From an optimization exercise on the open Yosys and OpenROAD flow, aimed at small area, a short achievable clock period and few clock cycles; shortcuts taken in it are not production practice.
RTL that was checked went through simulation tests only; none was proved equivalent to the original.
Not every run is shown, and edits may drop behaviour that the tests do not exercise.
No functional check of the RTL was part of runs 2, 3 and 5 to 7.
Power figures rest on the tool's default switching activity, not on a simulated workload.

### flow/run.sh
#!/bin/bash
# synth_recipe.tcl (not shown) runs the flow's synth.tcl, then flattens the netlist and writes it again
# the make line also repeats each setting of config.mk as NAME=value (left out here)
make -C /OpenROAD-flow-scripts/flow DESIGN_CONFIG=/design/flow/config.mk WORK_HOME=/design/flow/orfs CLKGATE_MAP_FILE= SYNTH_SCRIPT=/design/flow/synth_recipe.tcl finish
### flow/config.mk
export PLATFORM = sky130hd
export DESIGN_NAME = mips_pipeline
export DESIGN_NICKNAME = mips_pipeline
export VERILOG_FILES = /design/flow/design.v
export SDC_FILE = /design/flow/constraint.sdc
export NUM_CORES = 4
export LEC_CHECK = 0
export CAP_MARGIN = 20
export CORE_MARGIN = 2
export CORE_UTILIZATION = 40
export PLACE_DENSITY = 0.6
export SLEW_MARGIN = 20
### flow/constraint.sdc
create_clock -name core_clock -period 10.0 [get_ports {clk}]
set_input_delay 2.0000 -clock core_clock [delete_from_list [all_inputs] [get_ports {clk}]]
set_output_delay 2.0000 -clock core_clock [all_outputs]
set_load 0.01 [all_outputs]
### flow/design.v
module sign_ext (d_in, d_out);
  input [15:0] d_in;
  output [31:0] d_out;
  assign d_out = {{16{d_in[15]}}, d_in};
endmodule
module shl2_32b (d_in, d_out);
  input [31:0] d_in;
  output [31:0] d_out;
  assign d_out = d_in << 2;
endmodule
module shl2_26b (d_in, d_out);
  input [25:0] d_in;
  output [27:0] d_out;
  assign d_out = {d_in,2'b00};
endmodule
module adder_32b (a , b, cin, cout, sum);
  input [31:0] a, b;
  input cin;
  output cout;
  output [31:0] sum;
  assign {cout, sum} = a + b + cin;
endmodule
module mux2to1_32b (i0, i1, sel, y);
  input [31:0] i0, i1;
  input sel;
  output [31:0] y;
  assign y = (sel==1'b1) ? i1 : i0;
endmodule
module mux2to1_5b (i0, i1, sel, y);
  input [4:0] i0, i1;
  input sel;
  output [4:0] y;
  assign y = (sel==1'b1) ? i1 : i0;
endmodule
module mux2to1_9b (i0, i1, sel, y);
  input [8:0] i0, i1;
  input sel;
  output [8:0] y;
  assign y = (sel==1'b1) ? i1 : i0;
endmodule
module mux4to1_32b (i0, i1, i2, i3, sel, y);
  input [31:0] i0, i1, i2, i3;
  input[1:0] sel;
  output [31:0] y;
  assign y = (sel==2'b00) ? i0:
         (sel==2'b01) ? i1:
         (sel==2'b10) ? i2:i3;
endmodule
module reg_32b (d_in, sclr, ld, clk, d_out);
  input [31:0] d_in;
  input sclr, ld, clk;
  output [31:0] d_out;
  reg [31:0] d_out;
  always @(posedge clk)
  begin
    if (sclr==1'b1)
      d_out <= 32'd0;
    else if (ld)
      d_out <= d_in;
    else
      d_out <= d_out;
  end
endmodule
module reg_64b (d_in, asclr, ld, clk, d_out);
  input [63:0] d_in;
  input asclr, ld, clk;
  output reg[63:0] d_out;
  always @(posedge clk)
  begin
    if (asclr==1'b1)
      d_out <= 64'd0;
    else if (ld)
      d_out <= d_in;
  end
endmodule
module reg_120b (d_in, sclr, ld, clk, d_out);
  input [119:0] d_in;
  input sclr, ld, clk;
  output reg[119:0] d_out;
  always @(posedge clk)
  begin
    if (sclr==1'b1)
      d_out <= 120'd0;
    else if (ld)
      d_out <= d_in;
  end
endmodule
module reg_74b (d_in, sclr, ld, clk, d_out);
  input [73:0] d_in;
  input sclr, ld, clk;
  output reg[73:0] d_out;
  always @(posedge clk)
  begin
    if (sclr==1'b1)
      d_out <= 74'd0;
    else if (ld)
      d_out <= d_in;
  end
endmodule
module reg_71b (d_in, sclr, ld, clk, d_out);
  input [70:0] d_in;
  input sclr, ld, clk;
  output reg[70:0] d_out;
  always @(posedge clk)
  begin
    if (sclr==1'b1)
      d_out <= 71'd0;
    else if (ld)
      d_out <= d_in;
  end
endmodule
module alu (a, b, ctrl, y, zero);
  input [31:0] a, b;
  input [2:0] ctrl;
  output [31:0] y;
  output zero;
  assign y =  (ctrl == 3'b000) ? (a & b) :
              (ctrl == 3'b001) ? (a | b) : 
              (ctrl == 3'b010) ? (a + b) :
              (ctrl == 3'b110) ? (a - b) : (($signed(a)<$signed(b)) ? 32'd1: 32'd0);
  assign zero = (y == 32'd0) ? 1'b1 : 1'b0;
endmodule
module alu_controller (alu_op, func, operation);
  input [1:0] alu_op;
  input [5:0] func;
  output [2:0] operation;
  reg [2:0] operation;
  always @(*)
  begin
    operation = 3'b000;
    if (alu_op == 2'b00)         
      operation = 3'b010;
    else if (alu_op == 2'b01)    
      operation = 3'b110;
    else if (alu_op == 2'b11)    
      operation = 3'b111;
    else
      begin
        case (func)
          6'b100000: operation = 3'b010;   
          6'b100011: operation = 3'b110;   
          6'b100100: operation = 3'b000;   
          6'b100101: operation = 3'b001;   
          6'b101010: operation = 3'b111;   
          default:   operation = 3'b000;
        endcase
      end
  end
endmodule
module reg_file (wr_data, rd_reg1, rd_reg2, wr_reg, reg_write, rst, clk, rd_data1, rd_data2);
  input [31:0] wr_data;
  input [4:0] rd_reg1, rd_reg2, wr_reg;
  input reg_write, rst, clk;
  output [31:0] rd_data1, rd_data2;
  reg [31:0] register_file [1:31];
  integer i;
  always @(posedge clk)begin
    if (rst == 1'b1)
      for (i=1; i<32 ; i=i+1 )
        register_file[i] <= 32'd0;
    else if (reg_write == 1'b1 && wr_reg != 5'd0)
      register_file[wr_reg] <= wr_data;
  end
  assign rd_data1 = (rd_reg1 == 5'd0) ? 32'd0 :
                    (reg_write == 1'b1 && wr_reg == rd_reg1) ? wr_data : register_file[rd_reg1];
  assign rd_data2 = (rd_reg2 == 5'd0) ? 32'd0 :
                    (reg_write == 1'b1 && wr_reg == rd_reg2) ? wr_data : register_file[rd_reg2];
endmodule
module forwarding_unit (ID_EX_rs, ID_EX_rt, EX_MEM_rd, MEM_WB_rd, EX_MEM_reg_write, MEM_WB_reg_write, forward1, forward2);
  input[4:0] ID_EX_rs, ID_EX_rt, EX_MEM_rd, MEM_WB_rd;
  input EX_MEM_reg_write, MEM_WB_reg_write;
  output reg[1:0] forward1, forward2;
  always @(*)
  begin
    forward1 = 2'b0;
    if( EX_MEM_reg_write == 1'b1 && EX_MEM_rd == ID_EX_rs && EX_MEM_rd != 5'b0)
      forward1 = 2'b01;
    else if( MEM_WB_reg_write == 1'b1 && MEM_WB_rd == ID_EX_rs && MEM_WB_rd != 5'b0)
      forward1 = 2'b10;
  end
  always @(*)
  begin
    forward2 = 2'b0;
    if( EX_MEM_reg_write == 1'b1 && EX_MEM_rd == ID_EX_rt && EX_MEM_rd != 5'b0)
      forward2 = 2'b01;
    else if( MEM_WB_reg_write == 1'b1 && MEM_WB_rd == ID_EX_rt && MEM_WB_rd != 5'b0)
      forward2 = 2'b10;
  end
endmodule
module new_forwarding_unit (IF_ID_rs, IF_ID_rt, ID_EX_reg_write, ID_EX_rd, EX_MEM_rd, EX_MEM_reg_write, MEM_WB_rd, MEM_WB_reg_write, forward3, forward4);
  input[4:0] IF_ID_rs, IF_ID_rt, ID_EX_rd, EX_MEM_rd, MEM_WB_rd;
  input ID_EX_reg_write, EX_MEM_reg_write, MEM_WB_reg_write;
  output reg[1:0] forward3, forward4;
  always @(*)
  begin
    forward3 = 2'b0;
    if(ID_EX_reg_write == 1'b1 && IF_ID_rs == ID_EX_rd && ID_EX_rd != 5'b0)
      forward3 = 2'b01;
    else if(EX_MEM_reg_write == 1'b1 && IF_ID_rs == EX_MEM_rd && EX_MEM_rd != 5'b0)
      forward3 = 2'b10;
    else if(MEM_WB_reg_write == 1'b1 && IF_ID_rs == MEM_WB_rd && MEM_WB_rd != 5'b0)
      forward3 = 2'b11;
  end
  always @(*)
  begin
    forward4 = 2'b0;
    if(ID_EX_reg_write == 1'b1 && IF_ID_rt == ID_EX_rd && ID_EX_rd != 5'b0)
      forward4 = 2'b01;
    else if(EX_MEM_reg_write == 1'b1 && IF_ID_rt == EX_MEM_rd && EX_MEM_rd != 5'b0)
      forward4 = 2'b10;
    else if(MEM_WB_reg_write == 1'b1 && IF_ID_rt == MEM_WB_rd && MEM_WB_rd != 5'b0)
      forward4 = 2'b11;
  end
endmodule
module hazard_unit (ID_EX_rt, IF_ID_rs, IF_ID_rt, ID_EX_memread, pc_en, IF_ID_en, c_or_nop);
  input[4:0] ID_EX_rt, IF_ID_rs, IF_ID_rt;
  input ID_EX_memread;
  output reg pc_en, IF_ID_en, c_or_nop;
  always @(*)
  begin
    {pc_en, IF_ID_en, c_or_nop} = 3'b110;
    if(ID_EX_memread == 1 && (ID_EX_rt == IF_ID_rs || ID_EX_rt == IF_ID_rt))
      begin
        pc_en = 1'b0;
        IF_ID_en = 1'b0;
        c_or_nop = 1'b1;
      end
  end
endmodule
module new_hazard_unit(opcode, ID_EX_rd, EX_MEM_rd, IF_ID_rs, IF_ID_rt, ID_EX_memread, EX_MEM_memread, h1_pce, IF_ID_en, ID_flush, apply);
 input[4:0] ID_EX_rd, EX_MEM_rd, IF_ID_rs, IF_ID_rt;
 input[5:0] opcode;
 input ID_EX_memread, EX_MEM_memread;
 output reg h1_pce, IF_ID_en, ID_flush, apply;
  always@(*)
  begin
    {h1_pce, IF_ID_en, ID_flush, apply} = 4'b1101;
    if(opcode == 6'b000100 || opcode == 6'b000110)begin
     if(ID_EX_memread == 1 && (IF_ID_rs == ID_EX_rd || IF_ID_rt == ID_EX_rd) && ID_EX_rd != 5'b0)
        begin
          h1_pce = 1'b0;
          IF_ID_en = 1'b0;
          ID_flush = 1'b1;
          apply = 1'b0;
        end
      else if(EX_MEM_memread == 1 && (IF_ID_rs == EX_MEM_rd || IF_ID_rt == EX_MEM_rd) && EX_MEM_rd != 5'b0)
        begin
          h1_pce = 1'b0;
          IF_ID_en = 1'b0;
          ID_flush = 1'b1;
          apply = 1'b0;
        end
    end
  end
endmodule
module controller (pc_en,c_or_nop, IF_ID_en, IF_flush, ID_flush, pc_src, forwarda, forwardb, forwardc, forwardd, jump,
                      control_signals, are_equal, zero, ID_EX_memread, EX_MEM_memread, ID_EX_reg_write, EX_MEM_reg_write, MEM_WB_reg_write,
                      ID_EX_rs, ID_EX_rt, ID_EX_rd, IF_ID_rs, IF_ID_rt, EX_MEM_rd, MEM_WB_rd,
                      opcode, func);
    output pc_en, c_or_nop, IF_ID_en, ID_flush;
    output reg IF_flush, pc_src;
    output reg [1:0] jump;
    output[1:0] forwarda, forwardb, forwardc, forwardd;
    output [8:0] control_signals;
    input are_equal, zero, ID_EX_memread, EX_MEM_memread, ID_EX_reg_write, EX_MEM_reg_write, MEM_WB_reg_write;
    input[4:0] ID_EX_rs, ID_EX_rt, ID_EX_rd, IF_ID_rs, IF_ID_rt, EX_MEM_rd, MEM_WB_rd;
    input [5:0] opcode;
    input [5:0] func;
    reg reg_write, reg_dst, mem_read, mem_write, alu_src_b, ID_flush_taken, mem_to_reg;        
    reg [1:0] alu_op;
    wire h1_pce, h2_pce, h1_ie, h2_ie, ID_flush_stall, apply;        
    wire [2:0] operation;
assign control_signals = {mem_to_reg, reg_write, mem_write, mem_read, alu_src_b, operation, reg_dst}; 
    assign pc_en = h1_pce & h2_pce;
    assign IF_ID_en = h1_ie & h2_ie;
    assign ID_flush = ID_flush_stall | ID_flush_taken;
    alu_controller ALU_CTRL(
                           .alu_op(alu_op), 
                           .func(func), 	
			   .operation(operation)	
                           );
    forwarding_unit EX_FU(
			   .ID_EX_rs(ID_EX_rs), 
                           .ID_EX_rt(ID_EX_rt), 
                           .EX_MEM_rd(EX_MEM_rd), 
                           .MEM_WB_rd(MEM_WB_rd), 
                           .EX_MEM_reg_write(EX_MEM_reg_write), 
                           .MEM_WB_reg_write(MEM_WB_reg_write), 
                           .forward1(forwarda), 
                           .forward2(forwardb)
                          );
    hazard_unit MEMORY_HU(
                           .ID_EX_rt(ID_EX_rt), 
                           .IF_ID_rs(IF_ID_rs), 
                           .IF_ID_rt(IF_ID_rt), 
                           .ID_EX_memread(ID_EX_memread), 
                           .pc_en(h1_pce),
                           .IF_ID_en(h1_ie),
                           .c_or_nop(c_or_nop)
                          );
   new_forwarding_unit ID_FU(
                           .IF_ID_rs(IF_ID_rs), 
                           .IF_ID_rt(IF_ID_rt), 
                           .ID_EX_reg_write(ID_EX_reg_write), 
                           .ID_EX_rd(ID_EX_rd), 
                           .EX_MEM_rd(EX_MEM_rd), 
                           .EX_MEM_reg_write(EX_MEM_reg_write), 
                           .MEM_WB_rd(MEM_WB_rd), 
                           .MEM_WB_reg_write(MEM_WB_reg_write), 
                           .forward3(forwardc), 
                           .forward4(forwardd)
                           );
    new_hazard_unit BRANCH_HU(
                           .opcode(opcode),
                           .ID_EX_rd(ID_EX_rd), 
                           .EX_MEM_rd(EX_MEM_rd), 
                           .IF_ID_rs(IF_ID_rs), 
                           .IF_ID_rt(IF_ID_rt), 
                           .ID_EX_memread(ID_EX_memread), 
                           .EX_MEM_memread(EX_MEM_memread), 
                           .h1_pce(h2_pce), 
                           .IF_ID_en(h2_ie), 
                           .ID_flush(ID_flush_stall), 
                           .apply(apply)
                           );
    always @(*)
    begin
      {IF_flush, ID_flush_taken, mem_to_reg, reg_write, mem_write, mem_read, alu_src_b, reg_dst, alu_op, pc_src, jump} = 13'd0;
      case (opcode)
        6'b000000 : {mem_to_reg, reg_dst, reg_write, alu_op} = 5'b11110;   
        6'b100011 : {alu_src_b, reg_write, mem_read} = 3'b111; 
        6'b101011 : {mem_to_reg, alu_src_b, mem_write} = 3'b111;                                 
        6'b000100 : {pc_src, IF_flush, ID_flush_taken} = (are_equal & apply == 1'b1) ? 3'b111 : 1'b000; 
        6'b001001: {mem_to_reg, reg_write, alu_src_b} = 3'b111; 
        6'b001010: {mem_to_reg, reg_write, alu_src_b, alu_op} = 5'b11111;
        6'b000010: {pc_src, jump, ID_flush_taken, IF_flush} = 5'b10111;    
        6'b000110: {pc_src, jump, ID_flush_taken, IF_flush} = 5'b11011;
      endcase
      if (pc_en == 1'b0)
        {pc_src, IF_flush, ID_flush_taken} = 3'b000; 
    end
endmodule
module datapath ( clk, rst, control_signals, pc_en, c_or_nop, IF_ID_en, IF_flush, ID_flush, pc_src,
                  jump, ID_EX_memread, EX_MEM_memread, ID_EX_rd, IF_ID_rs, IF_ID_rt, ID_EX_rs,
                  ID_EX_rt, EX_MEM_rd,ID_EX_reg_write, EX_MEM_reg_write, MEM_WB_reg_write,MEM_WB_rd,
                  forwarda, forwardb, forwardc, forwardd, mem_read, mem_write, are_equal, zero, inst_adr, data_adr,
                  data_out, inst, data_in, opcode, func);
  input clk, rst;
  input pc_en, c_or_nop, IF_ID_en, IF_flush, ID_flush, pc_src;
  input[1:0] jump, forwarda, forwardb, forwardc, forwardd;
  input[8:0] control_signals;
  input[31:0] inst, data_in;
  output are_equal, zero, ID_EX_memread, EX_MEM_memread, ID_EX_reg_write, EX_MEM_reg_write, MEM_WB_reg_write, mem_read, mem_write;
  output[5:0] opcode, func;
  output[4:0] ID_EX_rs, ID_EX_rt, ID_EX_rd, IF_ID_rs, IF_ID_rt, EX_MEM_rd, MEM_WB_rd;
  output[31:0] inst_adr, data_adr, data_out;
  wire[31:0] mux1_out;
  wire[31:0] mux2_out;
  wire[8:0] mux3_out;
  wire[31:0] mux4_out;
  wire[31:0] mux5_out;
  wire[31:0] mux5_0_out;
  wire[4:0]  mux6_out;
  wire[31:0] mux7_out;
  wire[31:0] mux8_out;
  wire[31:0] mux9_out;
  wire[63:0] IF_ID_out; 
  wire[119:0] ID_EX_out;
  wire[73:0] EX_MEM_out;
  wire[70:0] MEM_WB_out;
  wire[31:0] pc_out;
  wire[31:0] read_data1, read_data2;
  wire[31:0] adder1_out, adder2_out, alu_out;
  wire[31:0] sgn_ext_out;
  wire[31:0] shl2_32_out;
  wire[27:0] shl2_26_out;
  wire cout;
      reg_32b PC(
                 .d_in(mux1_out), 
                 .sclr(rst), 
                 .ld(pc_en), 
                 .clk(clk), 
                 .d_out(pc_out)
                );
     adder_32b ADDER_1(
                 .a(pc_out),
                 .b(32'd4),
                 .cin(1'b0),
                 .cout(cout),
                 .sum(adder1_out)
                      );
    reg_64b IF_ID_reg(
                 .d_in({adder1_out, inst}), 
                 .asclr((rst | IF_flush)), 
                 .ld(IF_ID_en), 
                 .clk(clk), 
                 .d_out(IF_ID_out)
);
   mux2to1_32b MUX1(
                 .i0(adder1_out), 
                 .i1(mux2_out), 
                 .sel(pc_src), 
                 .y(mux1_out)
                   );
  mux4to1_32b MUX2(
                 .i0(adder2_out),
                 .i1({IF_ID_out[63:60],shl2_26_out}),
                 .i2(mux8_out),
                 .i3(32'd0),
                 .sel(jump),
                 .y(mux2_out)
                   );
  reg_file  RF(
                 .wr_data(mux7_out),
                 .rd_reg1(IF_ID_out[25:21]),
                 .rd_reg2(IF_ID_out[20:16]),
                 .wr_reg(MEM_WB_out[4:0]),
                 .reg_write(MEM_WB_out[69]),
                 .rst(rst),
                 .clk(clk),
                 .rd_data1(read_data1),
                 .rd_data2(read_data2)
                  );
  sign_ext SGN_EXT(
                 .d_in(IF_ID_out[15:0]),
                 .d_out(sgn_ext_out)
);
  shl2_32b SHL2_32(
                 .d_in(sgn_ext_out),
                 .d_out(shl2_32_out)
);
  shl2_26b SHL2_26(
                 .d_in(IF_ID_out[25:0]),
                 .d_out(shl2_26_out)
);
  adder_32b ADDER_2(
                 .a(IF_ID_out[63:32]),
                 .b(shl2_32_out),
                 .cin(1'b0),
                 .cout(),
                 .sum(adder2_out)
                  );
  mux2to1_9b MUX3(.i0(control_signals),.i1(9'b0),.sel(c_or_nop),.y(mux3_out)
);
  mux4to1_32b MUX8(
                 .i0(read_data1),
                 .i1(alu_out),
                 .i2(EX_MEM_out[68:37]),
                 .i3(mux7_out),
                 .sel(forwardc),
                 .y(mux8_out)
);
  mux4to1_32b MUX9(
                .i0(read_data2),
                .i1(alu_out),
                .i2(EX_MEM_out[68:37]),
                .i3(mux7_out),
                .sel(forwardd),
                .y(mux9_out));
  reg_120b ID_EX_reg(
               .d_in({mux3_out,sgn_ext_out,read_data1,read_data2,IF_ID_out[25:11]}),
               .sclr((rst | ID_flush)),
               .ld(1'b1),
               .clk(clk),
               .d_out(ID_EX_out)
);
  mux4to1_32b MUX4(
               .i0(ID_EX_out[78:47]),
               .i1(EX_MEM_out[68:37]),
               .i2(mux7_out),
               .i3(32'd0),
               .sel(forwarda),
               .y(mux4_out)
);
  mux4to1_32b MUX5(
               .i0(ID_EX_out[46:15]),
               .i1(EX_MEM_out[68:37]),
               .i2(mux7_out),
               .i3(32'd0),
               .sel(forwardb),
               .y(mux5_out)
);
  mux2to1_32b MUX5_0(
               .i0(mux5_out),
               .i1(ID_EX_out[110:79]),
               .sel(ID_EX_out[115]),
               .y(mux5_0_out)
);
  alu ALU(
               .a(mux4_out),
               .b(mux5_0_out),
               .ctrl(ID_EX_out[114:112]),
               .y(alu_out),
               .zero(zero)
);
  mux2to1_5b MUX6(
               .i0(ID_EX_out[9:5]),
               .i1(ID_EX_out[4:0]),
               .sel(ID_EX_out[111]),
               .y(mux6_out)
);
  reg_74b EX_MEM_reg(
               .d_in({ID_EX_out[119:116],zero,alu_out,mux5_out,mux6_out}),
               .sclr(rst),
               .ld(1'b1),
               .clk(clk),
               .d_out(EX_MEM_out)
);
  reg_71b MEM_WB_reg(
               .d_in({EX_MEM_out[73:72], data_in, EX_MEM_out[68:37], EX_MEM_out[4:0]}),
               .sclr(rst),
               .ld(1'b1),
               .clk(clk),
               .d_out(MEM_WB_out)
);
  mux2to1_32b MUX7(
              .i0(MEM_WB_out[68:37]),
              .i1(MEM_WB_out[36:5]),
              .sel(MEM_WB_out[70]),
              .y(mux7_out)
);
  assign ID_EX_reg_write = ID_EX_out[118];
  assign EX_MEM_memread = EX_MEM_out[70];
  assign MEM_WB_reg_write = MEM_WB_out[69];
  assign MEM_WB_rd = MEM_WB_out[4:0]; 
  assign mem_read = EX_MEM_out[70];
  assign mem_write = EX_MEM_out[71];
  assign opcode = IF_ID_out[31:26];
  assign func = IF_ID_out[5:0];
  assign IF_ID_rs = IF_ID_out[25:21];
  assign IF_ID_rt = IF_ID_out[20:16];
  assign EX_MEM_rd = EX_MEM_out[4:0];
  assign EX_MEM_reg_write = EX_MEM_out[72];
  assign inst_adr = pc_out;
  assign data_adr = EX_MEM_out[68:37];
  assign data_out = EX_MEM_out[36:5];
  assign are_equal = (mux8_out == mux9_out) ? 1'b1 : 1'b0;
  assign ID_EX_memread = ID_EX_out[116];
  assign ID_EX_rs = ID_EX_out[14:10];
  assign ID_EX_rt = ID_EX_out[9:5];
  assign ID_EX_rd = mux6_out;
endmodule
module mips_pipeline (rst, clk, inst_adr, inst, data_adr, data_in, data_out, mem_read, mem_write);
  input rst, clk;
  output [31:0] inst_adr;
  input  [31:0] inst;
  output [31:0] data_adr;
  input  [31:0] data_in;
  output [31:0] data_out;
  output mem_read, mem_write;
  wire pc_en, c_or_nop, IF_ID_en, IF_flush, ID_flush, pc_src, ID_EX_memread, EX_MEM_memread, ID_EX_reg_write, EX_MEM_reg_write, MEM_WB_reg_write,
         are_equal, zero;
  wire[1:0] jump, forwarda, forwardb, forwardc, forwardd;
  wire[4:0] ID_EX_rd, IF_ID_rs, IF_ID_rt, ID_EX_rs, ID_EX_rt, EX_MEM_rd, MEM_WB_rd;
  wire[5:0] opcode, func;
  wire[8:0] control_signals; 
  wire [2:0] alu_ctrl;
  datapath DP(  clk, rst, control_signals, pc_en, c_or_nop, IF_ID_en, IF_flush, ID_flush, pc_src,
                  jump, ID_EX_memread, EX_MEM_memread, ID_EX_rd, IF_ID_rs, IF_ID_rt, ID_EX_rs,
                  ID_EX_rt, EX_MEM_rd,ID_EX_reg_write, EX_MEM_reg_write, MEM_WB_reg_write,MEM_WB_rd,
                  forwarda, forwardb, forwardc, forwardd, mem_read, mem_write, are_equal, zero, inst_adr, data_adr,
                   data_out, inst, data_in, opcode, func
            );
  controller CU(  pc_en, c_or_nop, IF_ID_en, IF_flush, ID_flush, pc_src, forwarda, forwardb, forwardc, forwardd, jump,
                      control_signals, are_equal, zero, ID_EX_memread, EX_MEM_memread, ID_EX_reg_write, EX_MEM_reg_write, MEM_WB_reg_write,
                      ID_EX_rs, ID_EX_rt, ID_EX_rd, IF_ID_rs, IF_ID_rt, EX_MEM_rd, MEM_WB_rd,
                      opcode, func 
                );
endmodule
Fig. 1: run 1, power grid
Scale bar: 100 um. Pins as bars on the die edge.
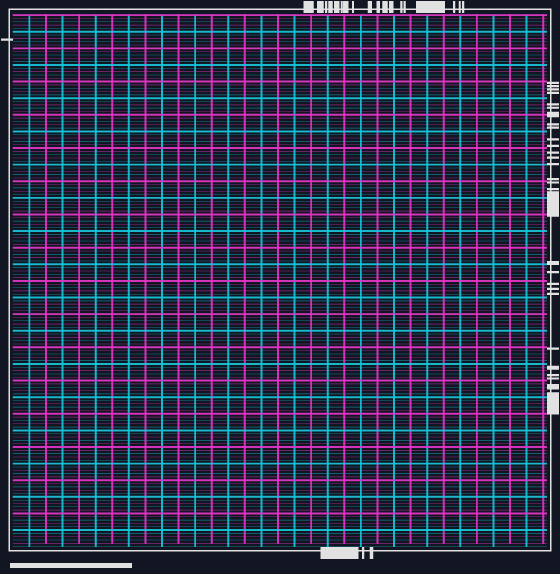
- magenta: VDD
- cyan: VSS
- met4 straps: 32
- met5 straps: 32
- rows: 160
- met1 rails: 161
- signal pins: 164

Fig. 2: run 1, placed cells, one colour a class
Fill, decap, tap and diode cells in grey.
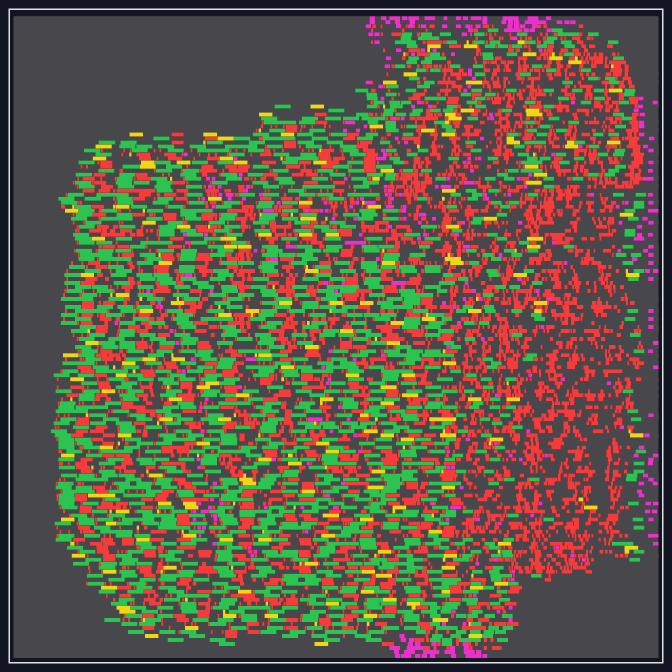
- magenta: other buffers and delay cells (cells 387)
- red: all other logic (cells 4,870)
- yellow: clock drivers and dummy loads (cells 285)
- green: flip-flops (cells 1,373)

Fig. 3: run 1, clock wires, drivers and flops
Scale bar: 100 um.
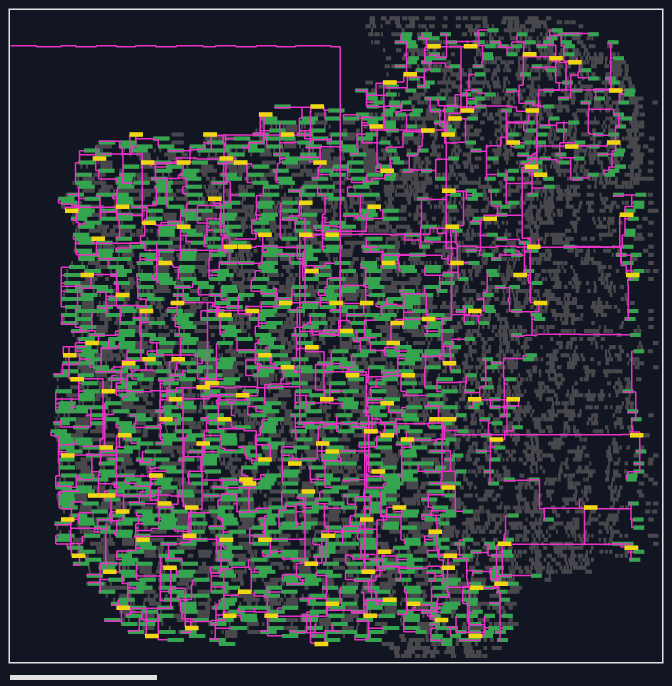
- green: flip-flops (count 1,373)
- magenta: clock wires (length 18,600 um)
- yellow: cells driving clock nets (count 154)
- routed clock nets: 155
clk_skew: 0.0584 ns
clock network power: 0.00574 W
Worst-Skew Late Latency: 0.85 ns
clock power share: 38.5%

==> results by group, run 1 <==
Outcome
  – Status: finished clean

STA
  – Final Hold Vio Count: 0
  – Relative slew slack: 15.5%
  – Worst setup margin: ~0.91 ns
  – Final setup vio count: 0

Critical path
  – CP Data Required Time: 10.76 ns
  – WS Path Type: flip-flop to flip-flop
  – Reg2reg path depth: 24
  – Reg2reg setup slack: a little over 0.9 ns
  – Crit path DAT: 9.85 ns
  – RR Startpoint: DP.MEM_WB_reg.d_out[4]

Logic synthesis
  – Synth Area per Inst: 11.1 um2
  – Synth area leader: edfxtp_1
  – Most frequent cells after synthesis: nor2_1 (1,361), edfxtp_1 (1,024), mux4_2 (511)
  – Synthesized flop and latch total: between 1,000 and 1,500
  – Synth Area in Compound Gates: approximately 11%
  – Syn Inst Count: 6,896
  – Mapped cell area: around 77,000 um2
  – Adder-cell area share of the yosys netlist: 2.13%
  – Synth Area in Simple Gates: 14.0%
  – Post-synthesis mux area share: 17.4%

Power
  – Sequential group power: between 0.006 and 0.007 W
  – Peak supply drop: 0.194 mV
  – Highest-power group: sequential cells
  – Pint: 0.0105 W
  – Power Total: 0.0149 W
  – Power per cell area: roughly 170 nW/um2

Layout
  – Comb_multi_in: ~4,700
  – Number of flip-flops in the largest register: between 1,000 and 1,500
  – Non-Filler Instances: between 9,000 and 10,000
  – Clock-cell share: under 10%
  – Largest register by flop count: DP.RF.register_file
  – Post-route cell area: 86,200 um2
  – Number of sequential storage elements: 1,373

CTS
  – CTS max path bufs: 3
  – Sink Count: 1,373
  – CTS Hold Bufs: 0
  – Post-CTS Resized: 0
  – CTS H-tree depth: 4

Global route
  – GRT busiest layer: met2
  – First-pass GRT wire length: 435,000 um
  – Initial antenna violation count: 10
  – Global-route met2 utilization: 48.2%

Place
  – Hpwl dp: 205,000 um

Routing
  – Detailed-router iteration count before antenna repair: 9
  – Top sig layer: met5
  – Met3 WL: 36,700 um

Die
  – Core Region: 190,000 um2
  – Starting density of the core: 40.3%
  – Num tapcells: 2,511

Min path
  – Hold_sp: DP.EX_MEM_reg.d_out[73]
Testbench counts for the RTL of run 1, summed over its fixed seeds: cycles 56,775.
Fig. 4: run 1, metal layers overlaid
Scale bar: 100 um. Two of the layers only.
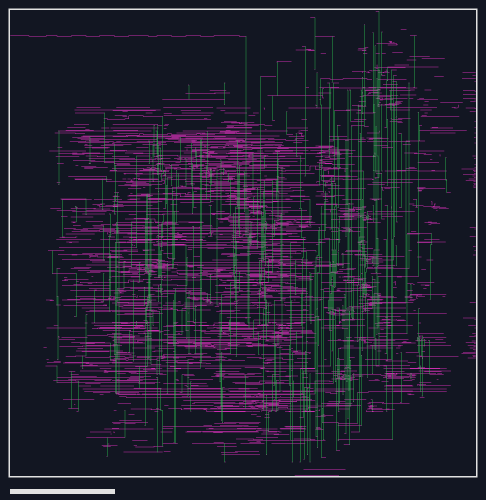

--- run 2 (changed files replaced; the others as in run 1) ---
==> flow/design.v <==
module adder_32b (a, b, cin, sum);
  input  [31:0] a, b;
  input         cin;
  output [31:0] sum;
  wire [31:0] p0 = a ^ b;
  wire [31:0] g0 = a & b;
  wire [31:0] g1i = {g0[31:1], g0[0] | (p0[0] & cin)};
  wire [31:0] g [0:5];
  wire [31:0] p [0:5];
  assign g[0] = g1i;
  assign p[0] = p0;
  genvar l, k;
  generate
    for (l = 0; l < 5; l = l + 1) begin : g_lvl
      for (k = 0; k < 32; k = k + 1) begin : g_bit
        if (k >= (1 << l)) begin : g_op
          assign g[l+1][k] = g[l][k] | (p[l][k] & g[l][k - (1 << l)]);
          assign p[l+1][k] = p[l][k] & p[l][k - (1 << l)];
        end else begin : g_pass
          assign g[l+1][k] = g[l][k];
          assign p[l+1][k] = p[l][k];
        end
      end
    end
  endgenerate
  assign sum = p0 ^ {g[5][30:0], cin};
endmodule
module ks_add #(parameter W = 16) (a, b, cin, sum, cout);
  input  [W-1:0] a, b;
  input          cin;
  output [W-1:0] sum;
  output         cout;
  localparam L = $clog2(W);
  wire [W-1:0] g [0:L];
  wire [W-1:0] p [0:L];
  wire [W-1:0] x = a ^ b;
  assign g[0] = {a[W-1:1] & b[W-1:1], (a[0] & b[0]) | (x[0] & cin)};
  assign p[0] = x;
  genvar l, k;
  generate
    for (l = 0; l < L; l = l + 1) begin : g_lvl
      for (k = 0; k < W; k = k + 1) begin : g_bit
        if (k >= (1 << l)) begin : g_op
          assign g[l+1][k] = g[l][k] | (p[l][k] & g[l][k - (1 << l)]);
          assign p[l+1][k] = p[l][k] & p[l][k - (1 << l)];
        end else begin : g_pass
          assign g[l+1][k] = g[l][k];
          assign p[l+1][k] = p[l][k];
        end
      end
    end
  endgenerate
  assign sum  = x ^ {g[L][W-2:0], cin};
  assign cout = g[L][W-1];
endmodule
module reg_file (clk, we, wa, wd, ra1, ra2, rd1, rd2);
  input         clk, we;
  input  [4:0]  wa, ra1, ra2;
  input  [31:0] wd;
  output [31:0] rd1, rd2;
  wire [31:0] r [0:31];
  assign r[0] = 32'd0;
  genvar i;
  generate
    for (i = 1; i < 32; i = i + 1) begin : g_reg
      reg [31:0] q;
      always @(posedge clk)
        if (we && wa == i) q <= wd;
      assign r[i] = q;
    end
  endgenerate
  assign rd1 = r[ra1];
  assign rd2 = r[ra2];
endmodule
module mips_pipeline (rst, clk, inst_adr, inst, data_adr, data_in, data_out, mem_read, mem_write);
  input rst, clk;
  output [31:0] inst_adr;
  input  [31:0] inst;
  output [31:0] data_adr;
  input  [31:0] data_in;
  output [31:0] data_out;
  output mem_read, mem_write;
  localparam [5:0] OP_R = 6'b000000, OP_LW = 6'b100011, OP_SW = 6'b101011,
                   OP_BEQ = 6'b000100, OP_ADDI = 6'b001001, OP_SLTI = 6'b001010,
                   OP_J = 6'b000010, OP_JR = 6'b000110;
  reg [31:0] pc;
  reg [31:0] x_a, x_b, x_bt;
  reg [15:0] x_imm;
  reg        x_wen, x_load, x_store, x_beq, x_jr;
  reg [4:0]  x_dst;
  reg        x_sub, x_and, x_or, x_slt;
  reg        x_a_fw;                     
  reg        x_b_fw;                     
  reg        x_o_fw, x_o_rf, x_o_imm;    
  reg        x_d_ld;                     
  reg [31:0] m_res, m_sd;
  reg        m_wen, m_load, m_store;
  reg [4:0]  m_dst;
  wire [31:0] m_val = m_load ? data_in : m_res;
  assign data_adr  = m_res;
  assign data_out  = m_sd;
  assign mem_read  = m_load;
  assign mem_write = m_store;
  wire [31:0] x_se  = {{16{x_imm[15]}}, x_imm};
  wire [31:0] e_a   = x_a_fw ? m_res : x_a;
  wire [31:0] e_rt  = x_b_fw ? m_res : x_b;
  wire [31:0] e_b   = ({32{x_o_fw}} & m_res) | ({32{x_o_rf}} & x_b) | ({32{x_o_imm}} & x_se);
  wire        e_inv = x_sub | x_slt;
  wire [31:0] e_sum;
  adder_32b ALU_ADD (.a(e_a), .b(e_b ^ {32{e_inv}}), .cin(e_inv), .sum(e_sum));
  wire        e_lt  = (e_a[31] ^ e_b[31]) ? e_a[31] : e_sum[31];
  wire [31:0] e_res = x_and ? (e_a & e_b) :
                      x_or  ? (e_a | e_b) :
                      x_slt ? {31'd0, e_lt} : e_sum;
  wire        e_eq  = (e_a == e_rt);
  wire        e_taken = x_beq & e_eq;
  wire        redirect = e_taken | x_jr;
  wire [31:0] redirect_pc = x_jr ? e_a : x_bt;
  always @(posedge clk) begin
    if (rst) begin
      m_wen   <= 1'b0;
      m_load  <= 1'b0;
      m_store <= 1'b0;
    end else begin
      m_wen   <= x_wen;
      m_load  <= x_load;
      m_store <= x_store;
    end
    m_res <= e_res;
    m_sd  <= x_d_ld ? data_in : e_rt;
    m_dst <= x_dst;
  end
  assign inst_adr = pc;
  wire [5:0]  op    = inst[31:26];
  wire [4:0]  rs    = inst[25:21];
  wire [4:0]  rt    = inst[20:16];
  wire [4:0]  rd    = inst[15:11];
  wire [5:0]  funct = inst[5:0];
  wire [15:0] imm   = inst[15:0];
  wire is_r    = (op == OP_R);
  wire is_lw   = (op == OP_LW);
  wire is_sw   = (op == OP_SW);
  wire is_beq  = (op == OP_BEQ);
  wire is_addi = (op == OP_ADDI);
  wire is_slti = (op == OP_SLTI);
  wire is_j    = (op == OP_J);
  wire is_jr   = (op == OP_JR);
  wire [4:0] dst = is_r ? rd : rt;
  wire       wen = (is_r | is_lw | is_addi | is_slti) & (dst != 5'd0);
  wire f_add = is_r & (funct == 6'b100000);
  wire f_sub = is_r & (funct == 6'b100011);
  wire f_or  = is_r & (funct == 6'b100101);
  wire f_slt = is_r & (funct == 6'b101010);
  wire f_and = is_r & ~(f_add | f_sub | f_or | f_slt);
  wire use_rs = is_r | is_addi | is_slti | is_lw | is_sw | is_beq | is_jr;
  wire use_rt = is_r | is_beq;
  wire hit_rs = x_wen & (x_dst == rs);
  wire hit_rt = x_wen & (x_dst == rt);
  wire stall  = x_load & ((hit_rs & use_rs) | (hit_rt & use_rt));
  wire        w_en = m_wen;
  wire [31:0] rf_a, rf_b;
  reg_file RF (.clk(clk), .we(w_en), .wa(m_dst), .wd(m_val),
               .ra1(rs), .ra2(rt), .rd1(rf_a), .rd2(rf_b));
  wire [31:0] d_a = (w_en && m_dst == rs) ? m_val : rf_a;
  wire [31:0] d_b = (w_en && m_dst == rt) ? m_val : rf_b;
  wire [31:0] pc4 = pc + 32'd4;
  wire [13:0] hi    = pc[31:18];
  wire [13:0] hi_p1 = hi + 14'd1;
  wire [13:0] hi_m1 = hi - 14'd1;
  wire [16:0] lo;
  ks_add #(16) BT_ADD (.a(pc[17:2]), .b(imm), .cin(1'b1), .sum(lo[15:0]), .cout(lo[16]));
  wire        hi_0  = lo[16] ~^ imm[15];
  wire        hi_up = lo[16] & ~imm[15];
  wire        hi_dn = ~lo[16] & imm[15];
  wire [13:0] bt_hi = ({14{hi_0}} & hi) | ({14{hi_up}} & hi_p1) | ({14{hi_dn}} & hi_m1);
  wire [31:0] bt    = {bt_hi, lo[15:0], pc[1:0]};
  wire        beq_same = is_beq & (rs == rt);
  always @(posedge clk) begin
    if (rst)
      pc <= 32'd0;
    else if (redirect)
      pc <= redirect_pc;
    else if (stall)
      pc <= pc;
    else if (is_j)
      pc <= {pc4[31:28], inst[25:0], 2'b00};
    else if (beq_same)
      pc <= bt;
    else
      pc <= pc4;
  end
  wire kill = rst | redirect | stall;
  always @(posedge clk) begin
    if (kill) begin
      x_wen   <= 1'b0;
      x_load  <= 1'b0;
      x_store <= 1'b0;
      x_beq   <= 1'b0;
      x_jr    <= 1'b0;
    end else begin
      x_wen   <= wen;
      x_load  <= is_lw;
      x_store <= is_sw;
      x_beq   <= is_beq & ~beq_same;
      x_jr    <= is_jr;
    end
    x_a     <= d_a;
    x_b     <= d_b;
    x_bt    <= bt;
    x_imm   <= imm;
    x_dst   <= dst;
    x_sub   <= f_sub;
    x_and   <= f_and;
    x_or    <= f_or;
    x_slt   <= f_slt | is_slti;
    x_a_fw  <= hit_rs & ~x_load;
    x_b_fw  <= hit_rt & ~x_load;
    x_o_fw  <= is_r & hit_rt & ~x_load;
    x_o_rf  <= is_r & ~(hit_rt & ~x_load);
    x_o_imm <= ~is_r;
    x_d_ld  <= hit_rt & x_load;
  end
endmodule
==> flow/config.mk <==
export PLATFORM = sky130hd
export DESIGN_NAME = mips_pipeline
export DESIGN_NICKNAME = mips_pipeline
export VERILOG_FILES = /design/flow/design.v
export SDC_FILE = /design/flow/constraint.sdc
export NUM_CORES = 4
export LEC_CHECK = 0
export CAP_MARGIN = 20
export CORE_MARGIN = 2
export CORE_UTILIZATION = 35
export PLACE_DENSITY = 0.55
export SETUP_SLACK_MARGIN = 5
export SLEW_MARGIN = 20
Fig. 5: run 2, metal layers overlaid
Scale bar: 100 um. Two of the layers only.
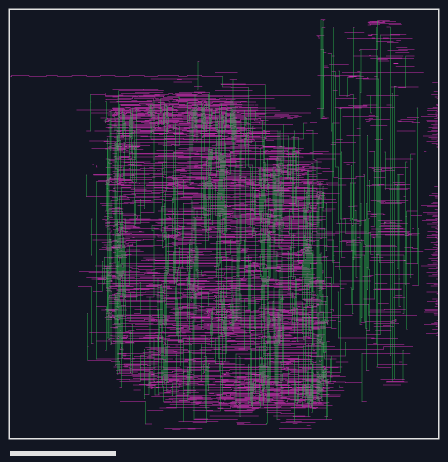
- green: met4 (wire length 25.6 mm)
- magenta: met3 (wire length 44.0 mm)

Fig. 6: run 2, power grid
Scale bar: 100 um. Pins as bars on the die edge.
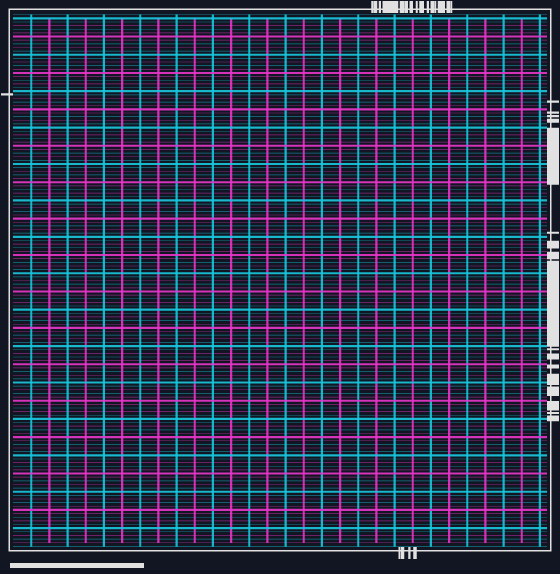
- magenta: VDD
- cyan: VSS
- met5 straps: 29
- met4 straps: 29
- rows: 146
- met1 rails: 147
- signal pins: 164
DIE HEIGHT: 403 um
Peak supply drop: 0.192 mV

==> run 2 against run 1 <==
Synthesized cell count decreased by 36%; clock skew decreased by 0.021 ns; via count decreased by 21%; routed wire length decreased by 9.1%; combinational power decreased by 19%; largest cell class unchanged.
==> results by group, run 2 <==
Outcome
  – Status: finished clean

Routing
  – Met3 WL: 44,000 um (+20%)
  – Post-Route WL: 280,000 um
  – DR WL/cell: 41.6 um
  – Top sig layer: met5
  – Detailed-router iteration count before antenna repair: 13 (+4)
  – Drc violations: 0
  – WL met2: roughly 120,000 um

Layout
  – Share of layout cells above drive strength 1: between 10% and 20%
  – Non-Filler Instances: 6,740 (-29%)
  – Clock-cell share: 6.62% (+0.76 points)
  – Comb_multi_in: 2,716 (-42%)
  – Largest register by flop count: RF.g.q
  – Number of flip-flops in the largest register: 992 (-3.1%)
  – Register area: 34,500 um2
  – Largest cell class by area: registers
  – Signal buffers: between 300 and 400
  – Number of sequential storage elements: 1,228 (-11%)
  – Post-route cell area: 65,800 um2 (-24%)

Place
  – Placed Area: roughly 60,000 um2
  – Place WS: between 3 and 4 ns
  – Placer Congestion: approximately 0.96
  – Hpwl dp: 162,000 um (-21%)

Logic synthesis
  – Adder-cell area share of the yosys netlist: 1.26% (-0.87 points)
  – Synth top area share: between 50 and 60%
  – Post-synthesis mux area share: 2.63% (-15 points)
  – Register area share after synthesis: 61.8%
  – Mapped cell area: 55,800 um2 (-27%)
  – Most frequent cells after synthesis: edfxtp_1 (992), a22oi_1 (414), clkbuf_1 (277)
  – Synth Area in Simple Gates: 7.98% (-6.0 points)
  – Synth Area in Compound Gates: 20.6% (+9.8 points)
  – Syn Inst Count: 4,404 (-36%)
  – Synth Warn #: 4
  – Synthesized flop and latch total: 1,228 (-11%)
  – Synth Area per Inst: 12.7 um2 (+14%)
  – Synth area leader: edfxtp_1
  – Largest family of logic cells by synthesized area: compound AO/OA/AOI/OAI gates

Global route
  – Pin count of the biggest net entering global routing: 52
  – Initial antenna violation count: 8 (-2)
  – GRT Residual Overflow: 0
  – First-pass GRT wire length: 376,000 um (-14%)
  – Global-route met2 utilization: 48.8% (+0.59 points)
  – GRT busiest layer: met2

STA
  – RSZ-0062 raised after global routing: yes
  – Relative slew slack: 14.6% (-0.88 points)
  – F_max: around 200 MHz
  – Final setup vio count: 0 (unchanged)
  – Hold_ws: 0.364 ns
  – Slew @ Worst Pin: 1.25 ns
  – Clk_skew: 0.0371 ns (-0.0213 ns)
  – Final Hold Vio Count: 0 (unchanged)
  – Worst setup margin: 4.88 ns (+3.97 ns)

Critical path
  – WS Path Type: input pin to flip-flop
  – Crit path DAT: 5.81 ns (-4.04 ns)
  – CP max-delay cell: nor2_4
  – R2R Path End: m_res[30]
  – CP Data Required Time: 10.70 ns (-0.06 ns)
  – Crit path max-delay family: simple AND/OR/NAND/NOR gates
  – Crit start category: input pin
  – RR Startpoint: x_a_fw
  – Reg2reg setup slack: 5.19 ns (+4.28 ns)
  – Reg2reg path depth: 13 (-46%)

Power
  – Sequential group power: 0.00652 W (-0.6%)
  – Clock network power: 0.00504 W (-12%)
  – Highest-power group: sequential cells
  – Pint: 0.00970 W (-7.3%)
  – Power Total: 0.0137 W (-8.1%)
  – Combinational cell power: 0.00211 W
  – Power per cell area: 208 nW/um2 (+20%)
  – Clock power share: 36.9% (-1.6 points)
  – Register share of total power: between 40% and 50%

Min path
  – Hold_sp: pc[1]
  – Worst hold path endpoint: x_bt[1]

Die
  – Die area: roughly 160,000 um2
  – Core Region: 158,000 um2 (-17%)
  – Starting density of the core: 35.2% (-5.1 points)
  – Num tapcells: 2,072 (-17%)

CTS
  – Post-CTS setup buffers: 9
  – CTS H-tree depth: 4 (unchanged)
  – Post-CTS Resized: 29 (+29)
  – Sink Count: 1,228 (-11%)
  – Worst-Skew Late Latency: 0.80 ns (-0.05 ns)
  – CTS Hold Bufs: 0 (unchanged)
  – Total CTS buffers: 131
  – CTS max path bufs: 3 (unchanged)

Run
  – Max-cap viol count: 0
Fig. 7: run 2, the clock tree on the layout
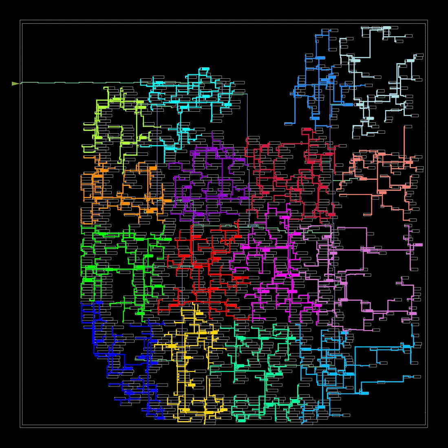

==> run 2 -> run 3 <==
==> flow/flow/run.sh (new file) <==
#!/bin/bash
set -euo pipefail
bash standard.sh SETUP_SLACK_MARGIN=7 finish > standard_flow.log 2>&1
==> flow/standard.sh (new file) <==
#!/bin/bash
# synth_recipe.tcl (not shown) runs the flow's synth.tcl, then flattens the netlist and writes it again
# the make line also repeats each setting of config.mk as NAME=value (left out here)
make -C /OpenROAD-flow-scripts/flow DESIGN_CONFIG=/design/flow/config.mk WORK_HOME=/design/flow/orfs CLKGATE_MAP_FILE= SYNTH_SCRIPT=/design/flow/synth_recipe.tcl "${@:-finish}"
removed: flow/run.sh
Fig. 8: run 3, the clock tree on the layout
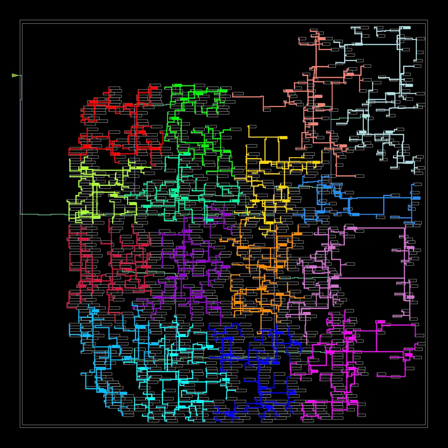
CTS H-tree depth: 4
total CTS buffers: 132
number of sequential storage elements: 1,228
Root Buffer: clkbuf_16

Fig. 9: run 3, placed cells, one colour a class
Fill, decap, tap and diode cells in grey.
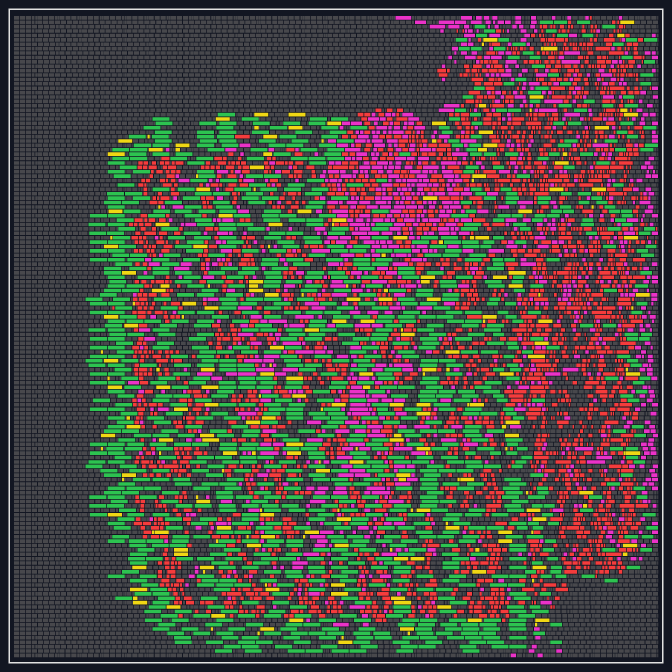
- red: all other logic (cells 2,884)
- green: flip-flops (cells 1,228)
- magenta: other buffers and delay cells (cells 1,181)
- yellow: clock drivers and dummy loads (cells 235)
share of the core filled with cells: 51.7%
post-route cell area: 81,800 um2

==> run 3 against run 2 <==
Still clean; global-route usage up 6.3 points; sequential share of layout area down 9.9 points; core utilization up 10 points; fmax up 7.9%; setup slack better by 0.38 ns; highest routed layer unchanged.
==> results by group, run 3 <==
Logic synthesis
  – Synth Area in Simple Gates: 7.98% (unchanged)
  – Register area share after synthesis: 61.8% (unchanged)
  – Synth Warn #: 4 (unchanged)
  – Synth Area in Compound Gates: 20.6% (unchanged)
  – Synth area leader: edfxtp_1
  – Largest family of logic cells by synthesized area: compound AO/OA/AOI/OAI gates
  – Mapped cell area: 55,800 um2 (unchanged)
  – Synth top area share: 53.4% (unchanged)
  – Synth Area per Inst: 12.7 um2 (unchanged)

Power
  – Power Total: 0.0148 W (+8.3%)
  – Combinational cell power: 0.00337 W (+60%)
  – Pint: 0.0102 W (+5.4%)
  – Sequential group power: 0.00643 W (-1%)
  – Peak supply drop: 0.148 mV (-23%)
  – Clock network power: 0.00500 W (-0.8%)

Routing
  – Post-Route WL: 339,000 um (+21%)
  – Detailed-router iteration count before antenna repair: 14 (+1)
  – DR WL/cell: 44.5 um (+7.0%)
  – Drc violations: 0 (unchanged)

Die
  – Core Region: 158,000 um2 (unchanged)
  – Num tapcells: 2,072 (unchanged)
  – Starting density of the core: 35.2% (unchanged)
  – DIE HEIGHT: 403 um (unchanged)

Outcome
  – Status: finished clean

Critical path
  – WS Path Type: input pin to flip-flop
  – R2R Path End: pc[21]
  – CP Data Required Time: 10.74 ns (+0.04 ns)
  – Reg2reg path depth: 22 (+9)
  – CP max-delay cell: o41ai_2

STA
  – Clk_skew: 0.0510 ns (+0.0139 ns)
  – Final Hold Vio Count: 0 (unchanged)
  – F_max: 211 MHz (+7.9%)
  – Worst setup margin: 5.26 ns (+0.375 ns)

Run
  – Max-cap viol count: 0 (unchanged)

Global route
  – Initial antenna violation count: 19 (+11)

Place
  – Placer Congestion: 0.982 (+1.9%)

CTS
  – CTS Hold Bufs: 0 (unchanged)
  – Worst-Skew Late Latency: 0.83 ns (+0.03 ns)
  – Post-CTS setup buffers: 626 (+617)
  – CTS max path bufs: 3 (unchanged)
  – Post-CTS Resized: 1,730 (+5900%)
  – Sink Count: 1,228 (unchanged)

Layout
  – Non-Filler Instances: 7,616 (+13%)
  – Register area: 34,800 um2 (+0.76%)
  – Comb_multi_in: 2,721 (+0.18%)
  – Largest cell class by area: registers
  – Clock-cell share: 5.21% (-1.4 points)

Min path
  – Hold_sp: x_dst[1]
## Run 4: files that changed since run 3, shown whole
removed: flow/flow/run.sh
removed: flow/standard.sh
==> flow/design.v <==
module adder_32b (a, b, cin, sum);
  input  [31:0] a, b;
  input         cin;
  output [31:0] sum;
  wire [31:0] p0 = a ^ b;
  wire [31:0] g0 = a & b;
  wire [31:0] g1i = {g0[31:1], g0[0] | (p0[0] & cin)};
  wire [31:0] g [0:5];
  wire [31:0] p [0:5];
  assign g[0] = g1i;
  assign p[0] = p0;
  genvar l, k;
  generate
    for (l = 0; l < 5; l = l + 1) begin : g_lvl
      for (k = 0; k < 32; k = k + 1) begin : g_bit
        if (k >= (1 << l)) begin : g_op
          assign g[l+1][k] = g[l][k] | (p[l][k] & g[l][k - (1 << l)]);
          assign p[l+1][k] = p[l][k] & p[l][k - (1 << l)];
        end else begin : g_pass
          assign g[l+1][k] = g[l][k];
          assign p[l+1][k] = p[l][k];
        end
      end
    end
  endgenerate
  assign sum = p0 ^ {g[5][30:0], cin};
endmodule
module reg_file (clk, we, wa, wd, ra1, ra2, rd1, rd2);
  input         clk, we;
  input  [4:0]  wa, ra1, ra2;
  input  [31:0] wd;
  output [31:0] rd1, rd2;
  wire [31:0] r [0:31];
  assign r[0] = 32'd0;
  genvar i;
  generate
    for (i = 1; i < 32; i = i + 1) begin : g_reg
      reg [31:0] q;
      always @(posedge clk)
        if (we && wa == i) q <= wd;
      assign r[i] = q;
    end
  endgenerate
  assign rd1 = r[ra1];
  assign rd2 = r[ra2];
endmodule
module mips_pipeline (rst, clk, inst_adr, inst, data_adr, data_in, data_out, mem_read, mem_write);
  input rst, clk;
  output [31:0] inst_adr;
  input  [31:0] inst;
  output [31:0] data_adr;
  input  [31:0] data_in;
  output [31:0] data_out;
  output mem_read, mem_write;
  localparam [5:0] OP_R = 6'b000000, OP_LW = 6'b100011, OP_SW = 6'b101011,
                   OP_BEQ = 6'b000100, OP_ADDI = 6'b001001, OP_SLTI = 6'b001010,
                   OP_J = 6'b000010, OP_JR = 6'b000110;
  reg [31:0] pc;
  reg [31:0] x_a, x_b, x_bt;
  reg [15:0] x_imm;
  reg        x_wen, x_load, x_store, x_beq, x_jr;
  reg [4:0]  x_dst;
  reg        x_imm_sel, x_sub, x_and, x_or, x_slt;
  reg        x_fa, x_fb;
  reg [31:0] m_res, m_sd;
  reg        m_wen, m_load, m_store;
  reg [4:0]  m_dst;
  wire [31:0] m_val = m_load ? data_in : m_res;
  assign data_adr  = m_res;
  assign data_out  = m_sd;
  assign mem_read  = m_load;
  assign mem_write = m_store;
  wire [31:0] e_a   = x_fa ? m_val : x_a;
  wire [31:0] e_rt  = x_fb ? m_val : x_b;
  wire [31:0] e_b   = x_imm_sel ? {{16{x_imm[15]}}, x_imm} : e_rt;
  wire        e_inv = x_sub | x_slt;
  wire [31:0] e_sum;
  adder_32b ALU_ADD (.a(e_a), .b(e_b ^ {32{e_inv}}), .cin(e_inv), .sum(e_sum));
  wire        e_lt  = (e_a[31] ^ e_b[31]) ? e_a[31] : e_sum[31];
  wire [31:0] e_res = x_and ? (e_a & e_b) :
                      x_or  ? (e_a | e_b) :
                      x_slt ? {31'd0, e_lt} : e_sum;
  wire        e_eq  = (e_a == e_rt);
  wire        e_taken = x_beq & e_eq;
  wire        redirect = e_taken | x_jr;
  wire [31:0] redirect_pc = x_jr ? e_a : x_bt;
  always @(posedge clk) begin
    if (rst) begin
      m_wen   <= 1'b0;
      m_load  <= 1'b0;
      m_store <= 1'b0;
    end else begin
      m_wen   <= x_wen;
      m_load  <= x_load;
      m_store <= x_store;
    end
    m_res <= e_res;
    m_sd  <= e_rt;
    m_dst <= x_dst;
  end
  assign inst_adr = pc;
  wire [5:0]  op    = inst[31:26];
  wire [4:0]  rs    = inst[25:21];
  wire [4:0]  rt    = inst[20:16];
  wire [4:0]  rd    = inst[15:11];
  wire [5:0]  funct = inst[5:0];
  wire [15:0] imm   = inst[15:0];
  wire is_r    = (op == OP_R);
  wire is_lw   = (op == OP_LW);
  wire is_sw   = (op == OP_SW);
  wire is_beq  = (op == OP_BEQ);
  wire is_addi = (op == OP_ADDI);
  wire is_slti = (op == OP_SLTI);
  wire is_j    = (op == OP_J);
  wire is_jr   = (op == OP_JR);
  wire [4:0] dst = is_r ? rd : rt;
  wire       wen = (is_r | is_lw | is_addi | is_slti) & (dst != 5'd0);
  wire f_add = is_r & (funct == 6'b100000);
  wire f_sub = is_r & (funct == 6'b100011);
  wire f_or  = is_r & (funct == 6'b100101);
  wire f_slt = is_r & (funct == 6'b101010);
  wire f_and = is_r & ~(f_add | f_sub | f_or | f_slt);
  wire        w_en = m_wen;
  wire [31:0] rf_a, rf_b;
  reg_file RF (.clk(clk), .we(w_en), .wa(m_dst), .wd(m_val),
               .ra1(rs), .ra2(rt), .rd1(rf_a), .rd2(rf_b));
  wire [31:0] d_a = (w_en && m_dst == rs) ? m_val : rf_a;
  wire [31:0] d_b = (w_en && m_dst == rt) ? m_val : rf_b;
  wire [31:0] pc4 = pc + 32'd4;
  wire [31:0] bt;
  adder_32b BT_ADD (.a(pc4), .b({{14{imm[15]}}, imm, 2'b00}), .cin(1'b0), .sum(bt));
  wire        beq_same = is_beq & (rs == rt);
  always @(posedge clk) begin
    if (rst)
      pc <= 32'd0;
    else if (redirect)
      pc <= redirect_pc;
    else if (is_j)
      pc <= {pc4[31:28], inst[25:0], 2'b00};
    else if (beq_same)
      pc <= bt;
    else
      pc <= pc4;
  end
  wire kill = rst | redirect;
  always @(posedge clk) begin
    if (kill) begin
      x_wen   <= 1'b0;
      x_load  <= 1'b0;
      x_store <= 1'b0;
      x_beq   <= 1'b0;
      x_jr    <= 1'b0;
    end else begin
      x_wen   <= wen;
      x_load  <= is_lw;
      x_store <= is_sw;
      x_beq   <= is_beq & ~beq_same;
      x_jr    <= is_jr;
    end
    x_a       <= d_a;
    x_b       <= d_b;
    x_bt      <= bt;
    x_imm     <= imm;
    x_dst     <= dst;
    x_imm_sel <= ~is_r;
    x_sub     <= f_sub;
    x_and     <= f_and;
    x_or      <= f_or;
    x_slt     <= f_slt | is_slti;
    x_fa      <= x_wen & (x_dst == rs);
    x_fb      <= x_wen & (x_dst == rt);
  end
endmodule
==> flow/run.sh <==
#!/bin/bash
# synth_recipe.tcl (not shown) runs the flow's synth.tcl, then flattens the netlist and writes it again
# the make line also repeats each setting of config.mk as NAME=value (left out here)
make -C /OpenROAD-flow-scripts/flow DESIGN_CONFIG=/design/flow/config.mk WORK_HOME=/design/flow/orfs CLKGATE_MAP_FILE= SYNTH_SCRIPT=/design/flow/synth_recipe.tcl finish
==> flow/config.mk <==
export PLATFORM = sky130hd
export DESIGN_NAME = mips_pipeline
export DESIGN_NICKNAME = mips_pipeline
export VERILOG_FILES = /design/flow/design.v
export SDC_FILE = /design/flow/constraint.sdc
export NUM_CORES = 4
export LEC_CHECK = 0
export CAP_MARGIN = 20
export CORE_MARGIN = 2
export CORE_UTILIZATION = 40
export PLACE_DENSITY = 0.6
export SETUP_SLACK_MARGIN = 5
export SLEW_MARGIN = 20
==> run 4 against run 3 <==
Synthesized area down 1.7%; die area decreased by 14%; still clean on timing, DRC and antenna; worst hold slack got worse by 0.017 ns; global-route usage shrank 3.2 points.
==> results by group, run 4 <==
Die
  – DIE HEIGHT: 374 um (-7.2%)
  – Core Region: 136,000 um2 (-14%)
  – Num tapcells: 1,781 (-14%)
  – Starting density of the core: 40.4% (+5.2 points)
  – Row count: 135

STA
  – Max Slew Vio Count: 0
  – F_max: 194 MHz (-7.8%)
  – Worst setup margin: 4.85 ns (-0.404 ns)
  – Clk_skew: 0.0352 ns (-0.0158 ns)
  – Final Hold Vio Count: 0 (unchanged)
  – Relative slew slack: 18.1%

Logic synthesis
  – Synth Area in Compound Gates: 20.4% (-0.24 points)
  – Largest family of logic cells by synthesized area: compound AO/OA/AOI/OAI gates
  – Synth top area share: 54.3% (+0.90 points)
  – Most common flop cell mapped by yosys: edfxtp_1
  – Mapped cell area: 54,900 um2 (-1.7%)
  – Synth area leader: edfxtp_1
  – Synth Area per Inst: 12.9 um2 (+1.8%)
  – Synth Area in Simple Gates: 7.53% (-0.46 points)
  – Syn Inst Count: 4,255
  – Register area share after synthesis: 62.8% (+0.93 points)
  – Synth Warn #: 3 (-1)

Layout
  – Share of the core filled with cells: 47.9% (-3.8 points)
  – Share of layout cells above drive strength 1: 14.7%
  – Non-Filler Instances: 6,349 (-17%)
  – Post-route cell area: 65,000 um2 (-21%)
  – Clock-cell share: 6.58% (+1.4 points)
  – Number of diodes: 2
  – Register area: 34,500 um2 (-0.94%)
  – Largest cell class by area: registers

Power
  – Psw: 0.00397 W
  – Sequential group power: 0.00634 W (-1%)
  – Peak supply drop: 0.167 mV (+13%)
  – Clock network power: 0.00496 W (-0.8%)
  – Combinational cell power: 0.00246 W (-27%)
  – Power Total: 0.0138 W (-7.0%)
  – Pint: 0.00980 W (-4.2%)

CTS
  – Post-CTS Resized: 100 (-94%)
  – CTS max path bufs: 3 (unchanged)
  – CTS H-tree depth: 4 (unchanged)
  – Post-CTS setup buffers: 21 (-97%)
  – Worst-Skew Late Latency: 0.79 ns (-0.04 ns)
  – CTS clk-pin slew, worst paths: around 0.060 ns
  – Root Buffer: clkbuf_16

Critical path
  – Crit-path max cell delay: 0.82 ns
  – CP max-delay cell: clkdlybuf4s50_1
  – CP Data Required Time: 10.67 ns (-0.07 ns)
  – R2R Path End: pc[9]
  – Reg2reg path depth: 11 (-50%)
  – RR Startpoint: m_load
  – WS Path Type: input pin to flip-flop

Global route
  – Pin count of the biggest net entering global routing: 53
  – Initial antenna violation count: 13 (-6)

Routing
  – Drc violations: 0 (unchanged)
  – Detailed-router iteration count before antenna repair: 12 (-2)

Place
  – I/O Buffers: 163

Outcome
  – Status: finished clean

Run
  – Max-cap viol count: 0 (unchanged)

Min path
  – Hold_sp: pc[1]
Testbench counts for the RTL of run 4, summed over its fixed seeds: cycles 45,965.
Fig. 10: run 4, metal layers overlaid
Scale bar: 100 um. Two of the layers only.
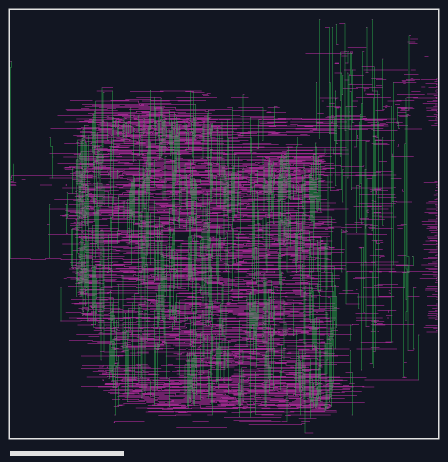
- green: met4 (wire length 23.7 mm)
- magenta: met3 (wire length 48.4 mm)
Tot GR Track Use: 36.5%
Post-Route WL: 266,000 um

Fig. 11: run 4, the clock tree on the layout
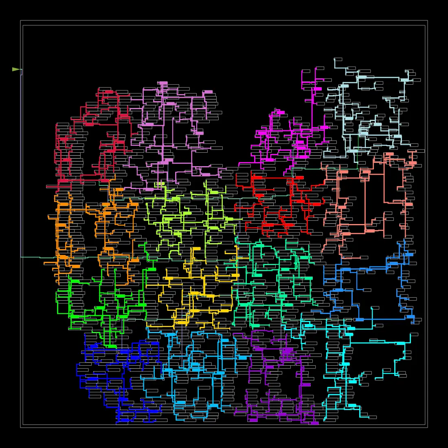
number of sequential storage elements: 1,225
total CTS buffers: 131
Sink Count: 1,225

## Run 5: files that changed since run 4, shown whole
==> flow/design.v <==
module adder_32b (a, b, cin, sum);
  input  [31:0] a, b;
  input         cin;
  output [31:0] sum;
  wire [31:0] p0 = a ^ b;
  wire [31:0] g0 = a & b;
  wire [31:0] g1i = {g0[31:1], g0[0] | (p0[0] & cin)};
  wire [31:0] g [0:5];
  wire [31:0] p [0:5];
  assign g[0] = g1i;
  assign p[0] = p0;
  genvar l, k;
  generate
    for (l = 0; l < 5; l = l + 1) begin : g_lvl
      for (k = 0; k < 32; k = k + 1) begin : g_bit
        if (k >= (1 << l)) begin : g_op
          assign g[l+1][k] = g[l][k] | (p[l][k] & g[l][k - (1 << l)]);
          assign p[l+1][k] = p[l][k] & p[l][k - (1 << l)];
        end else begin : g_pass
          assign g[l+1][k] = g[l][k];
          assign p[l+1][k] = p[l][k];
        end
      end
    end
  endgenerate
  assign sum = p0 ^ {g[5][30:0], cin};
endmodule
module ks_add #(parameter W = 16) (a, b, cin, sum, cout);
  input  [W-1:0] a, b;
  input          cin;
  output [W-1:0] sum;
  output         cout;
  localparam L = $clog2(W);
  wire [W-1:0] g [0:L];
  wire [W-1:0] p [0:L];
  wire [W-1:0] x = a ^ b;
  assign g[0] = {a[W-1:1] & b[W-1:1], (a[0] & b[0]) | (x[0] & cin)};
  assign p[0] = x;
  genvar l, k;
  generate
    for (l = 0; l < L; l = l + 1) begin : g_lvl
      for (k = 0; k < W; k = k + 1) begin : g_bit
        if (k >= (1 << l)) begin : g_op
          assign g[l+1][k] = g[l][k] | (p[l][k] & g[l][k - (1 << l)]);
          assign p[l+1][k] = p[l][k] & p[l][k - (1 << l)];
        end else begin : g_pass
          assign g[l+1][k] = g[l][k];
          assign p[l+1][k] = p[l][k];
        end
      end
    end
  endgenerate
  assign sum  = x ^ {g[L][W-2:0], cin};
  assign cout = g[L][W-1];
endmodule
module cs_add #(parameter W = 16, parameter B = 4) (a, b, cin, sum, cout);
  input  [W-1:0] a, b;
  input          cin;
  output [W-1:0] sum;
  output         cout;
  localparam N = W / B;
  wire [N:0] c;
  assign c[0] = cin;
  genvar i;
  generate
    for (i = 0; i < N; i = i + 1) begin : g_blk
      wire [B:0] s0 = {1'b0, a[i*B +: B]} + {1'b0, b[i*B +: B]};
      wire [B:0] s1 = {1'b0, a[i*B +: B]} + {1'b0, b[i*B +: B]} + {{B{1'b0}}, 1'b1};
      assign sum[i*B +: B] = c[i] ? s1[B-1:0] : s0[B-1:0];
      assign c[i+1] = c[i] ? s1[B] : s0[B];
    end
  endgenerate
  assign cout = c[N];
endmodule
module reg_file (clk, we, wa, wd, ra1, ra2, rd1, rd2);
  input         clk, we;
  input  [4:0]  wa, ra1, ra2;
  input  [31:0] wd;
  output [31:0] rd1, rd2;
  wire [31:0] r [0:31];
  assign r[0] = 32'd0;
  genvar i;
  generate
    for (i = 1; i < 32; i = i + 1) begin : g_reg
      reg [31:0] q;
      always @(posedge clk)
        if (we && wa == i) q <= wd;
      assign r[i] = q;
    end
  endgenerate
  assign rd1 = r[ra1];
  assign rd2 = r[ra2];
endmodule
module mips_pipeline (rst, clk, inst_adr, inst, data_adr, data_in, data_out, mem_read, mem_write);
  input rst, clk;
  output [31:0] inst_adr;
  input  [31:0] inst;
  output [31:0] data_adr;
  input  [31:0] data_in;
  output [31:0] data_out;
  output mem_read, mem_write;
  localparam [5:0] OP_R = 6'b000000, OP_LW = 6'b100011, OP_SW = 6'b101011,
                   OP_BEQ = 6'b000100, OP_ADDI = 6'b001001, OP_SLTI = 6'b001010,
                   OP_J = 6'b000010, OP_JR = 6'b000110;
  reg [31:0] pc;
  reg [31:0] x_a, x_b;
  reg [15:0] x_lo;                       
  reg [13:0] x_hi;                       
  reg [1:0]  x_pcl;
  reg        x_c;                        
  reg [15:0] x_imm;
  reg        x_wen, x_load, x_store, x_beq, x_jr, x_same;
  reg [4:0]  x_dst;
  reg        x_sub, x_and, x_or, x_slt;
  reg        x_a_ld, x_a_fw, x_a_rf;             
  reg        x_b_ld, x_b_fw, x_b_rf;             
  reg        x_o_ld, x_o_fw, x_o_rf, x_o_imm;    
  reg [31:0] m_res, m_sd;
  reg        m_wen, m_load, m_store;
  reg [4:0]  m_dst;
  wire [31:0] m_val = m_load ? data_in : m_res;
  assign data_adr  = m_res;
  assign data_out  = m_sd;
  assign mem_read  = m_load;
  assign mem_write = m_store;
  wire [31:0] x_se  = {{16{x_imm[15]}}, x_imm};
  wire [31:0] e_a   = ({32{x_a_ld}} & data_in) | ({32{x_a_fw}} & m_res) | ({32{x_a_rf}} & x_a);
  wire [31:0] e_rt  = ({32{x_b_ld}} & data_in) | ({32{x_b_fw}} & m_res) | ({32{x_b_rf}} & x_b);
  wire [31:0] e_b   = ({32{x_o_ld}} & data_in) | ({32{x_o_fw}} & m_res) | ({32{x_o_rf}} & x_b) |
                      ({32{x_o_imm}} & x_se);
  wire        e_inv = x_sub | x_slt;
  wire [31:0] e_sum;
  adder_32b ALU_ADD (.a(e_a), .b(e_b ^ {32{e_inv}}), .cin(e_inv), .sum(e_sum));
  wire        e_lt  = (e_a[31] ^ e_b[31]) ? e_a[31] : e_sum[31];
  wire [31:0] e_res = x_and ? (e_a & e_b) :
                      x_or  ? (e_a | e_b) :
                      x_slt ? {31'd0, e_lt} : e_sum;
  wire        e_eq  = (e_a == e_rt);
  wire        e_taken = x_beq & e_eq;
  wire        e_cross = x_c ^ x_imm[15];
  wire [13:0] e_hi    = e_cross ? (x_c ? x_hi + 14'd1 : x_hi - 14'd1) : x_hi;
  wire [31:0] e_bt    = {e_hi, x_lo, x_pcl};
  wire        redirect = e_taken | x_jr | (x_same & e_cross);
  wire [31:0] redirect_pc = x_jr ? e_a : e_bt;
  always @(posedge clk) begin
    if (rst) begin
      m_wen   <= 1'b0;
      m_load  <= 1'b0;
      m_store <= 1'b0;
    end else begin
      m_wen   <= x_wen;
      m_load  <= x_load;
      m_store <= x_store;
    end
    m_res <= e_res;
    m_sd  <= e_rt;
    m_dst <= x_dst;
  end
  assign inst_adr = pc;
  wire [5:0]  op    = inst[31:26];
  wire [4:0]  rs    = inst[25:21];
  wire [4:0]  rt    = inst[20:16];
  wire [4:0]  rd    = inst[15:11];
  wire [5:0]  funct = inst[5:0];
  wire [15:0] imm   = inst[15:0];
  wire is_r    = (op == OP_R);
  wire is_lw   = (op == OP_LW);
  wire is_sw   = (op == OP_SW);
  wire is_beq  = (op == OP_BEQ);
  wire is_addi = (op == OP_ADDI);
  wire is_slti = (op == OP_SLTI);
  wire is_j    = (op == OP_J);
  wire is_jr   = (op == OP_JR);
  wire [4:0] dst = is_r ? rd : rt;
  wire       wen = (is_r | is_lw | is_addi | is_slti) & (dst != 5'd0);
  wire f_add = is_r & (funct == 6'b100000);
  wire f_sub = is_r & (funct == 6'b100011);
  wire f_or  = is_r & (funct == 6'b100101);
  wire f_slt = is_r & (funct == 6'b101010);
  wire f_and = is_r & ~(f_add | f_sub | f_or | f_slt);
  wire hit_rs = x_wen & (x_dst == rs);
  wire hit_rt = x_wen & (x_dst == rt);
  wire        w_en = m_wen;
  wire [31:0] rf_a, rf_b;
  reg_file RF (.clk(clk), .we(w_en), .wa(m_dst), .wd(m_val),
               .ra1(rs), .ra2(rt), .rd1(rf_a), .rd2(rf_b));
  wire [31:0] d_a = (w_en && m_dst == rs) ? m_val : rf_a;
  wire [31:0] d_b = (w_en && m_dst == rt) ? m_val : rf_b;
  wire [31:0] pc4 = pc + 32'd4;
  wire [16:0] lo;
  cs_add #(16, 4) BT_ADD (.a(pc[17:2]), .b(imm), .cin(1'b1), .sum(lo[15:0]), .cout(lo[16]));
  wire        beq_same = is_beq & (rs == rt);
  wire        go    = ~redirect;
  wire        s_red = redirect;
  wire        s_j   = go & is_j;
  wire        s_bt  = go & beq_same;
  wire        s_inc = go & ~is_j & ~beq_same;
  wire [31:0] pc_next = ({32{s_red}} & redirect_pc) |
                        ({32{s_j}}   & {pc4[31:28], inst[25:0], 2'b00}) |
                        ({32{s_inc}} & pc4) |
                        ({32{s_bt}}  & {pc[31:18], lo[15:0], pc[1:0]});
  always @(posedge clk) begin
    if (rst)
      pc <= 32'd0;
    else
      pc <= pc_next;
  end
  wire kill = rst | redirect;
  always @(posedge clk) begin
    if (kill) begin
      x_wen   <= 1'b0;
      x_load  <= 1'b0;
      x_store <= 1'b0;
      x_beq   <= 1'b0;
      x_jr    <= 1'b0;
      x_same  <= 1'b0;
    end else begin
      x_wen   <= wen;
      x_load  <= is_lw;
      x_store <= is_sw;
      x_beq   <= is_beq & ~beq_same;
      x_jr    <= is_jr;
      x_same  <= beq_same;
    end
    x_a     <= d_a;
    x_b     <= d_b;
    x_lo    <= lo[15:0];
    x_c     <= lo[16];
    x_hi    <= pc[31:18];
    x_pcl   <= pc[1:0];
    x_imm   <= imm;
    x_dst   <= dst;
    x_sub   <= f_sub;
    x_and   <= f_and;
    x_or    <= f_or;
    x_slt   <= f_slt | is_slti;
    x_a_ld  <= hit_rs & x_load;
    x_a_fw  <= hit_rs & ~x_load;
    x_a_rf  <= ~hit_rs;
    x_b_ld  <= hit_rt & x_load;
    x_b_fw  <= hit_rt & ~x_load;
    x_b_rf  <= ~hit_rt;
    x_o_ld  <= is_r & hit_rt & x_load;
    x_o_fw  <= is_r & hit_rt & ~x_load;
    x_o_rf  <= is_r & ~hit_rt;
    x_o_imm <= ~is_r;
  end
endmodule
==> flow/config.mk <==
export PLATFORM = sky130hd
export DESIGN_NAME = mips_pipeline
export DESIGN_NICKNAME = mips_pipeline
export VERILOG_FILES = /design/flow/design.v
export SDC_FILE = /design/flow/constraint.sdc
export NUM_CORES = 4
export LEC_CHECK = 0
export CAP_MARGIN = 20
export CORE_MARGIN = 2
export CORE_UTILIZATION = 40
export CTS_BUF_LIST = sky130_fd_sc_hd__clkbuf_8
export PLACE_DENSITY = 0.6
export SETUP_SLACK_MARGIN = 5
export SLEW_MARGIN = 20
==> run 5 against run 4 <==
Clock power is 6.0% lower; clock-buffer cell count rose by 41; critical endpoint is now x_a[11]; first-iteration DRC count grew 12%; power is 5.5% lower; sequential share of layout area is 0.88 points higher; critical path type unchanged; core utilization shrank 0.54 points.
==> results by group, run 5 <==
Layout
  – Share of the core filled with cells: 47.4% (-0.54 points)
  – Most frequent cells in the layout: edfxtp_1 (992), a22oi_1 (476), a221oi_1 (249)
  – Clock-cell share: 6.46% (-0.11 points)
  – Number of diodes: 11 (+9)
  – Share of layout cells above drive strength 1: 13.9% (-0.73 points)
  – Register area: 34,600 um2 (+0.52%)
  – Area growth, synth to finish: 17.2%
  – Number of sequential storage elements: 1,234 (+0.73%)
  – Filler instances: 12,000
  – Largest cell class by area: registers
  – Non-Filler Instances: 6,438 (+1.4%)
  – Post-route cell area: 64,300 um2 (-1.1%)
  – Signal buffers: 358

Critical path
  – Reg2reg path depth: 14 (+3)
  – R2R Path End: m_res[31]
  – RR Startpoint: x_o_imm
  – Crit-path cells: clkdlybuf4s50_1 > nand2_1 > nor2_4 > buf_4 > a22o_1 > a221oi_1 > nand3_1 > nor3_1 > o22ai_1
  – WS Path Type: input pin to flip-flop
  – CP Data Required Time: 10.77 ns (+0.10 ns)
  – CP max-delay cell: nor3_1
  – Crit-path max cell delay: 0.87 ns (+0.05 ns)

Routing
  – Detailed-router iteration count before antenna repair: 15 (+3)
  – Post-Route WL: 266,000 um (+0.15%)
  – Final ANT Viol Nets: 0
  – Drc violations: 0 (unchanged)

Logic synthesis
  – Register area share after synthesis: 63.1% (+0.33 points)
  – Mapped cell area: 54,900 um2 (about the same)
  – Synth Area in Compound Gates: 21.0% (+0.65 points)
  – Most common flop cell mapped by yosys: edfxtp_1
  – Synth Area in Simple Gates: 7.76% (+0.23 points)
  – Largest family of logic cells by synthesized area: compound AO/OA/AOI/OAI gates
  – Synth top area share: 54.3% (about the same)
  – Synth Area per Inst: 13.0 um2 (+0.68%)
  – Syn Inst Count: 4,226 (-0.68%)
  – Synth area leader: edfxtp_1
  – Synth Warn #: 3 (unchanged)

CTS
  – CTS max path bufs: 3 (unchanged)
  – Post-CTS setup buffers: 8 (-62%)
  – CTS clk-pin slew, worst paths: 0.07 ns (about the same)
  – Post-CTS Resized: 9 (-91%)
  – Worst-Skew Late Latency: 0.99 ns (+0.20 ns)
  – Root Buffer: clkbuf_8
  – CTS H-tree depth: 4 (unchanged)

Die
  – Row count: 135 (unchanged)
  – Num tapcells: 1,781 (unchanged)
  – Core Region: 136,000 um2 (unchanged)
  – DIE HEIGHT: 374 um (about the same)
  – Starting density of the core: 40.4% (about the same)

Min path
  – Hold_sp: pc[1]

STA
  – F_max: 193 MHz (-0.77%)
  – Clk_skew: 0.0577 ns (+0.0225 ns)
  – Relative slew slack: 8.50% (-9.6 points)
  – Worst setup margin: 4.81 ns (-0.0402 ns)
  – Max Slew Vio Count: 0 (unchanged)
  – Final Hold Vio Count: 0 (unchanged)
  – RSZ-0062 raised after global routing: no

Power
  – Peak supply drop: 0.181 mV (+8.2%)
  – Combinational cell power: 0.00196 W (-20%)
  – Power Total: 0.0130 W (-5.5%)
  – Psw: 0.00379 W (-4.6%)
  – Clock network power: 0.00466 W (-6.0%)
  – Pint: 0.00922 W (-5.9%)
  – Sequential group power: 0.00639 W (+0.8%)

Global route
  – Tot GR Track Use: 36.6% (+0.13 points)
  – First-pass GRT wire length: 359,000 um
  – Pin count of the biggest net entering global routing: 50 (-5.7%)
  – Initial antenna violation count: 12 (-1)

Run
  – Max-cap viol count: 0 (unchanged)

Outcome
  – Status: finished clean

Place
  – I/O Buffers: 163 (unchanged)
Fig. 12: run 5, the clock tree on the layout
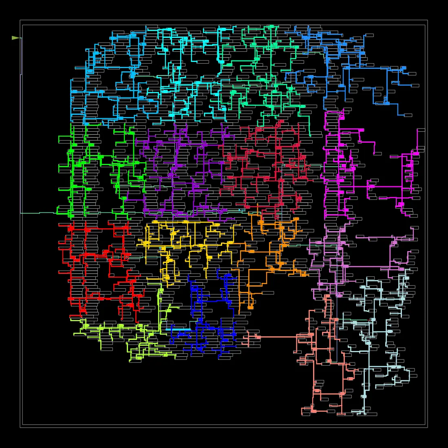
Sink Count: 1,234
total CTS buffers: 196

Fig. 13: run 5, clock wires, drivers and flops
Scale bar: 100 um.
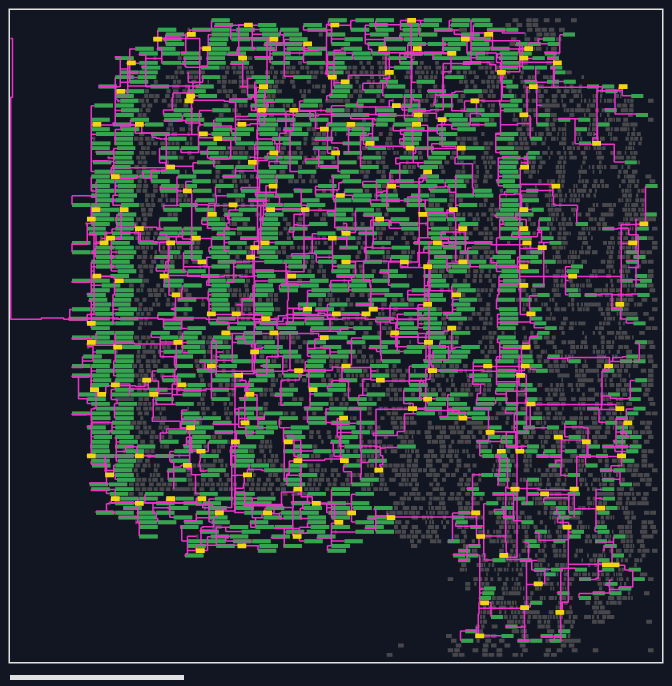
- magenta: clock wires (length 15,800 um)
- green: flip-flops (count 1,234)
- yellow: cells driving clock nets (count 196)
- routed clock nets: 197
- flops lie: widely spread

==> run 5 -> run 6 <==
==> flow/flow/run.sh (new file) <==
#!/bin/bash
set -euo pipefail
bash standard.sh SETUP_SLACK_MARGIN=7 finish > standard_flow.log 2>&1
==> flow/standard.sh (new file) <==
#!/bin/bash
# synth_recipe.tcl (not shown) runs the flow's synth.tcl, then flattens the netlist and writes it again
# the make line also repeats each setting of config.mk as NAME=value (left out here)
make -C /OpenROAD-flow-scripts/flow DESIGN_CONFIG=/design/flow/config.mk WORK_HOME=/design/flow/orfs CLKGATE_MAP_FILE= SYNTH_SCRIPT=/design/flow/synth_recipe.tcl "${@:-finish}"
--- a/flow/config.mk
+++ b/flow/config.mk
@@ -14 +14,2 @@
 export SLEW_MARGIN = 20
+export TNS_END_PERCENT = 0
removed: flow/run.sh
Fig. 14: run 6, power grid
Scale bar: 100 um. Pins as bars on the die edge.
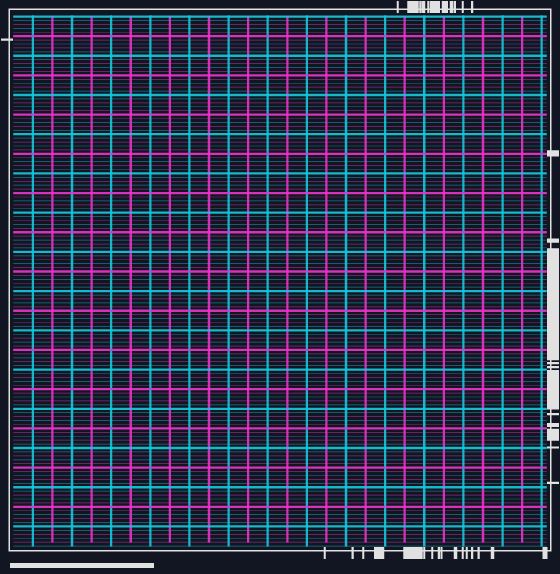
- magenta: VDD
- cyan: VSS
- met5 straps: 27
- rows: 135

Fig. 15: run 6, metal layers overlaid
Scale bar: 100 um. Two of the layers only.
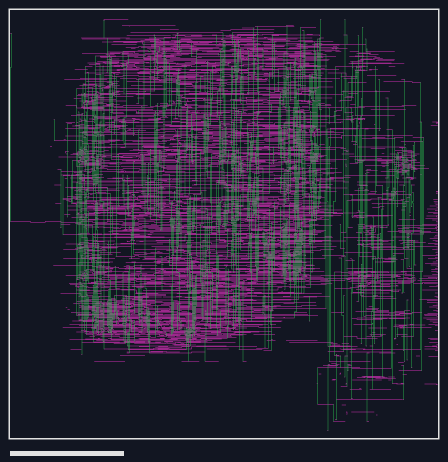
- magenta: met3 (wire length 49.2 mm)
- green: met4 (wire length 26.9 mm)
Post-Route WL: 273,000 um
via count: 49,000

==> run 6 against run 5 <==
Sequential share of layout area shrank 1.6 points; setup slack gained 0.89 ns; power down 0.31%; critical path depth increased by 1; synthesized cell count did not move; routed wire length is 2.6% higher; register-to-register slack improved by 0.36 ns; clock skew is 0.010 ns higher; final cell count grew 2.4%; fmax increased by 21%; combinational power grew 13%; first-iteration DRC count fell by 3.8%; critical path type unchanged; largest power group unchanged.
==> results by group, run 6 <==
CTS
  – CTS max path bufs: 3 (unchanged)
  – CTS H-tree depth: 4 (unchanged)
  – Sink Count: 1,234 (unchanged)
  – Total CTS buffers: 196 (unchanged)
  – Post-CTS setup buffers: 150 (+142)
  – CTS clk-pin slew, worst paths: 0.07 ns (about the same)
  – Root Buffer: clkbuf_8
  – Post-CTS Resized: 242 (+233)

Global route
  – Initial antenna violation count: 11 (-1)
  – First-pass GRT wire length: 367,000 um (+2.4%)
  – Pin count of the biggest net entering global routing: 47 (-6.0%)
  – Tot GR Track Use: 37.5% (+0.93 points)

Layout
  – Signal buffers: 517 (+44%)
  – Share of layout cells above drive strength 1: 19.7% (+5.7 points)
  – Number of diodes: 8 (-3)
  – Number of sequential storage elements: 1,234 (unchanged)
  – Most frequent cells in the layout: edfxtp_1 (992), a22oi_1 (470), buf_4 (330)
  – Filler instances: 11,900 (-0.63%)
  – Register area: 34,600 um2 (about the same)
  – Share of the core filled with cells: 48.8% (+1.4 points)
  – Post-route cell area: 66,300 um2 (+3.0%)
  – Non-Filler Instances: 6,592 (+2.4%)
  – Clock-cell share: 5.83% (-0.64 points)
  – Area growth, synth to finish: 20.7%

STA
  – Clk_skew: 0.0680 ns (+0.0103 ns)
  – F_max: 233 MHz (+21%)
  – Relative slew slack: 15.6% (+7.1 points)
  – Max Slew Vio Count: 0 (unchanged)
  – Final Hold Vio Count: 0 (unchanged)
  – RSZ-0062 raised after global routing: yes
  – Worst setup margin: 5.70 ns (+0.886 ns)

Power
  – Psw: 0.00390 W (+3.1%)
  – Clock network power: 0.00437 W (-6.2%)
  – Peak supply drop: 0.136 mV (-25%)
  – Pint: 0.00906 W (-1.7%)
  – Sequential group power: 0.00638 W (about the same)
  – Power Total: 0.0130 W (-0.31%)
  – Combinational cell power: 0.00221 W (+13%)

Critical path
  – R2R Path End: m_res[28]
  – Crit end category: flip-flop
  – CP max-delay cell: nor3_1
  – Levels on crit path: 10
  – RR Startpoint: x_o_rf
  – CP Data Required Time: 10.78 ns (about the same)
  – Crit-path cells: clkdlybuf4s15_2 > nand2b_4 > nor2_4 > buf_4 > buf_4 > a22o_1 > a221oi_1 > nand4_1 > nor3_1 > o22ai_1
  – Crit. Startpoint: inst[17]
  – Crit-path max cell delay: 0.53 ns (-0.34 ns)
  – Reg2reg path depth: 14 (unchanged)
  – WS Path Type: input pin to flip-flop

Place
  – I/O Buffers: 163 (unchanged)
  – Placed Area: 59,600 um2

Logic synthesis
  – Register area share after synthesis: 63.1% (unchanged)
  – Synth area leader: edfxtp_1
  – Mapped cell area: 54,900 um2 (unchanged)
  – Synth Area per Inst: 13.0 um2 (unchanged)
  – Post-synth EDFFs: 992
  – Synth Area in Compound Gates: 21.0% (unchanged)
  – Syn Inst Count: 4,226 (unchanged)
  – Synth Warn #: 3 (unchanged)
  – Synth top area share: 54.3% (unchanged)
  – Largest family of logic cells by synthesized area: compound AO/OA/AOI/OAI gates
  – Synth Area in Simple Gates: 7.76% (unchanged)

Outcome
  – Status: finished clean

Routing
  – Final ANT Viol Nets: 0 (unchanged)
  – Drc violations: 0 (unchanged)
  – Detailed-router iteration count before antenna repair: 14 (-1)

Run
  – Max-cap viol count: 0 (unchanged)

Die
  – Starting density of the core: 40.4% (unchanged)
  – DIE HEIGHT: 374 um (unchanged)
  – Core Region: 136,000 um2 (unchanged)
  – Row count: 135 (unchanged)
  – Num tapcells: 1,781 (unchanged)

Min path
  – Hold_sp: x_dst[1]
==> run 6 -> run 7 <==
==> flow/flow/run.sh (replaced) <==
#!/bin/bash
set -euo pipefail
bash standard.sh SETUP_SLACK_MARGIN=9 finish > standard_flow.log 2>&1
--- a/flow/config.mk
+++ b/flow/config.mk
@@ -9,5 +9,5 @@
 export CORE_MARGIN = 2
-export CORE_UTILIZATION = 40
+export CORE_UTILIZATION = 35
 export CTS_BUF_LIST = sky130_fd_sc_hd__clkbuf_8
-export PLACE_DENSITY = 0.6
+export PLACE_DENSITY = 0.55
 export SETUP_SLACK_MARGIN = 5
Fig. 16: run 7, placed cells, one colour a class
Fill, decap, tap and diode cells in grey.
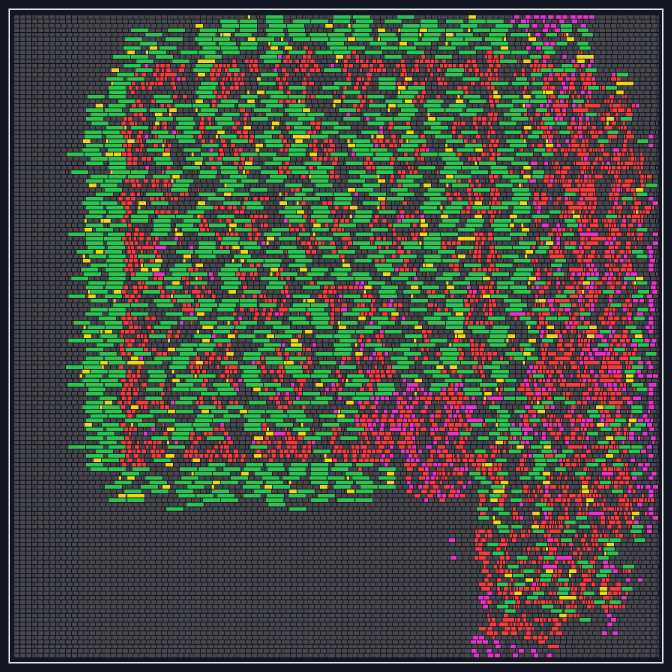
- magenta: other buffers and delay cells (cells 526)
- red: all other logic (cells 2,686)
- yellow: clock drivers and dummy loads (cells 373)
- green: flip-flops (cells 1,234)

==> run 7 against run 6 <==
Clock-buffer cell count is 15 higher; clock power is 2% higher; global-route usage is 3.1 points lower.
==> results by group, run 7 <==
Critical path
  – WS Path Type: input pin to flip-flop
  – Levels on crit path: 10 (unchanged)
  – Crit end category: flip-flop
  – CP max-delay cell: nor3_2
  – R2R Path End: m_res[31]
  – Crit. Startpoint: inst[25]
  – Crit-path max cell delay: 0.66 ns (+0.13 ns)
  – RR Startpoint: x_o_imm
  – Crit-path cells: clkdlybuf4s15_1 > nand3b_1 > buf_4 > nor2_4 > buf_4 > buf_4 > a221oi_1 > nand4_1 > nor3_2 > o22ai_1

Layout
  – Number of sequential storage elements: 1,234 (unchanged)
  – Most frequent cells in the layout: edfxtp_1 (992), a22oi_1 (473), buf_4 (333)
  – Largest cell class by area: registers
  – Filler instances: 14,400 (+21%)
  – Share of layout cells above drive strength 1: 19.3% (-0.31 points)
  – Area growth, synth to finish: 21.5%
  – Share of the core filled with cells: 42.8% (-6.0 points)
  – Register area: 34,600 um2 (about the same)
  – Clock-cell share: 5.96% (+0.13 points)
  – Post-route cell area: 66,700 um2 (+0.66%)
  – Number of diodes: 10 (+2)
  – Signal buffers: 526 (+1.7%)

Die
  – DIE HEIGHT: 400 um (+6.8%)
  – Starting density of the core: 35.2% (-5.2 points)
  – Core Region: 156,000 um2 (+15%)
  – Num tapcells: 2,058 (+16%)
  – Row count: 145 (+7.4%)

CTS
  – Sink Count: 1,234 (unchanged)
  – CTS clk-pin slew, worst paths: 0.08 ns (about the same)
  – Total CTS buffers: 204 (+4.1%)
  – Post-CTS Resized: 195 (-19%)
  – Post-CTS setup buffers: 153 (+2.0%)
  – CTS max path bufs: 3 (unchanged)
  – Root Buffer: clkbuf_8

Power
  – Sequential group power: 0.00638 W (about the same)
  – Clock network power: 0.00446 W (+2%)
  – Peak supply drop: 0.112 mV (-17%)
  – Pint: 0.00913 W (+0.78%)
  – Combinational cell power: 0.00220 W (about the same)
  – Psw: 0.00392 W (+0.31%)

Global route
  – First-pass GRT wire length: 379,000 um (+3.3%)
  – Initial antenna violation count: 15 (+4)
  – GRT Residual Overflow: 0

STA
  – Max Slew Vio Count: 0 (unchanged)
  – F_max: 225 MHz (-3.2%)
  – Clk_skew: 0.0715 ns (+0.00353 ns)
  – Final Hold Vio Count: 0 (unchanged)
  – RSZ-0062 raised after global routing: yes
  – Relative slew slack: 12.9% (-2.7 points)

Logic synthesis
  – Synth Area per Inst: 13.0 um2 (unchanged)
  – Mapped cell area: 54,900 um2 (unchanged)
  – Synth top area share: 54.3% (unchanged)
  – Largest family of logic cells by synthesized area: compound AO/OA/AOI/OAI gates
  – Synth area leader: edfxtp_1
  – Synth Area in Compound Gates: 21.0% (unchanged)

Routing
  – Via count: 49,000 (-0.057%)
  – Post-Route WL: 285,000 um (+4.4%)
  – WL met2: 115,000 um
  – Final ANT Viol Nets: 0 (unchanged)
  – Detailed-router iteration count before antenna repair: 17 (+3)

Place
  – I/O Buffers: 163 (unchanged)

Min path
  – Worst hold path endpoint: m_dst[2]
  – HP Class: flip-flop to flip-flop
  – Hold_sp: x_dst[2]

Run
  – Max-cap viol count: 0 (unchanged)

Outcome
  – Status: finished clean
Fig. 17: run 7, power grid
Scale bar: 100 um. Pins as bars on the die edge.
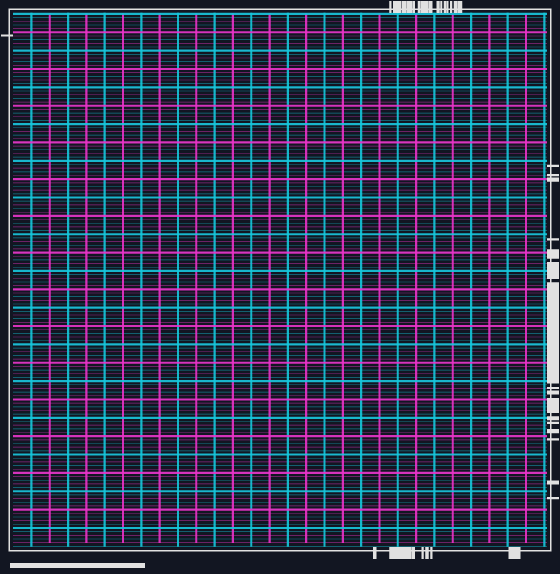
- cyan: VSS
- magenta: VDD
- rows: 145
- met5 straps: 29
- met1 rails: 146
- signal pins: 164
- met4 straps: 29

==> run 7 -> run 8 <==
--- a/flow/design.v
+++ b/flow/design.v
@@ -26,30 +26,2 @@
   assign sum = p0 ^ {g[5][30:0], cin};
-endmodule
-module ks_add #(parameter W = 16) (a, b, cin, sum, cout);
-  input  [W-1:0] a, b;
-  input          cin;
-  output [W-1:0] sum;
-  output         cout;
-  localparam L = $clog2(W);
-  wire [W-1:0] g [0:L];
-  wire [W-1:0] p [0:L];
-  wire [W-1:0] x = a ^ b;
-  assign g[0] = {a[W-1:1] & b[W-1:1], (a[0] & b[0]) | (x[0] & cin)};
-  assign p[0] = x;
-  genvar l, k;
-  generate
-    for (l = 0; l < L; l = l + 1) begin : g_lvl
-      for (k = 0; k < W; k = k + 1) begin : g_bit
-        if (k >= (1 << l)) begin : g_op
-          assign g[l+1][k] = g[l][k] | (p[l][k] & g[l][k - (1 << l)]);
-          assign p[l+1][k] = p[l][k] & p[l][k - (1 << l)];
-        end else begin : g_pass
-          assign g[l+1][k] = g[l][k];
-          assign p[l+1][k] = p[l][k];
-        end
-      end
-    end
-  endgenerate
-  assign sum  = x ^ {g[L][W-2:0], cin};
-  assign cout = g[L][W-1];
 endmodule
==> flow/flow/run.sh (replaced) <==
#!/bin/bash
set -euo pipefail
bash standard.sh SETUP_SLACK_MARGIN=7 finish > standard_flow.log 2>&1
--- a/flow/config.mk
+++ b/flow/config.mk
@@ -9,5 +9,5 @@
 export CORE_MARGIN = 2
-export CORE_UTILIZATION = 35
+export CORE_UTILIZATION = 40
 export CTS_BUF_LIST = sky130_fd_sc_hd__clkbuf_8
-export PLACE_DENSITY = 0.55
+export PLACE_DENSITY = 0.6
 export SETUP_SLACK_MARGIN = 5
==> run 8 against run 7 <==
Non-clock buffer count shrank 16; critical path type unchanged; via count rose by 0.40%; still clean; global-route usage grew 3.5 points; fmax rose by 2.9%; synthesized cell count unchanged; worst hold slack improved by 0.0047 ns.
==> results by group, run 8 <==
Critical path
  – Crit start category: input pin
  – Crit path DAT: approximately 5.2 ns
  – Crit-path cells: clkdlybuf4s15_2 > nand3b_1 > buf_4 > nor2_4 > buf_4 > buf_4 > a22o_1 > a221oi_1 > nand3_1 > nor4_4 > o22ai_1
  – Crit-path max cell delay: 0.69 ns (+0.03 ns)
  – Crit. Startpoint: inst[18]
  – WS Path Type: input pin to flip-flop
  – RR Startpoint: x_o_rf
  – Reg2reg setup slack: 6.08 ns
  – Levels on crit path: 11 (+1)
  – Critical path peak fanout: 19
  – CP max-delay cell: nor4_4
  – R2R Path End: m_res[26]

CTS
  – CTS max path bufs: 3 (unchanged)
  – CTS clk-pin slew, worst paths: 0.07 ns (about the same)
  – Post-CTS setup buffers: 139 (-9.2%)
  – Post-CTS Resized: 240 (+23%)
  – Sink Count: 1,234 (unchanged)

Die
  – Core Region: 136,000 um2 (-13%)
  – Starting density of the core: 40.4% (+5.2 points)
  – DIE HEIGHT: 374 um (-6.4%)
  – Num tapcells: 1,781 (-13%)
  – Row count: 135 (-6.9%)

Layout
  – Number of diodes: 9 (-1)
  – Post-route cell area: 66,400 um2 (-0.42%)
  – Clock buffers: 213
  – Share of layout cells above drive strength 1: 19.6% (+0.21 points)
  – Fin nets: 4,768
  – Non-clk invs: 116
  – Area growth, synth to finish: 21.0%
  – Register area: 34,600 um2 (about the same)
  – Largest cell class by area: registers
  – Clock-cell share: 6.04% (+0.084 points)
  – Signal buffers: 510 (-3.0%)
  – Filler instances: 11,800 (-18%)

Power
  – Pint: 0.00918 W (+0.56%)
  – Clock power share: 34.5%
  – Psw: 0.00394 W (+0.52%)
  – Sequential group power: 0.00638 W (about the same)
  – Switch share: 30.0%
  – Combinational cell power: 0.00222 W (about the same)
  – Register share of total power: approximately 49%
  – Peak supply drop: 0.151 mV (+34%)

Global route
  – First-pass GRT wire length: 371,000 um (-2.2%)
  – Initial antenna violation count: 16 (+1)
  – GRT Residual Overflow: 0 (unchanged)

Place
  – Placer Congestion: 0.959
  – I/O Buffers: 163 (unchanged)

STA
  – Final worst-path cycle share: 43.2%
  – Min cycle time layout: 4.32 ns
  – F_max: 232 MHz (+2.9%)
  – Max Slew Vio Count: 0 (unchanged)
  – RSZ-0062 raised after global routing: yes
  – Relative slew slack: 11.4% (-1.5 points)
  – Clk_skew: 0.0765 ns (+0.00501 ns)

Routing
  – Metal1 wirelength: 89,800 um
  – WL met2: 111,000 um (-3.8%)
  – Final ANT Viol Nets: 0 (unchanged)
  – Via count: 49,200 (+0.40%)
  – Top sig layer: met5
  – Detailed-router iteration count before antenna repair: 14 (-3)

Logic synthesis
  – Mapped cell area: 54,900 um2 (about the same)
  – Synth Area in Compound Gates: 21.0% (about the same)
  – Synth top area share: 54.3% (about the same)
  – Most common cell in the synthesized netlist: edfxtp_1
  – Synth area leader: edfxtp_1
  – Largest family of logic cells by synthesized area: compound AO/OA/AOI/OAI gates
  – Synth Area per Inst: 13.0 um2 (about the same)

Min path
  – Worst hold path endpoint: m_dst[0]
  – Hold_sp: x_dst[0]
  – HP Class: flip-flop to flip-flop

Outcome
  – Status: finished clean

Run
  – Max-cap viol count: 0 (unchanged)
Testbench counts for the RTL of run 8, summed over its fixed seeds: cycles 45,965.
Fig. 18: run 8, the clock tree on the layout
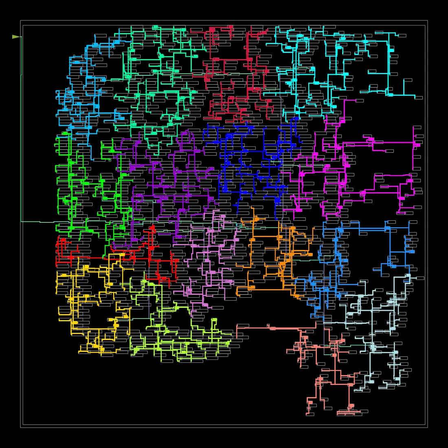
Root Buffer: clkbuf_8
number of sequential storage elements: 1,234
total CTS buffers: 199

Fig. 19: run 8, metal layers overlaid
Scale bar: 100 um. Two of the layers only.
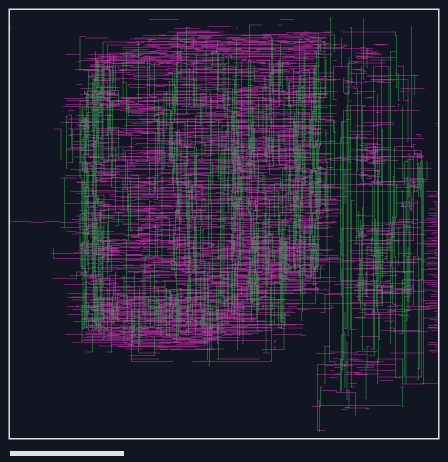
- magenta: met3 (wire length 48.0 mm)
- green: met4 (wire length 26.6 mm)

Fig. 20: run 8, clock wires, drivers and flops
Scale bar: 100 um.
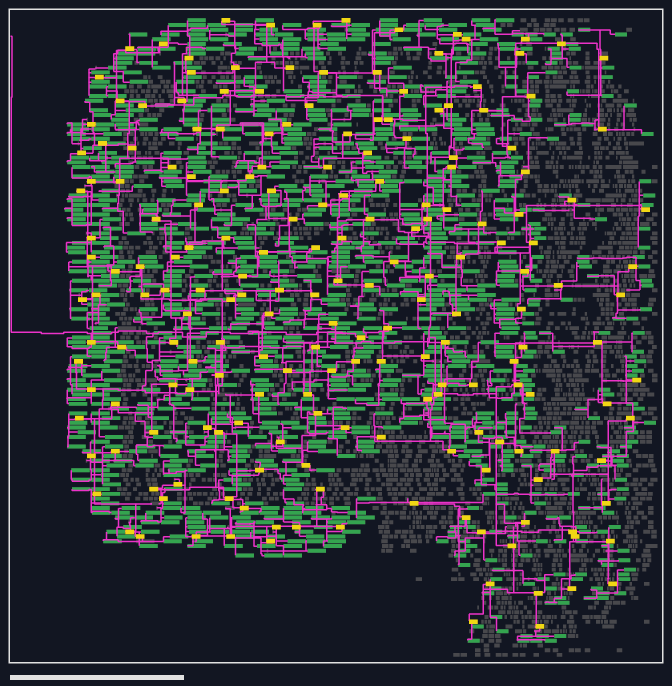

==> run 8 -> run 9 <==
--- a/flow/config.mk
+++ b/flow/config.mk
@@ -11,2 +11,4 @@
 export CTS_BUF_LIST = sky130_fd_sc_hd__clkbuf_8
+export CTS_CLUSTER_DIAMETER = 60
+export CTS_CLUSTER_SIZE = 15
 export PLACE_DENSITY = 0.6
Fig. 21: run 9, clock wires, drivers and flops
Scale bar: 100 um.
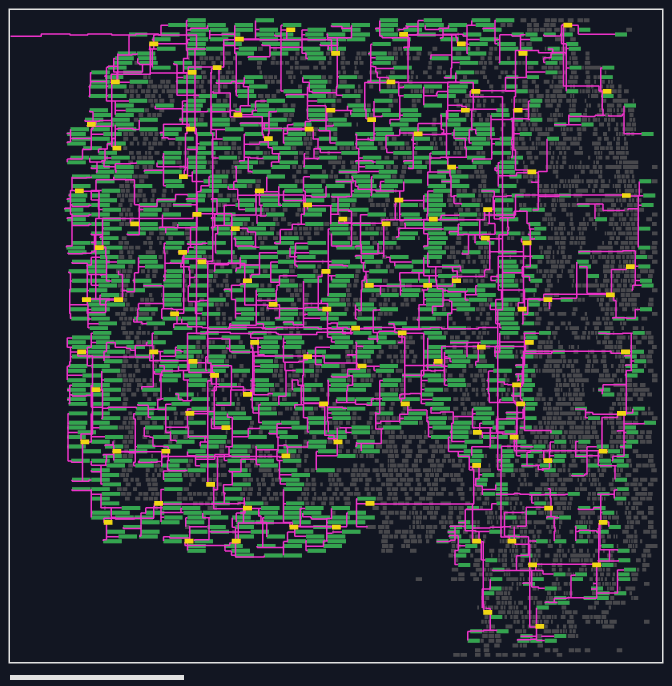
- green: flip-flops (count 1,234)
- yellow: cells driving clock nets (count 108)
- magenta: clock wires (length 14,800 um)
- flops lie: widely spread

Fig. 22: run 9, the clock tree on the layout
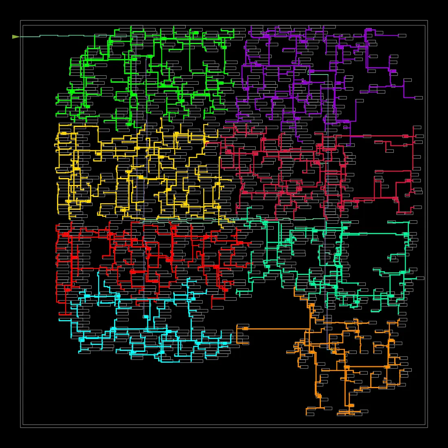
total CTS buffers: 108
CTS H-tree depth: 3

==> run 9 against run 8 <==
Die area did not move; first-iteration DRC count decreased by 2.8%; critical path type unchanged; synthesized cell count did not move; setup slack worse by 0.11 ns; routed wire length down 0.83%; register-to-register slack improved by 0.03 ns.
==> results by group, run 9 <==
Outcome
  – Status: finished clean

Layout
  – Number of diodes: 9 (unchanged)
  – Clock buffers: 110 (-48%)
  – Largest register by flop count: RF.g.q
  – Fin nets: 4,670 (-2.1%)
  – Number of sequential storage elements: 1,234 (unchanged)
  – Buffering overhead: 6.79%
  – Largest cell class by area: registers
  – Non-Filler Instances: between 6,000 and 7,000
  – Non-clk invs: 116 (unchanged)
  – Signal buffers: 503 (-1.4%)
  – Clock-cell share: 3.25% (-2.8 points)
  – Share of layout cells above drive strength 1: 17.2% (-2.3 points)
  – Filler instances: 12,000 (+1.1%)
  – Register area: 34,600 um2 (about the same)
  – Area growth, synth to finish: 17.1%
  – Most frequent cells in the layout: edfxtp_1 (992), a22oi_1 (471), buf_4 (318)
  – Post-route cell area: 64,300 um2 (-3.2%)

Logic synthesis
  – Synth area leader: edfxtp_1
  – Yosys cell types: 71
  – Mapped cell area: 54,900 um2 (unchanged)
  – Synth Area per Inst: 13.0 um2 (unchanged)
  – Most common cell in the synthesized netlist: edfxtp_1
  – Syn Inst Count: 4,226
  – Synth top area share: 54.3% (unchanged)
  – Synth Area in Compound Gates: 21.0% (unchanged)
  – Largest family of logic cells by synthesized area: compound AO/OA/AOI/OAI gates
  – Most frequent cells after synthesis: edfxtp_1 (992), a22oi_1 (476), a221oi_1 (254)
  – Most common flop cell mapped by yosys: edfxtp_1
  – Post-synth EDFFs: 992

STA
  – Relative slew slack: 7.71% (-3.7 points)
  – F_max: 226 MHz (-2.4%)
  – Final worst-path cycle share: 44.3% (+1.1 points)
  – RSZ-0062 raised after global routing: yes
  – Worst setup margin: 5.57 ns
  – Clk_skew: 0.0778 ns (+0.00123 ns)
  – Max Slew Vio Count: 0 (unchanged)
  – Min cycle time layout: 4.43 ns (+0.108 ns)

Critical path
  – RR Startpoint: x_o_rf
  – WS Path Type: input pin to flip-flop
  – Reg2reg path depth: 14
  – WP buf/inv: 4
  – R2R Path End: m_res[26]
  – Crit-path max cell delay: 0.65 ns (-0.04 ns)
  – Crit-path cells: clkdlybuf4s15_2 > nand3b_1 > buf_4 > nor2_4 > buf_4 > buf_4 > a22o_1 > a221oi_1 > nand4_1 > nor3_2 > o22ai_1
  – Crit path DAT: 5.11 ns (-0.04 ns)
  – Crit start category: input pin
  – CP max-delay cell: nor3_2
  – Worst setup path endpoint: x_a[2]
  – Reg2reg setup slack: 6.11 ns (+0.03 ns)
  – Crit. Startpoint: inst[23]
  – Levels on crit path: 11 (unchanged)
  – Critical path peak fanout: 17 (-2)

Power
  – Psw: 0.00360 W (-8.6%)
  – Clock power share: 26.5% (-8.0 points)
  – Pint: 0.00805 W (-12%)
  – Combinational cell power: 0.00219 W (about the same)
  – Peak supply drop: 0.104 mV (-31%)
  – Combinational fraction of design power: between 10% and 20%
  – Switch share: 30.9% (+0.90 points)
  – Power Total: 0.0116 W
  – Power per cell area: 181 nW/um2
  – Sequential group power: 0.00637 W (about the same)
  – Register share of total power: 54.7% (+6.1 points)
  – Leak: 21.4 nW

Place
  – Placed Area: between 50,000 and 60,000 um2
  – Placer Congestion: 0.959 (unchanged)
  – I/O Buffers: 163 (unchanged)

Global route
  – GRT Residual Overflow: 0 (unchanged)
  – First-pass GRT wire length: 368,000 um (-0.84%)
  – Initial antenna violation count: 20 (+4)
  – GRT met1 Usage: 45.3%
  – GRT busiest layer: met2

Routing
  – WL met2: 110,000 um (-0.44%)
  – DR WL/cell: 42.7 um
  – Final ANT Viol Nets: 0 (unchanged)
  – Via count: 48,100 (-2.1%)
  – Drc violations: 0
  – Detailed-router iteration count before antenna repair: 13 (-1)
  – Post-Route WL: around 270,000 um
  – Metal1 wirelength: 89,800 um (about the same)
  – Top sig layer: met5

Die
  – Row count: 135 (unchanged)
  – DIE HEIGHT: 374 um (unchanged)
  – Starting density of the core: 40.4% (unchanged)
  – Core Region: 136,000 um2 (unchanged)
  – Die area: about 140,000 um2
  – Num tapcells: 1,781 (unchanged)

CTS
  – Root Buffer: clkbuf_8
  – Post-CTS setup buffers: 156 (+12%)
  – CTS clk-pin slew, worst paths: 0.10 ns (+0.03 ns)
  – Worst-Skew Late Latency: 0.92 ns
  – Post-CTS Resized: 243 (+1.3%)
  – CTS Hold Bufs: 0
  – CTS max path bufs: 3 (unchanged)
  – Sink Count: 1,234 (unchanged)

Min path
  – HP Class: flip-flop to flip-flop
  – Hold_sp: x_dst[0]
  – Worst hold path endpoint: m_dst[0]

Run
  – Max-cap viol count: 0 (unchanged)
==> run 9 -> run 10 <==
==> flow/flow/run.sh (replaced) <==
#!/bin/bash
set -euo pipefail
bash standard.sh SETUP_SLACK_MARGIN=8 finish > standard_flow.log 2>&1
--- a/flow/config.mk
+++ b/flow/config.mk
@@ -11,4 +11,2 @@
 export CTS_BUF_LIST = sky130_fd_sc_hd__clkbuf_8
-export CTS_CLUSTER_DIAMETER = 60
-export CTS_CLUSTER_SIZE = 15
 export PLACE_DENSITY = 0.6
==> run 10 against run 9 <==
Sequential share of layout area down 1.7 points; largest power group unchanged; via count up 2.2%; synthesized cell count unchanged; still clean; largest cell class unchanged; synthesized area unchanged; clock-buffer cell count up 103; sequential power about the same; power up 13%; first-iteration DRC count up 2.9%; setup slack better by 0.11 ns.
==> results by group, run 10 <==
Outcome
  – Status: finished clean

Die
  – Num tapcells: 1,781 (unchanged)
  – Row count: 135 (unchanged)
  – DIE HEIGHT: 374 um (unchanged)
  – Core Region: 136,000 um2 (unchanged)
  – Die area: 140,000 um2 (unchanged)
  – Starting density of the core: 40.4% (unchanged)

CTS
  – CTS H-tree depth: 4 (+1)
  – Worst-Skew Late Latency: 1.00 ns (+0.08 ns)
  – Total CTS buffers: 199 (+84%)
  – Post-CTS setup buffers: 139 (-11%)
  – CTS max path bufs: 3 (unchanged)
  – Post-CTS Resized: 240 (-1.2%)
  – Sink Count: 1,234 (unchanged)

Routing
  – Final ANT Viol Nets: 0 (unchanged)
  – Drc violations: 0 (unchanged)
  – Via count: 49,200 (+2.2%)
  – Metal1 wirelength: 89,800 um (about the same)
  – Post-Route WL: 275,000 um (+0.84%)
  – Detailed-router iteration count before antenna repair: 14 (+1)
  – Top sig layer: met5
  – DR WL/cell: 41.8 um (-2.1%)
  – WL met2: 111,000 um (+0.44%)

STA
  – Relative slew slack: 11.4% (+3.7 points)
  – F_max: 232 MHz (+2.5%)
  – Final worst-path cycle share: 43.2% (-1.1 points)
  – Max Slew Vio Count: 0 (unchanged)
  – Min cycle time layout: 4.32 ns (-0.108 ns)
  – Final setup vio count: 0
  – Worst setup margin: 5.68 ns (+0.108 ns)

Layout
  – Largest cell class by area: registers
  – Fin nets: 4,768 (+2.1%)
  – Clock buffers: 213 (+94%)
  – Area growth, synth to finish: 21.0%
  – Post-route cell area: 66,400 um2 (+3.3%)
  – Signal buffers: 510 (+1.4%)
  – Most frequent cells in the layout: edfxtp_1 (992), a22oi_1 (469), buf_4 (324)
  – Number of diodes: 9 (unchanged)
  – Number of sequential storage elements: 1,234 (unchanged)
  – Non-clk invs: 116 (unchanged)
  – Buffering overhead: 6.70% (-0.091 points)
  – Largest register by flop count: RF.g.q
  – Clock-cell share: 6.04% (+2.8 points)
  – Share of layout cells above drive strength 1: 19.6% (+2.3 points)
  – Filler instances: 11,800 (-1.1%)
  – Register area: 34,600 um2 (about the same)

Place
  – I/O Buffers: 163 (unchanged)
  – Placed Area: 59,600 um2 (unchanged)
  – Placer Congestion: 0.959 (unchanged)

Critical path
  – Levels on crit path: 11 (unchanged)
  – Crit-path cells: clkdlybuf4s15_2 > nand3b_1 > buf_4 > nor2_4 > buf_4 > buf_4 > a22o_1 > a221oi_1 > nand3_1 > nor4_4 > o22ai_1
  – Crit-path max cell delay: 0.69 ns (+0.04 ns)
  – Crit. Startpoint: inst[18]
  – R2R Path End: m_res[26]
  – RR Startpoint: x_o_rf
  – Reg2reg path depth: 14 (unchanged)
  – Critical path peak fanout: 19 (+2)
  – WS Path Type: input pin to flip-flop
  – WP buf/inv: 4 (unchanged)
  – Reg2reg setup slack: 6.08 ns (-0.03 ns)
  – Crit path DAT: 5.15 ns (+0.04 ns)
  – CP max-delay cell: nor4_4
  – Crit start category: input pin

Logic synthesis
  – Synth Area per Inst: 13.0 um2 (unchanged)
  – Yosys cell types: 71 (unchanged)
  – Syn Inst Count: 4,226 (unchanged)
  – Post-synth EDFFs: 992 (unchanged)
  – Most common cell in the synthesized netlist: edfxtp_1
  – Synth area leader: edfxtp_1
  – Synth top area share: 54.3% (unchanged)
  – Synth Area in Compound Gates: 21.0% (unchanged)
  – Largest family of logic cells by synthesized area: compound AO/OA/AOI/OAI gates
  – Mapped cell area: 54,900 um2 (unchanged)

Global route
  – Tot GR Track Use: 37.9%
  – GRT met1 Usage: 45.2% (-0.10 points)
  – GRT Residual Overflow: 0 (unchanged)
  – Initial antenna violation count: 16 (-20%)
  – GRT busiest layer: met2

Power
  – Clock power share: 34.5% (+8.0 points)
  – Combinational cell power: 0.00222 W (about the same)
  – Psw: 0.00394 W (+9.4%)
  – Peak supply drop: 0.151 mV (+45%)
  – Pint: 0.00918 W (+14%)
  – Leak: 22.6 nW (+5.8%)
  – Switch share: 30.0% (-0.90 points)
  – Power Total: 0.0131 W (+13%)
  – Combinational fraction of design power: 16.9% (-1.9 points)

Min path
  – Worst hold path endpoint: m_dst[0]
  – HP Class: flip-flop to flip-flop
Fig. 23: run 10, placed cells, one colour a class
Fill, decap, tap and diode cells in grey.
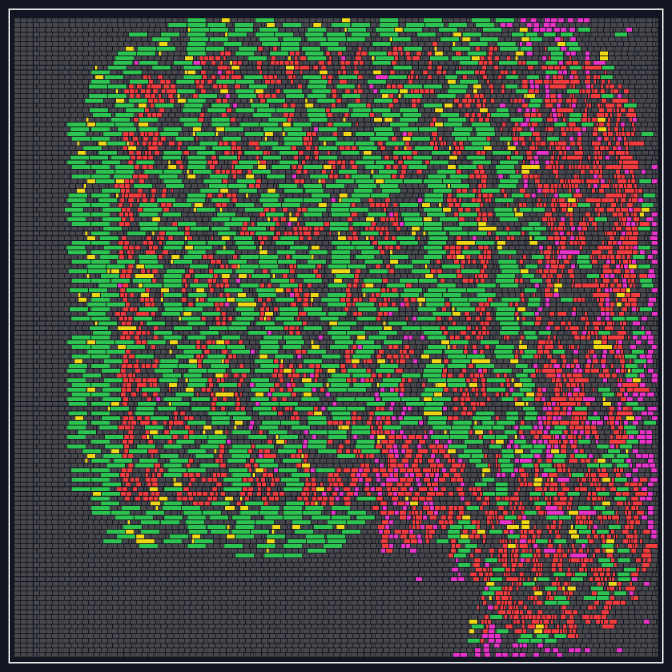
- magenta: other buffers and delay cells (cells 510)
- red: all other logic (cells 2,687)
- green: flip-flops (cells 1,234)
- yellow: clock drivers and dummy loads (cells 366)

Fig. 24: run 10, power grid
Scale bar: 100 um. Pins as bars on the die edge.
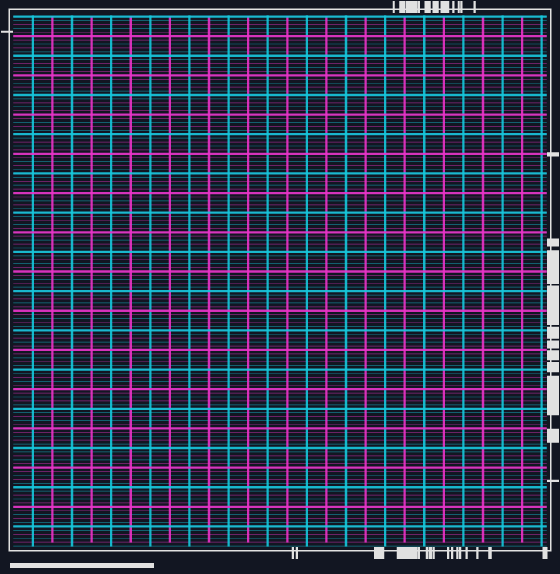
- magenta: VDD
- cyan: VSS
- met1 rails: 136
- rows: 135
- met5 straps: 27
- signal pins: 164


## Gallery

The clock tree on the layout.
shot_01.png
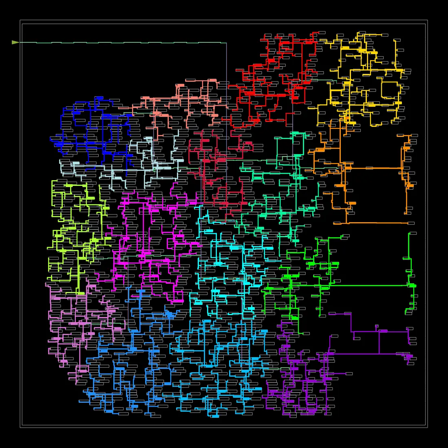
shot_02.png
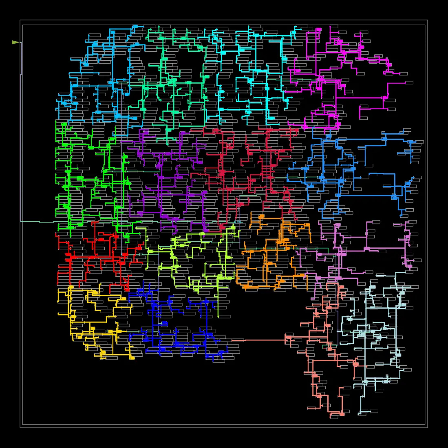
shot_03.png
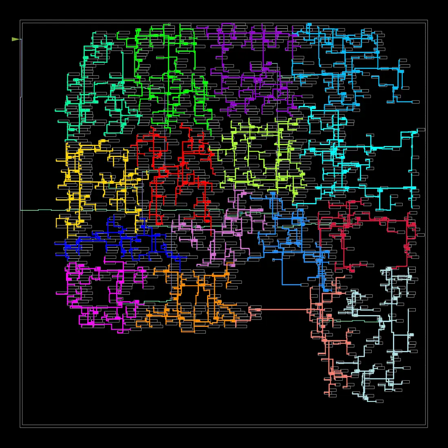
For run 1, see shot_01.png.
For run 6, see shot_02.png.
For run 7, see shot_03.png.


## Gallery

Clock wires, drivers and flops.
Scale bar: 100 um.
panel A
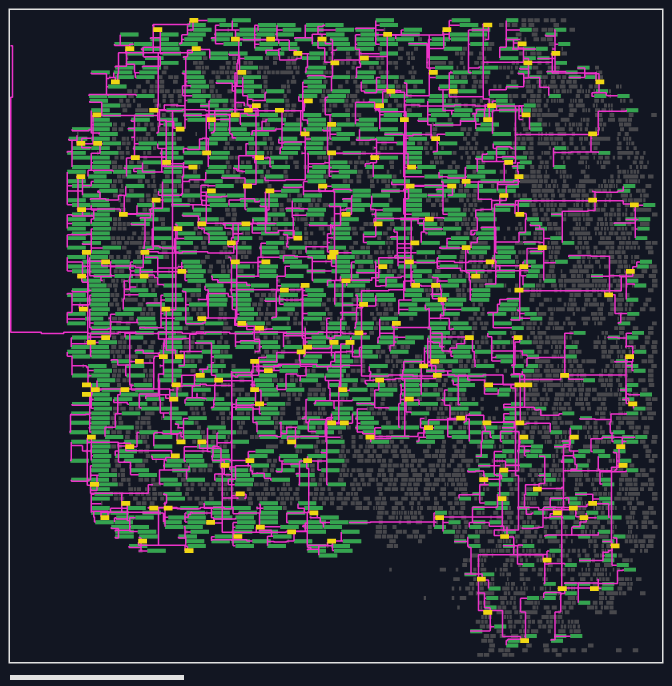
panel B
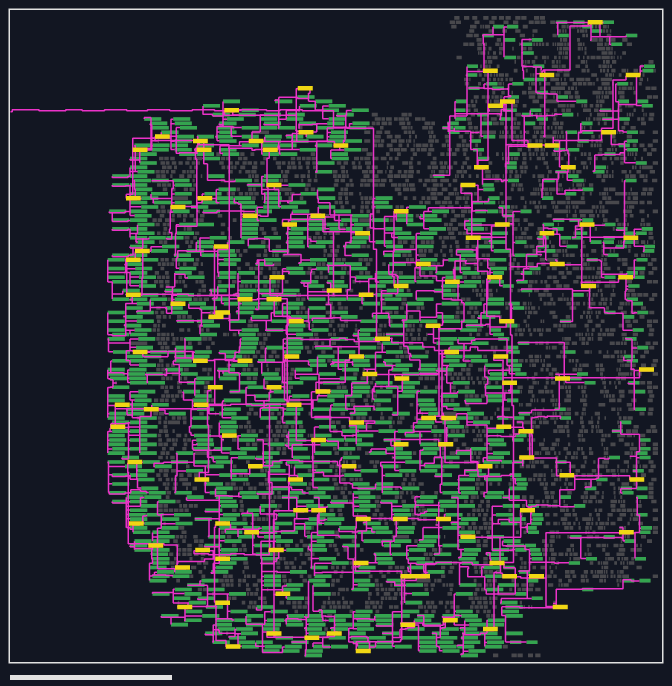
panel A -> run 6
panel B -> run 2
Of these, largest die: panel B

port drivers added, routing unchanged:
The results above use ideal ports. As a check the final layouts listed here were re-extracted and re-timed, cells and wires unchanged. Step 1: set_driving_cell puts a clkbuf_16 on clk and a buf_2 on each other input, an assumption about the parent block. Step 2 times the ports against the registers' clock, not the clock port: input delays grow and output delays shrink by t, the midpoint of the rising clock arrivals with the driver on. Slacks: no drivers / after step 1 / after step 2; pairs: no drivers / after step 1.
run | t (ns) | setup slack, ns | latest minus earliest clock arrival (ns) | slew at the worst register clock pin (ns)
run 1 | 0.913 | 0.912 / 0.912 / 0.912 | 0.073 / 0.074 | 0.07 / 0.07
run 2 | 0.863 | 4.882 / 4.933 / 4.071 | 0.038 / 0.039 | 0.07 / 0.07
run 3 | 0.883 | 5.257 / 5.287 / 4.404 | 0.052 / 0.051 | 0.08 / 0.08
run 4 | 0.844 | 4.854 / 4.757 / 3.913 | 0.040 / 0.040 | 0.07 / 0.07
run 5 | 1.038 | 4.813 / 4.856 / 3.818 | 0.064 / 0.063 | 0.07 / 0.07
run 6 | 1.019 | 5.700 / 5.733 / 4.714 | 0.083 / 0.083 | 0.07 / 0.07
run 7 | 1.036 | 5.556 / 5.554 / 4.518 | 0.071 / 0.072 | 0.08 / 0.08
run 8 | 1.035 | 5.680 / 5.705 / 4.670 | 0.082 / 0.082 | 0.08 / 0.08
run 9 | 0.968 | 5.573 / 5.618 / 4.650 | 0.087 / 0.087 | 0.11 / 0.11
run 10 | 1.035 | 5.680 / 5.705 / 4.670 | 0.082 / 0.082 | 0.08 / 0.08
After both steps setup and hold are still met in every run listed. The setup slack of run 7, which loses most, moves by -0.002 ns with the drivers and by -1.038 ns with both steps.
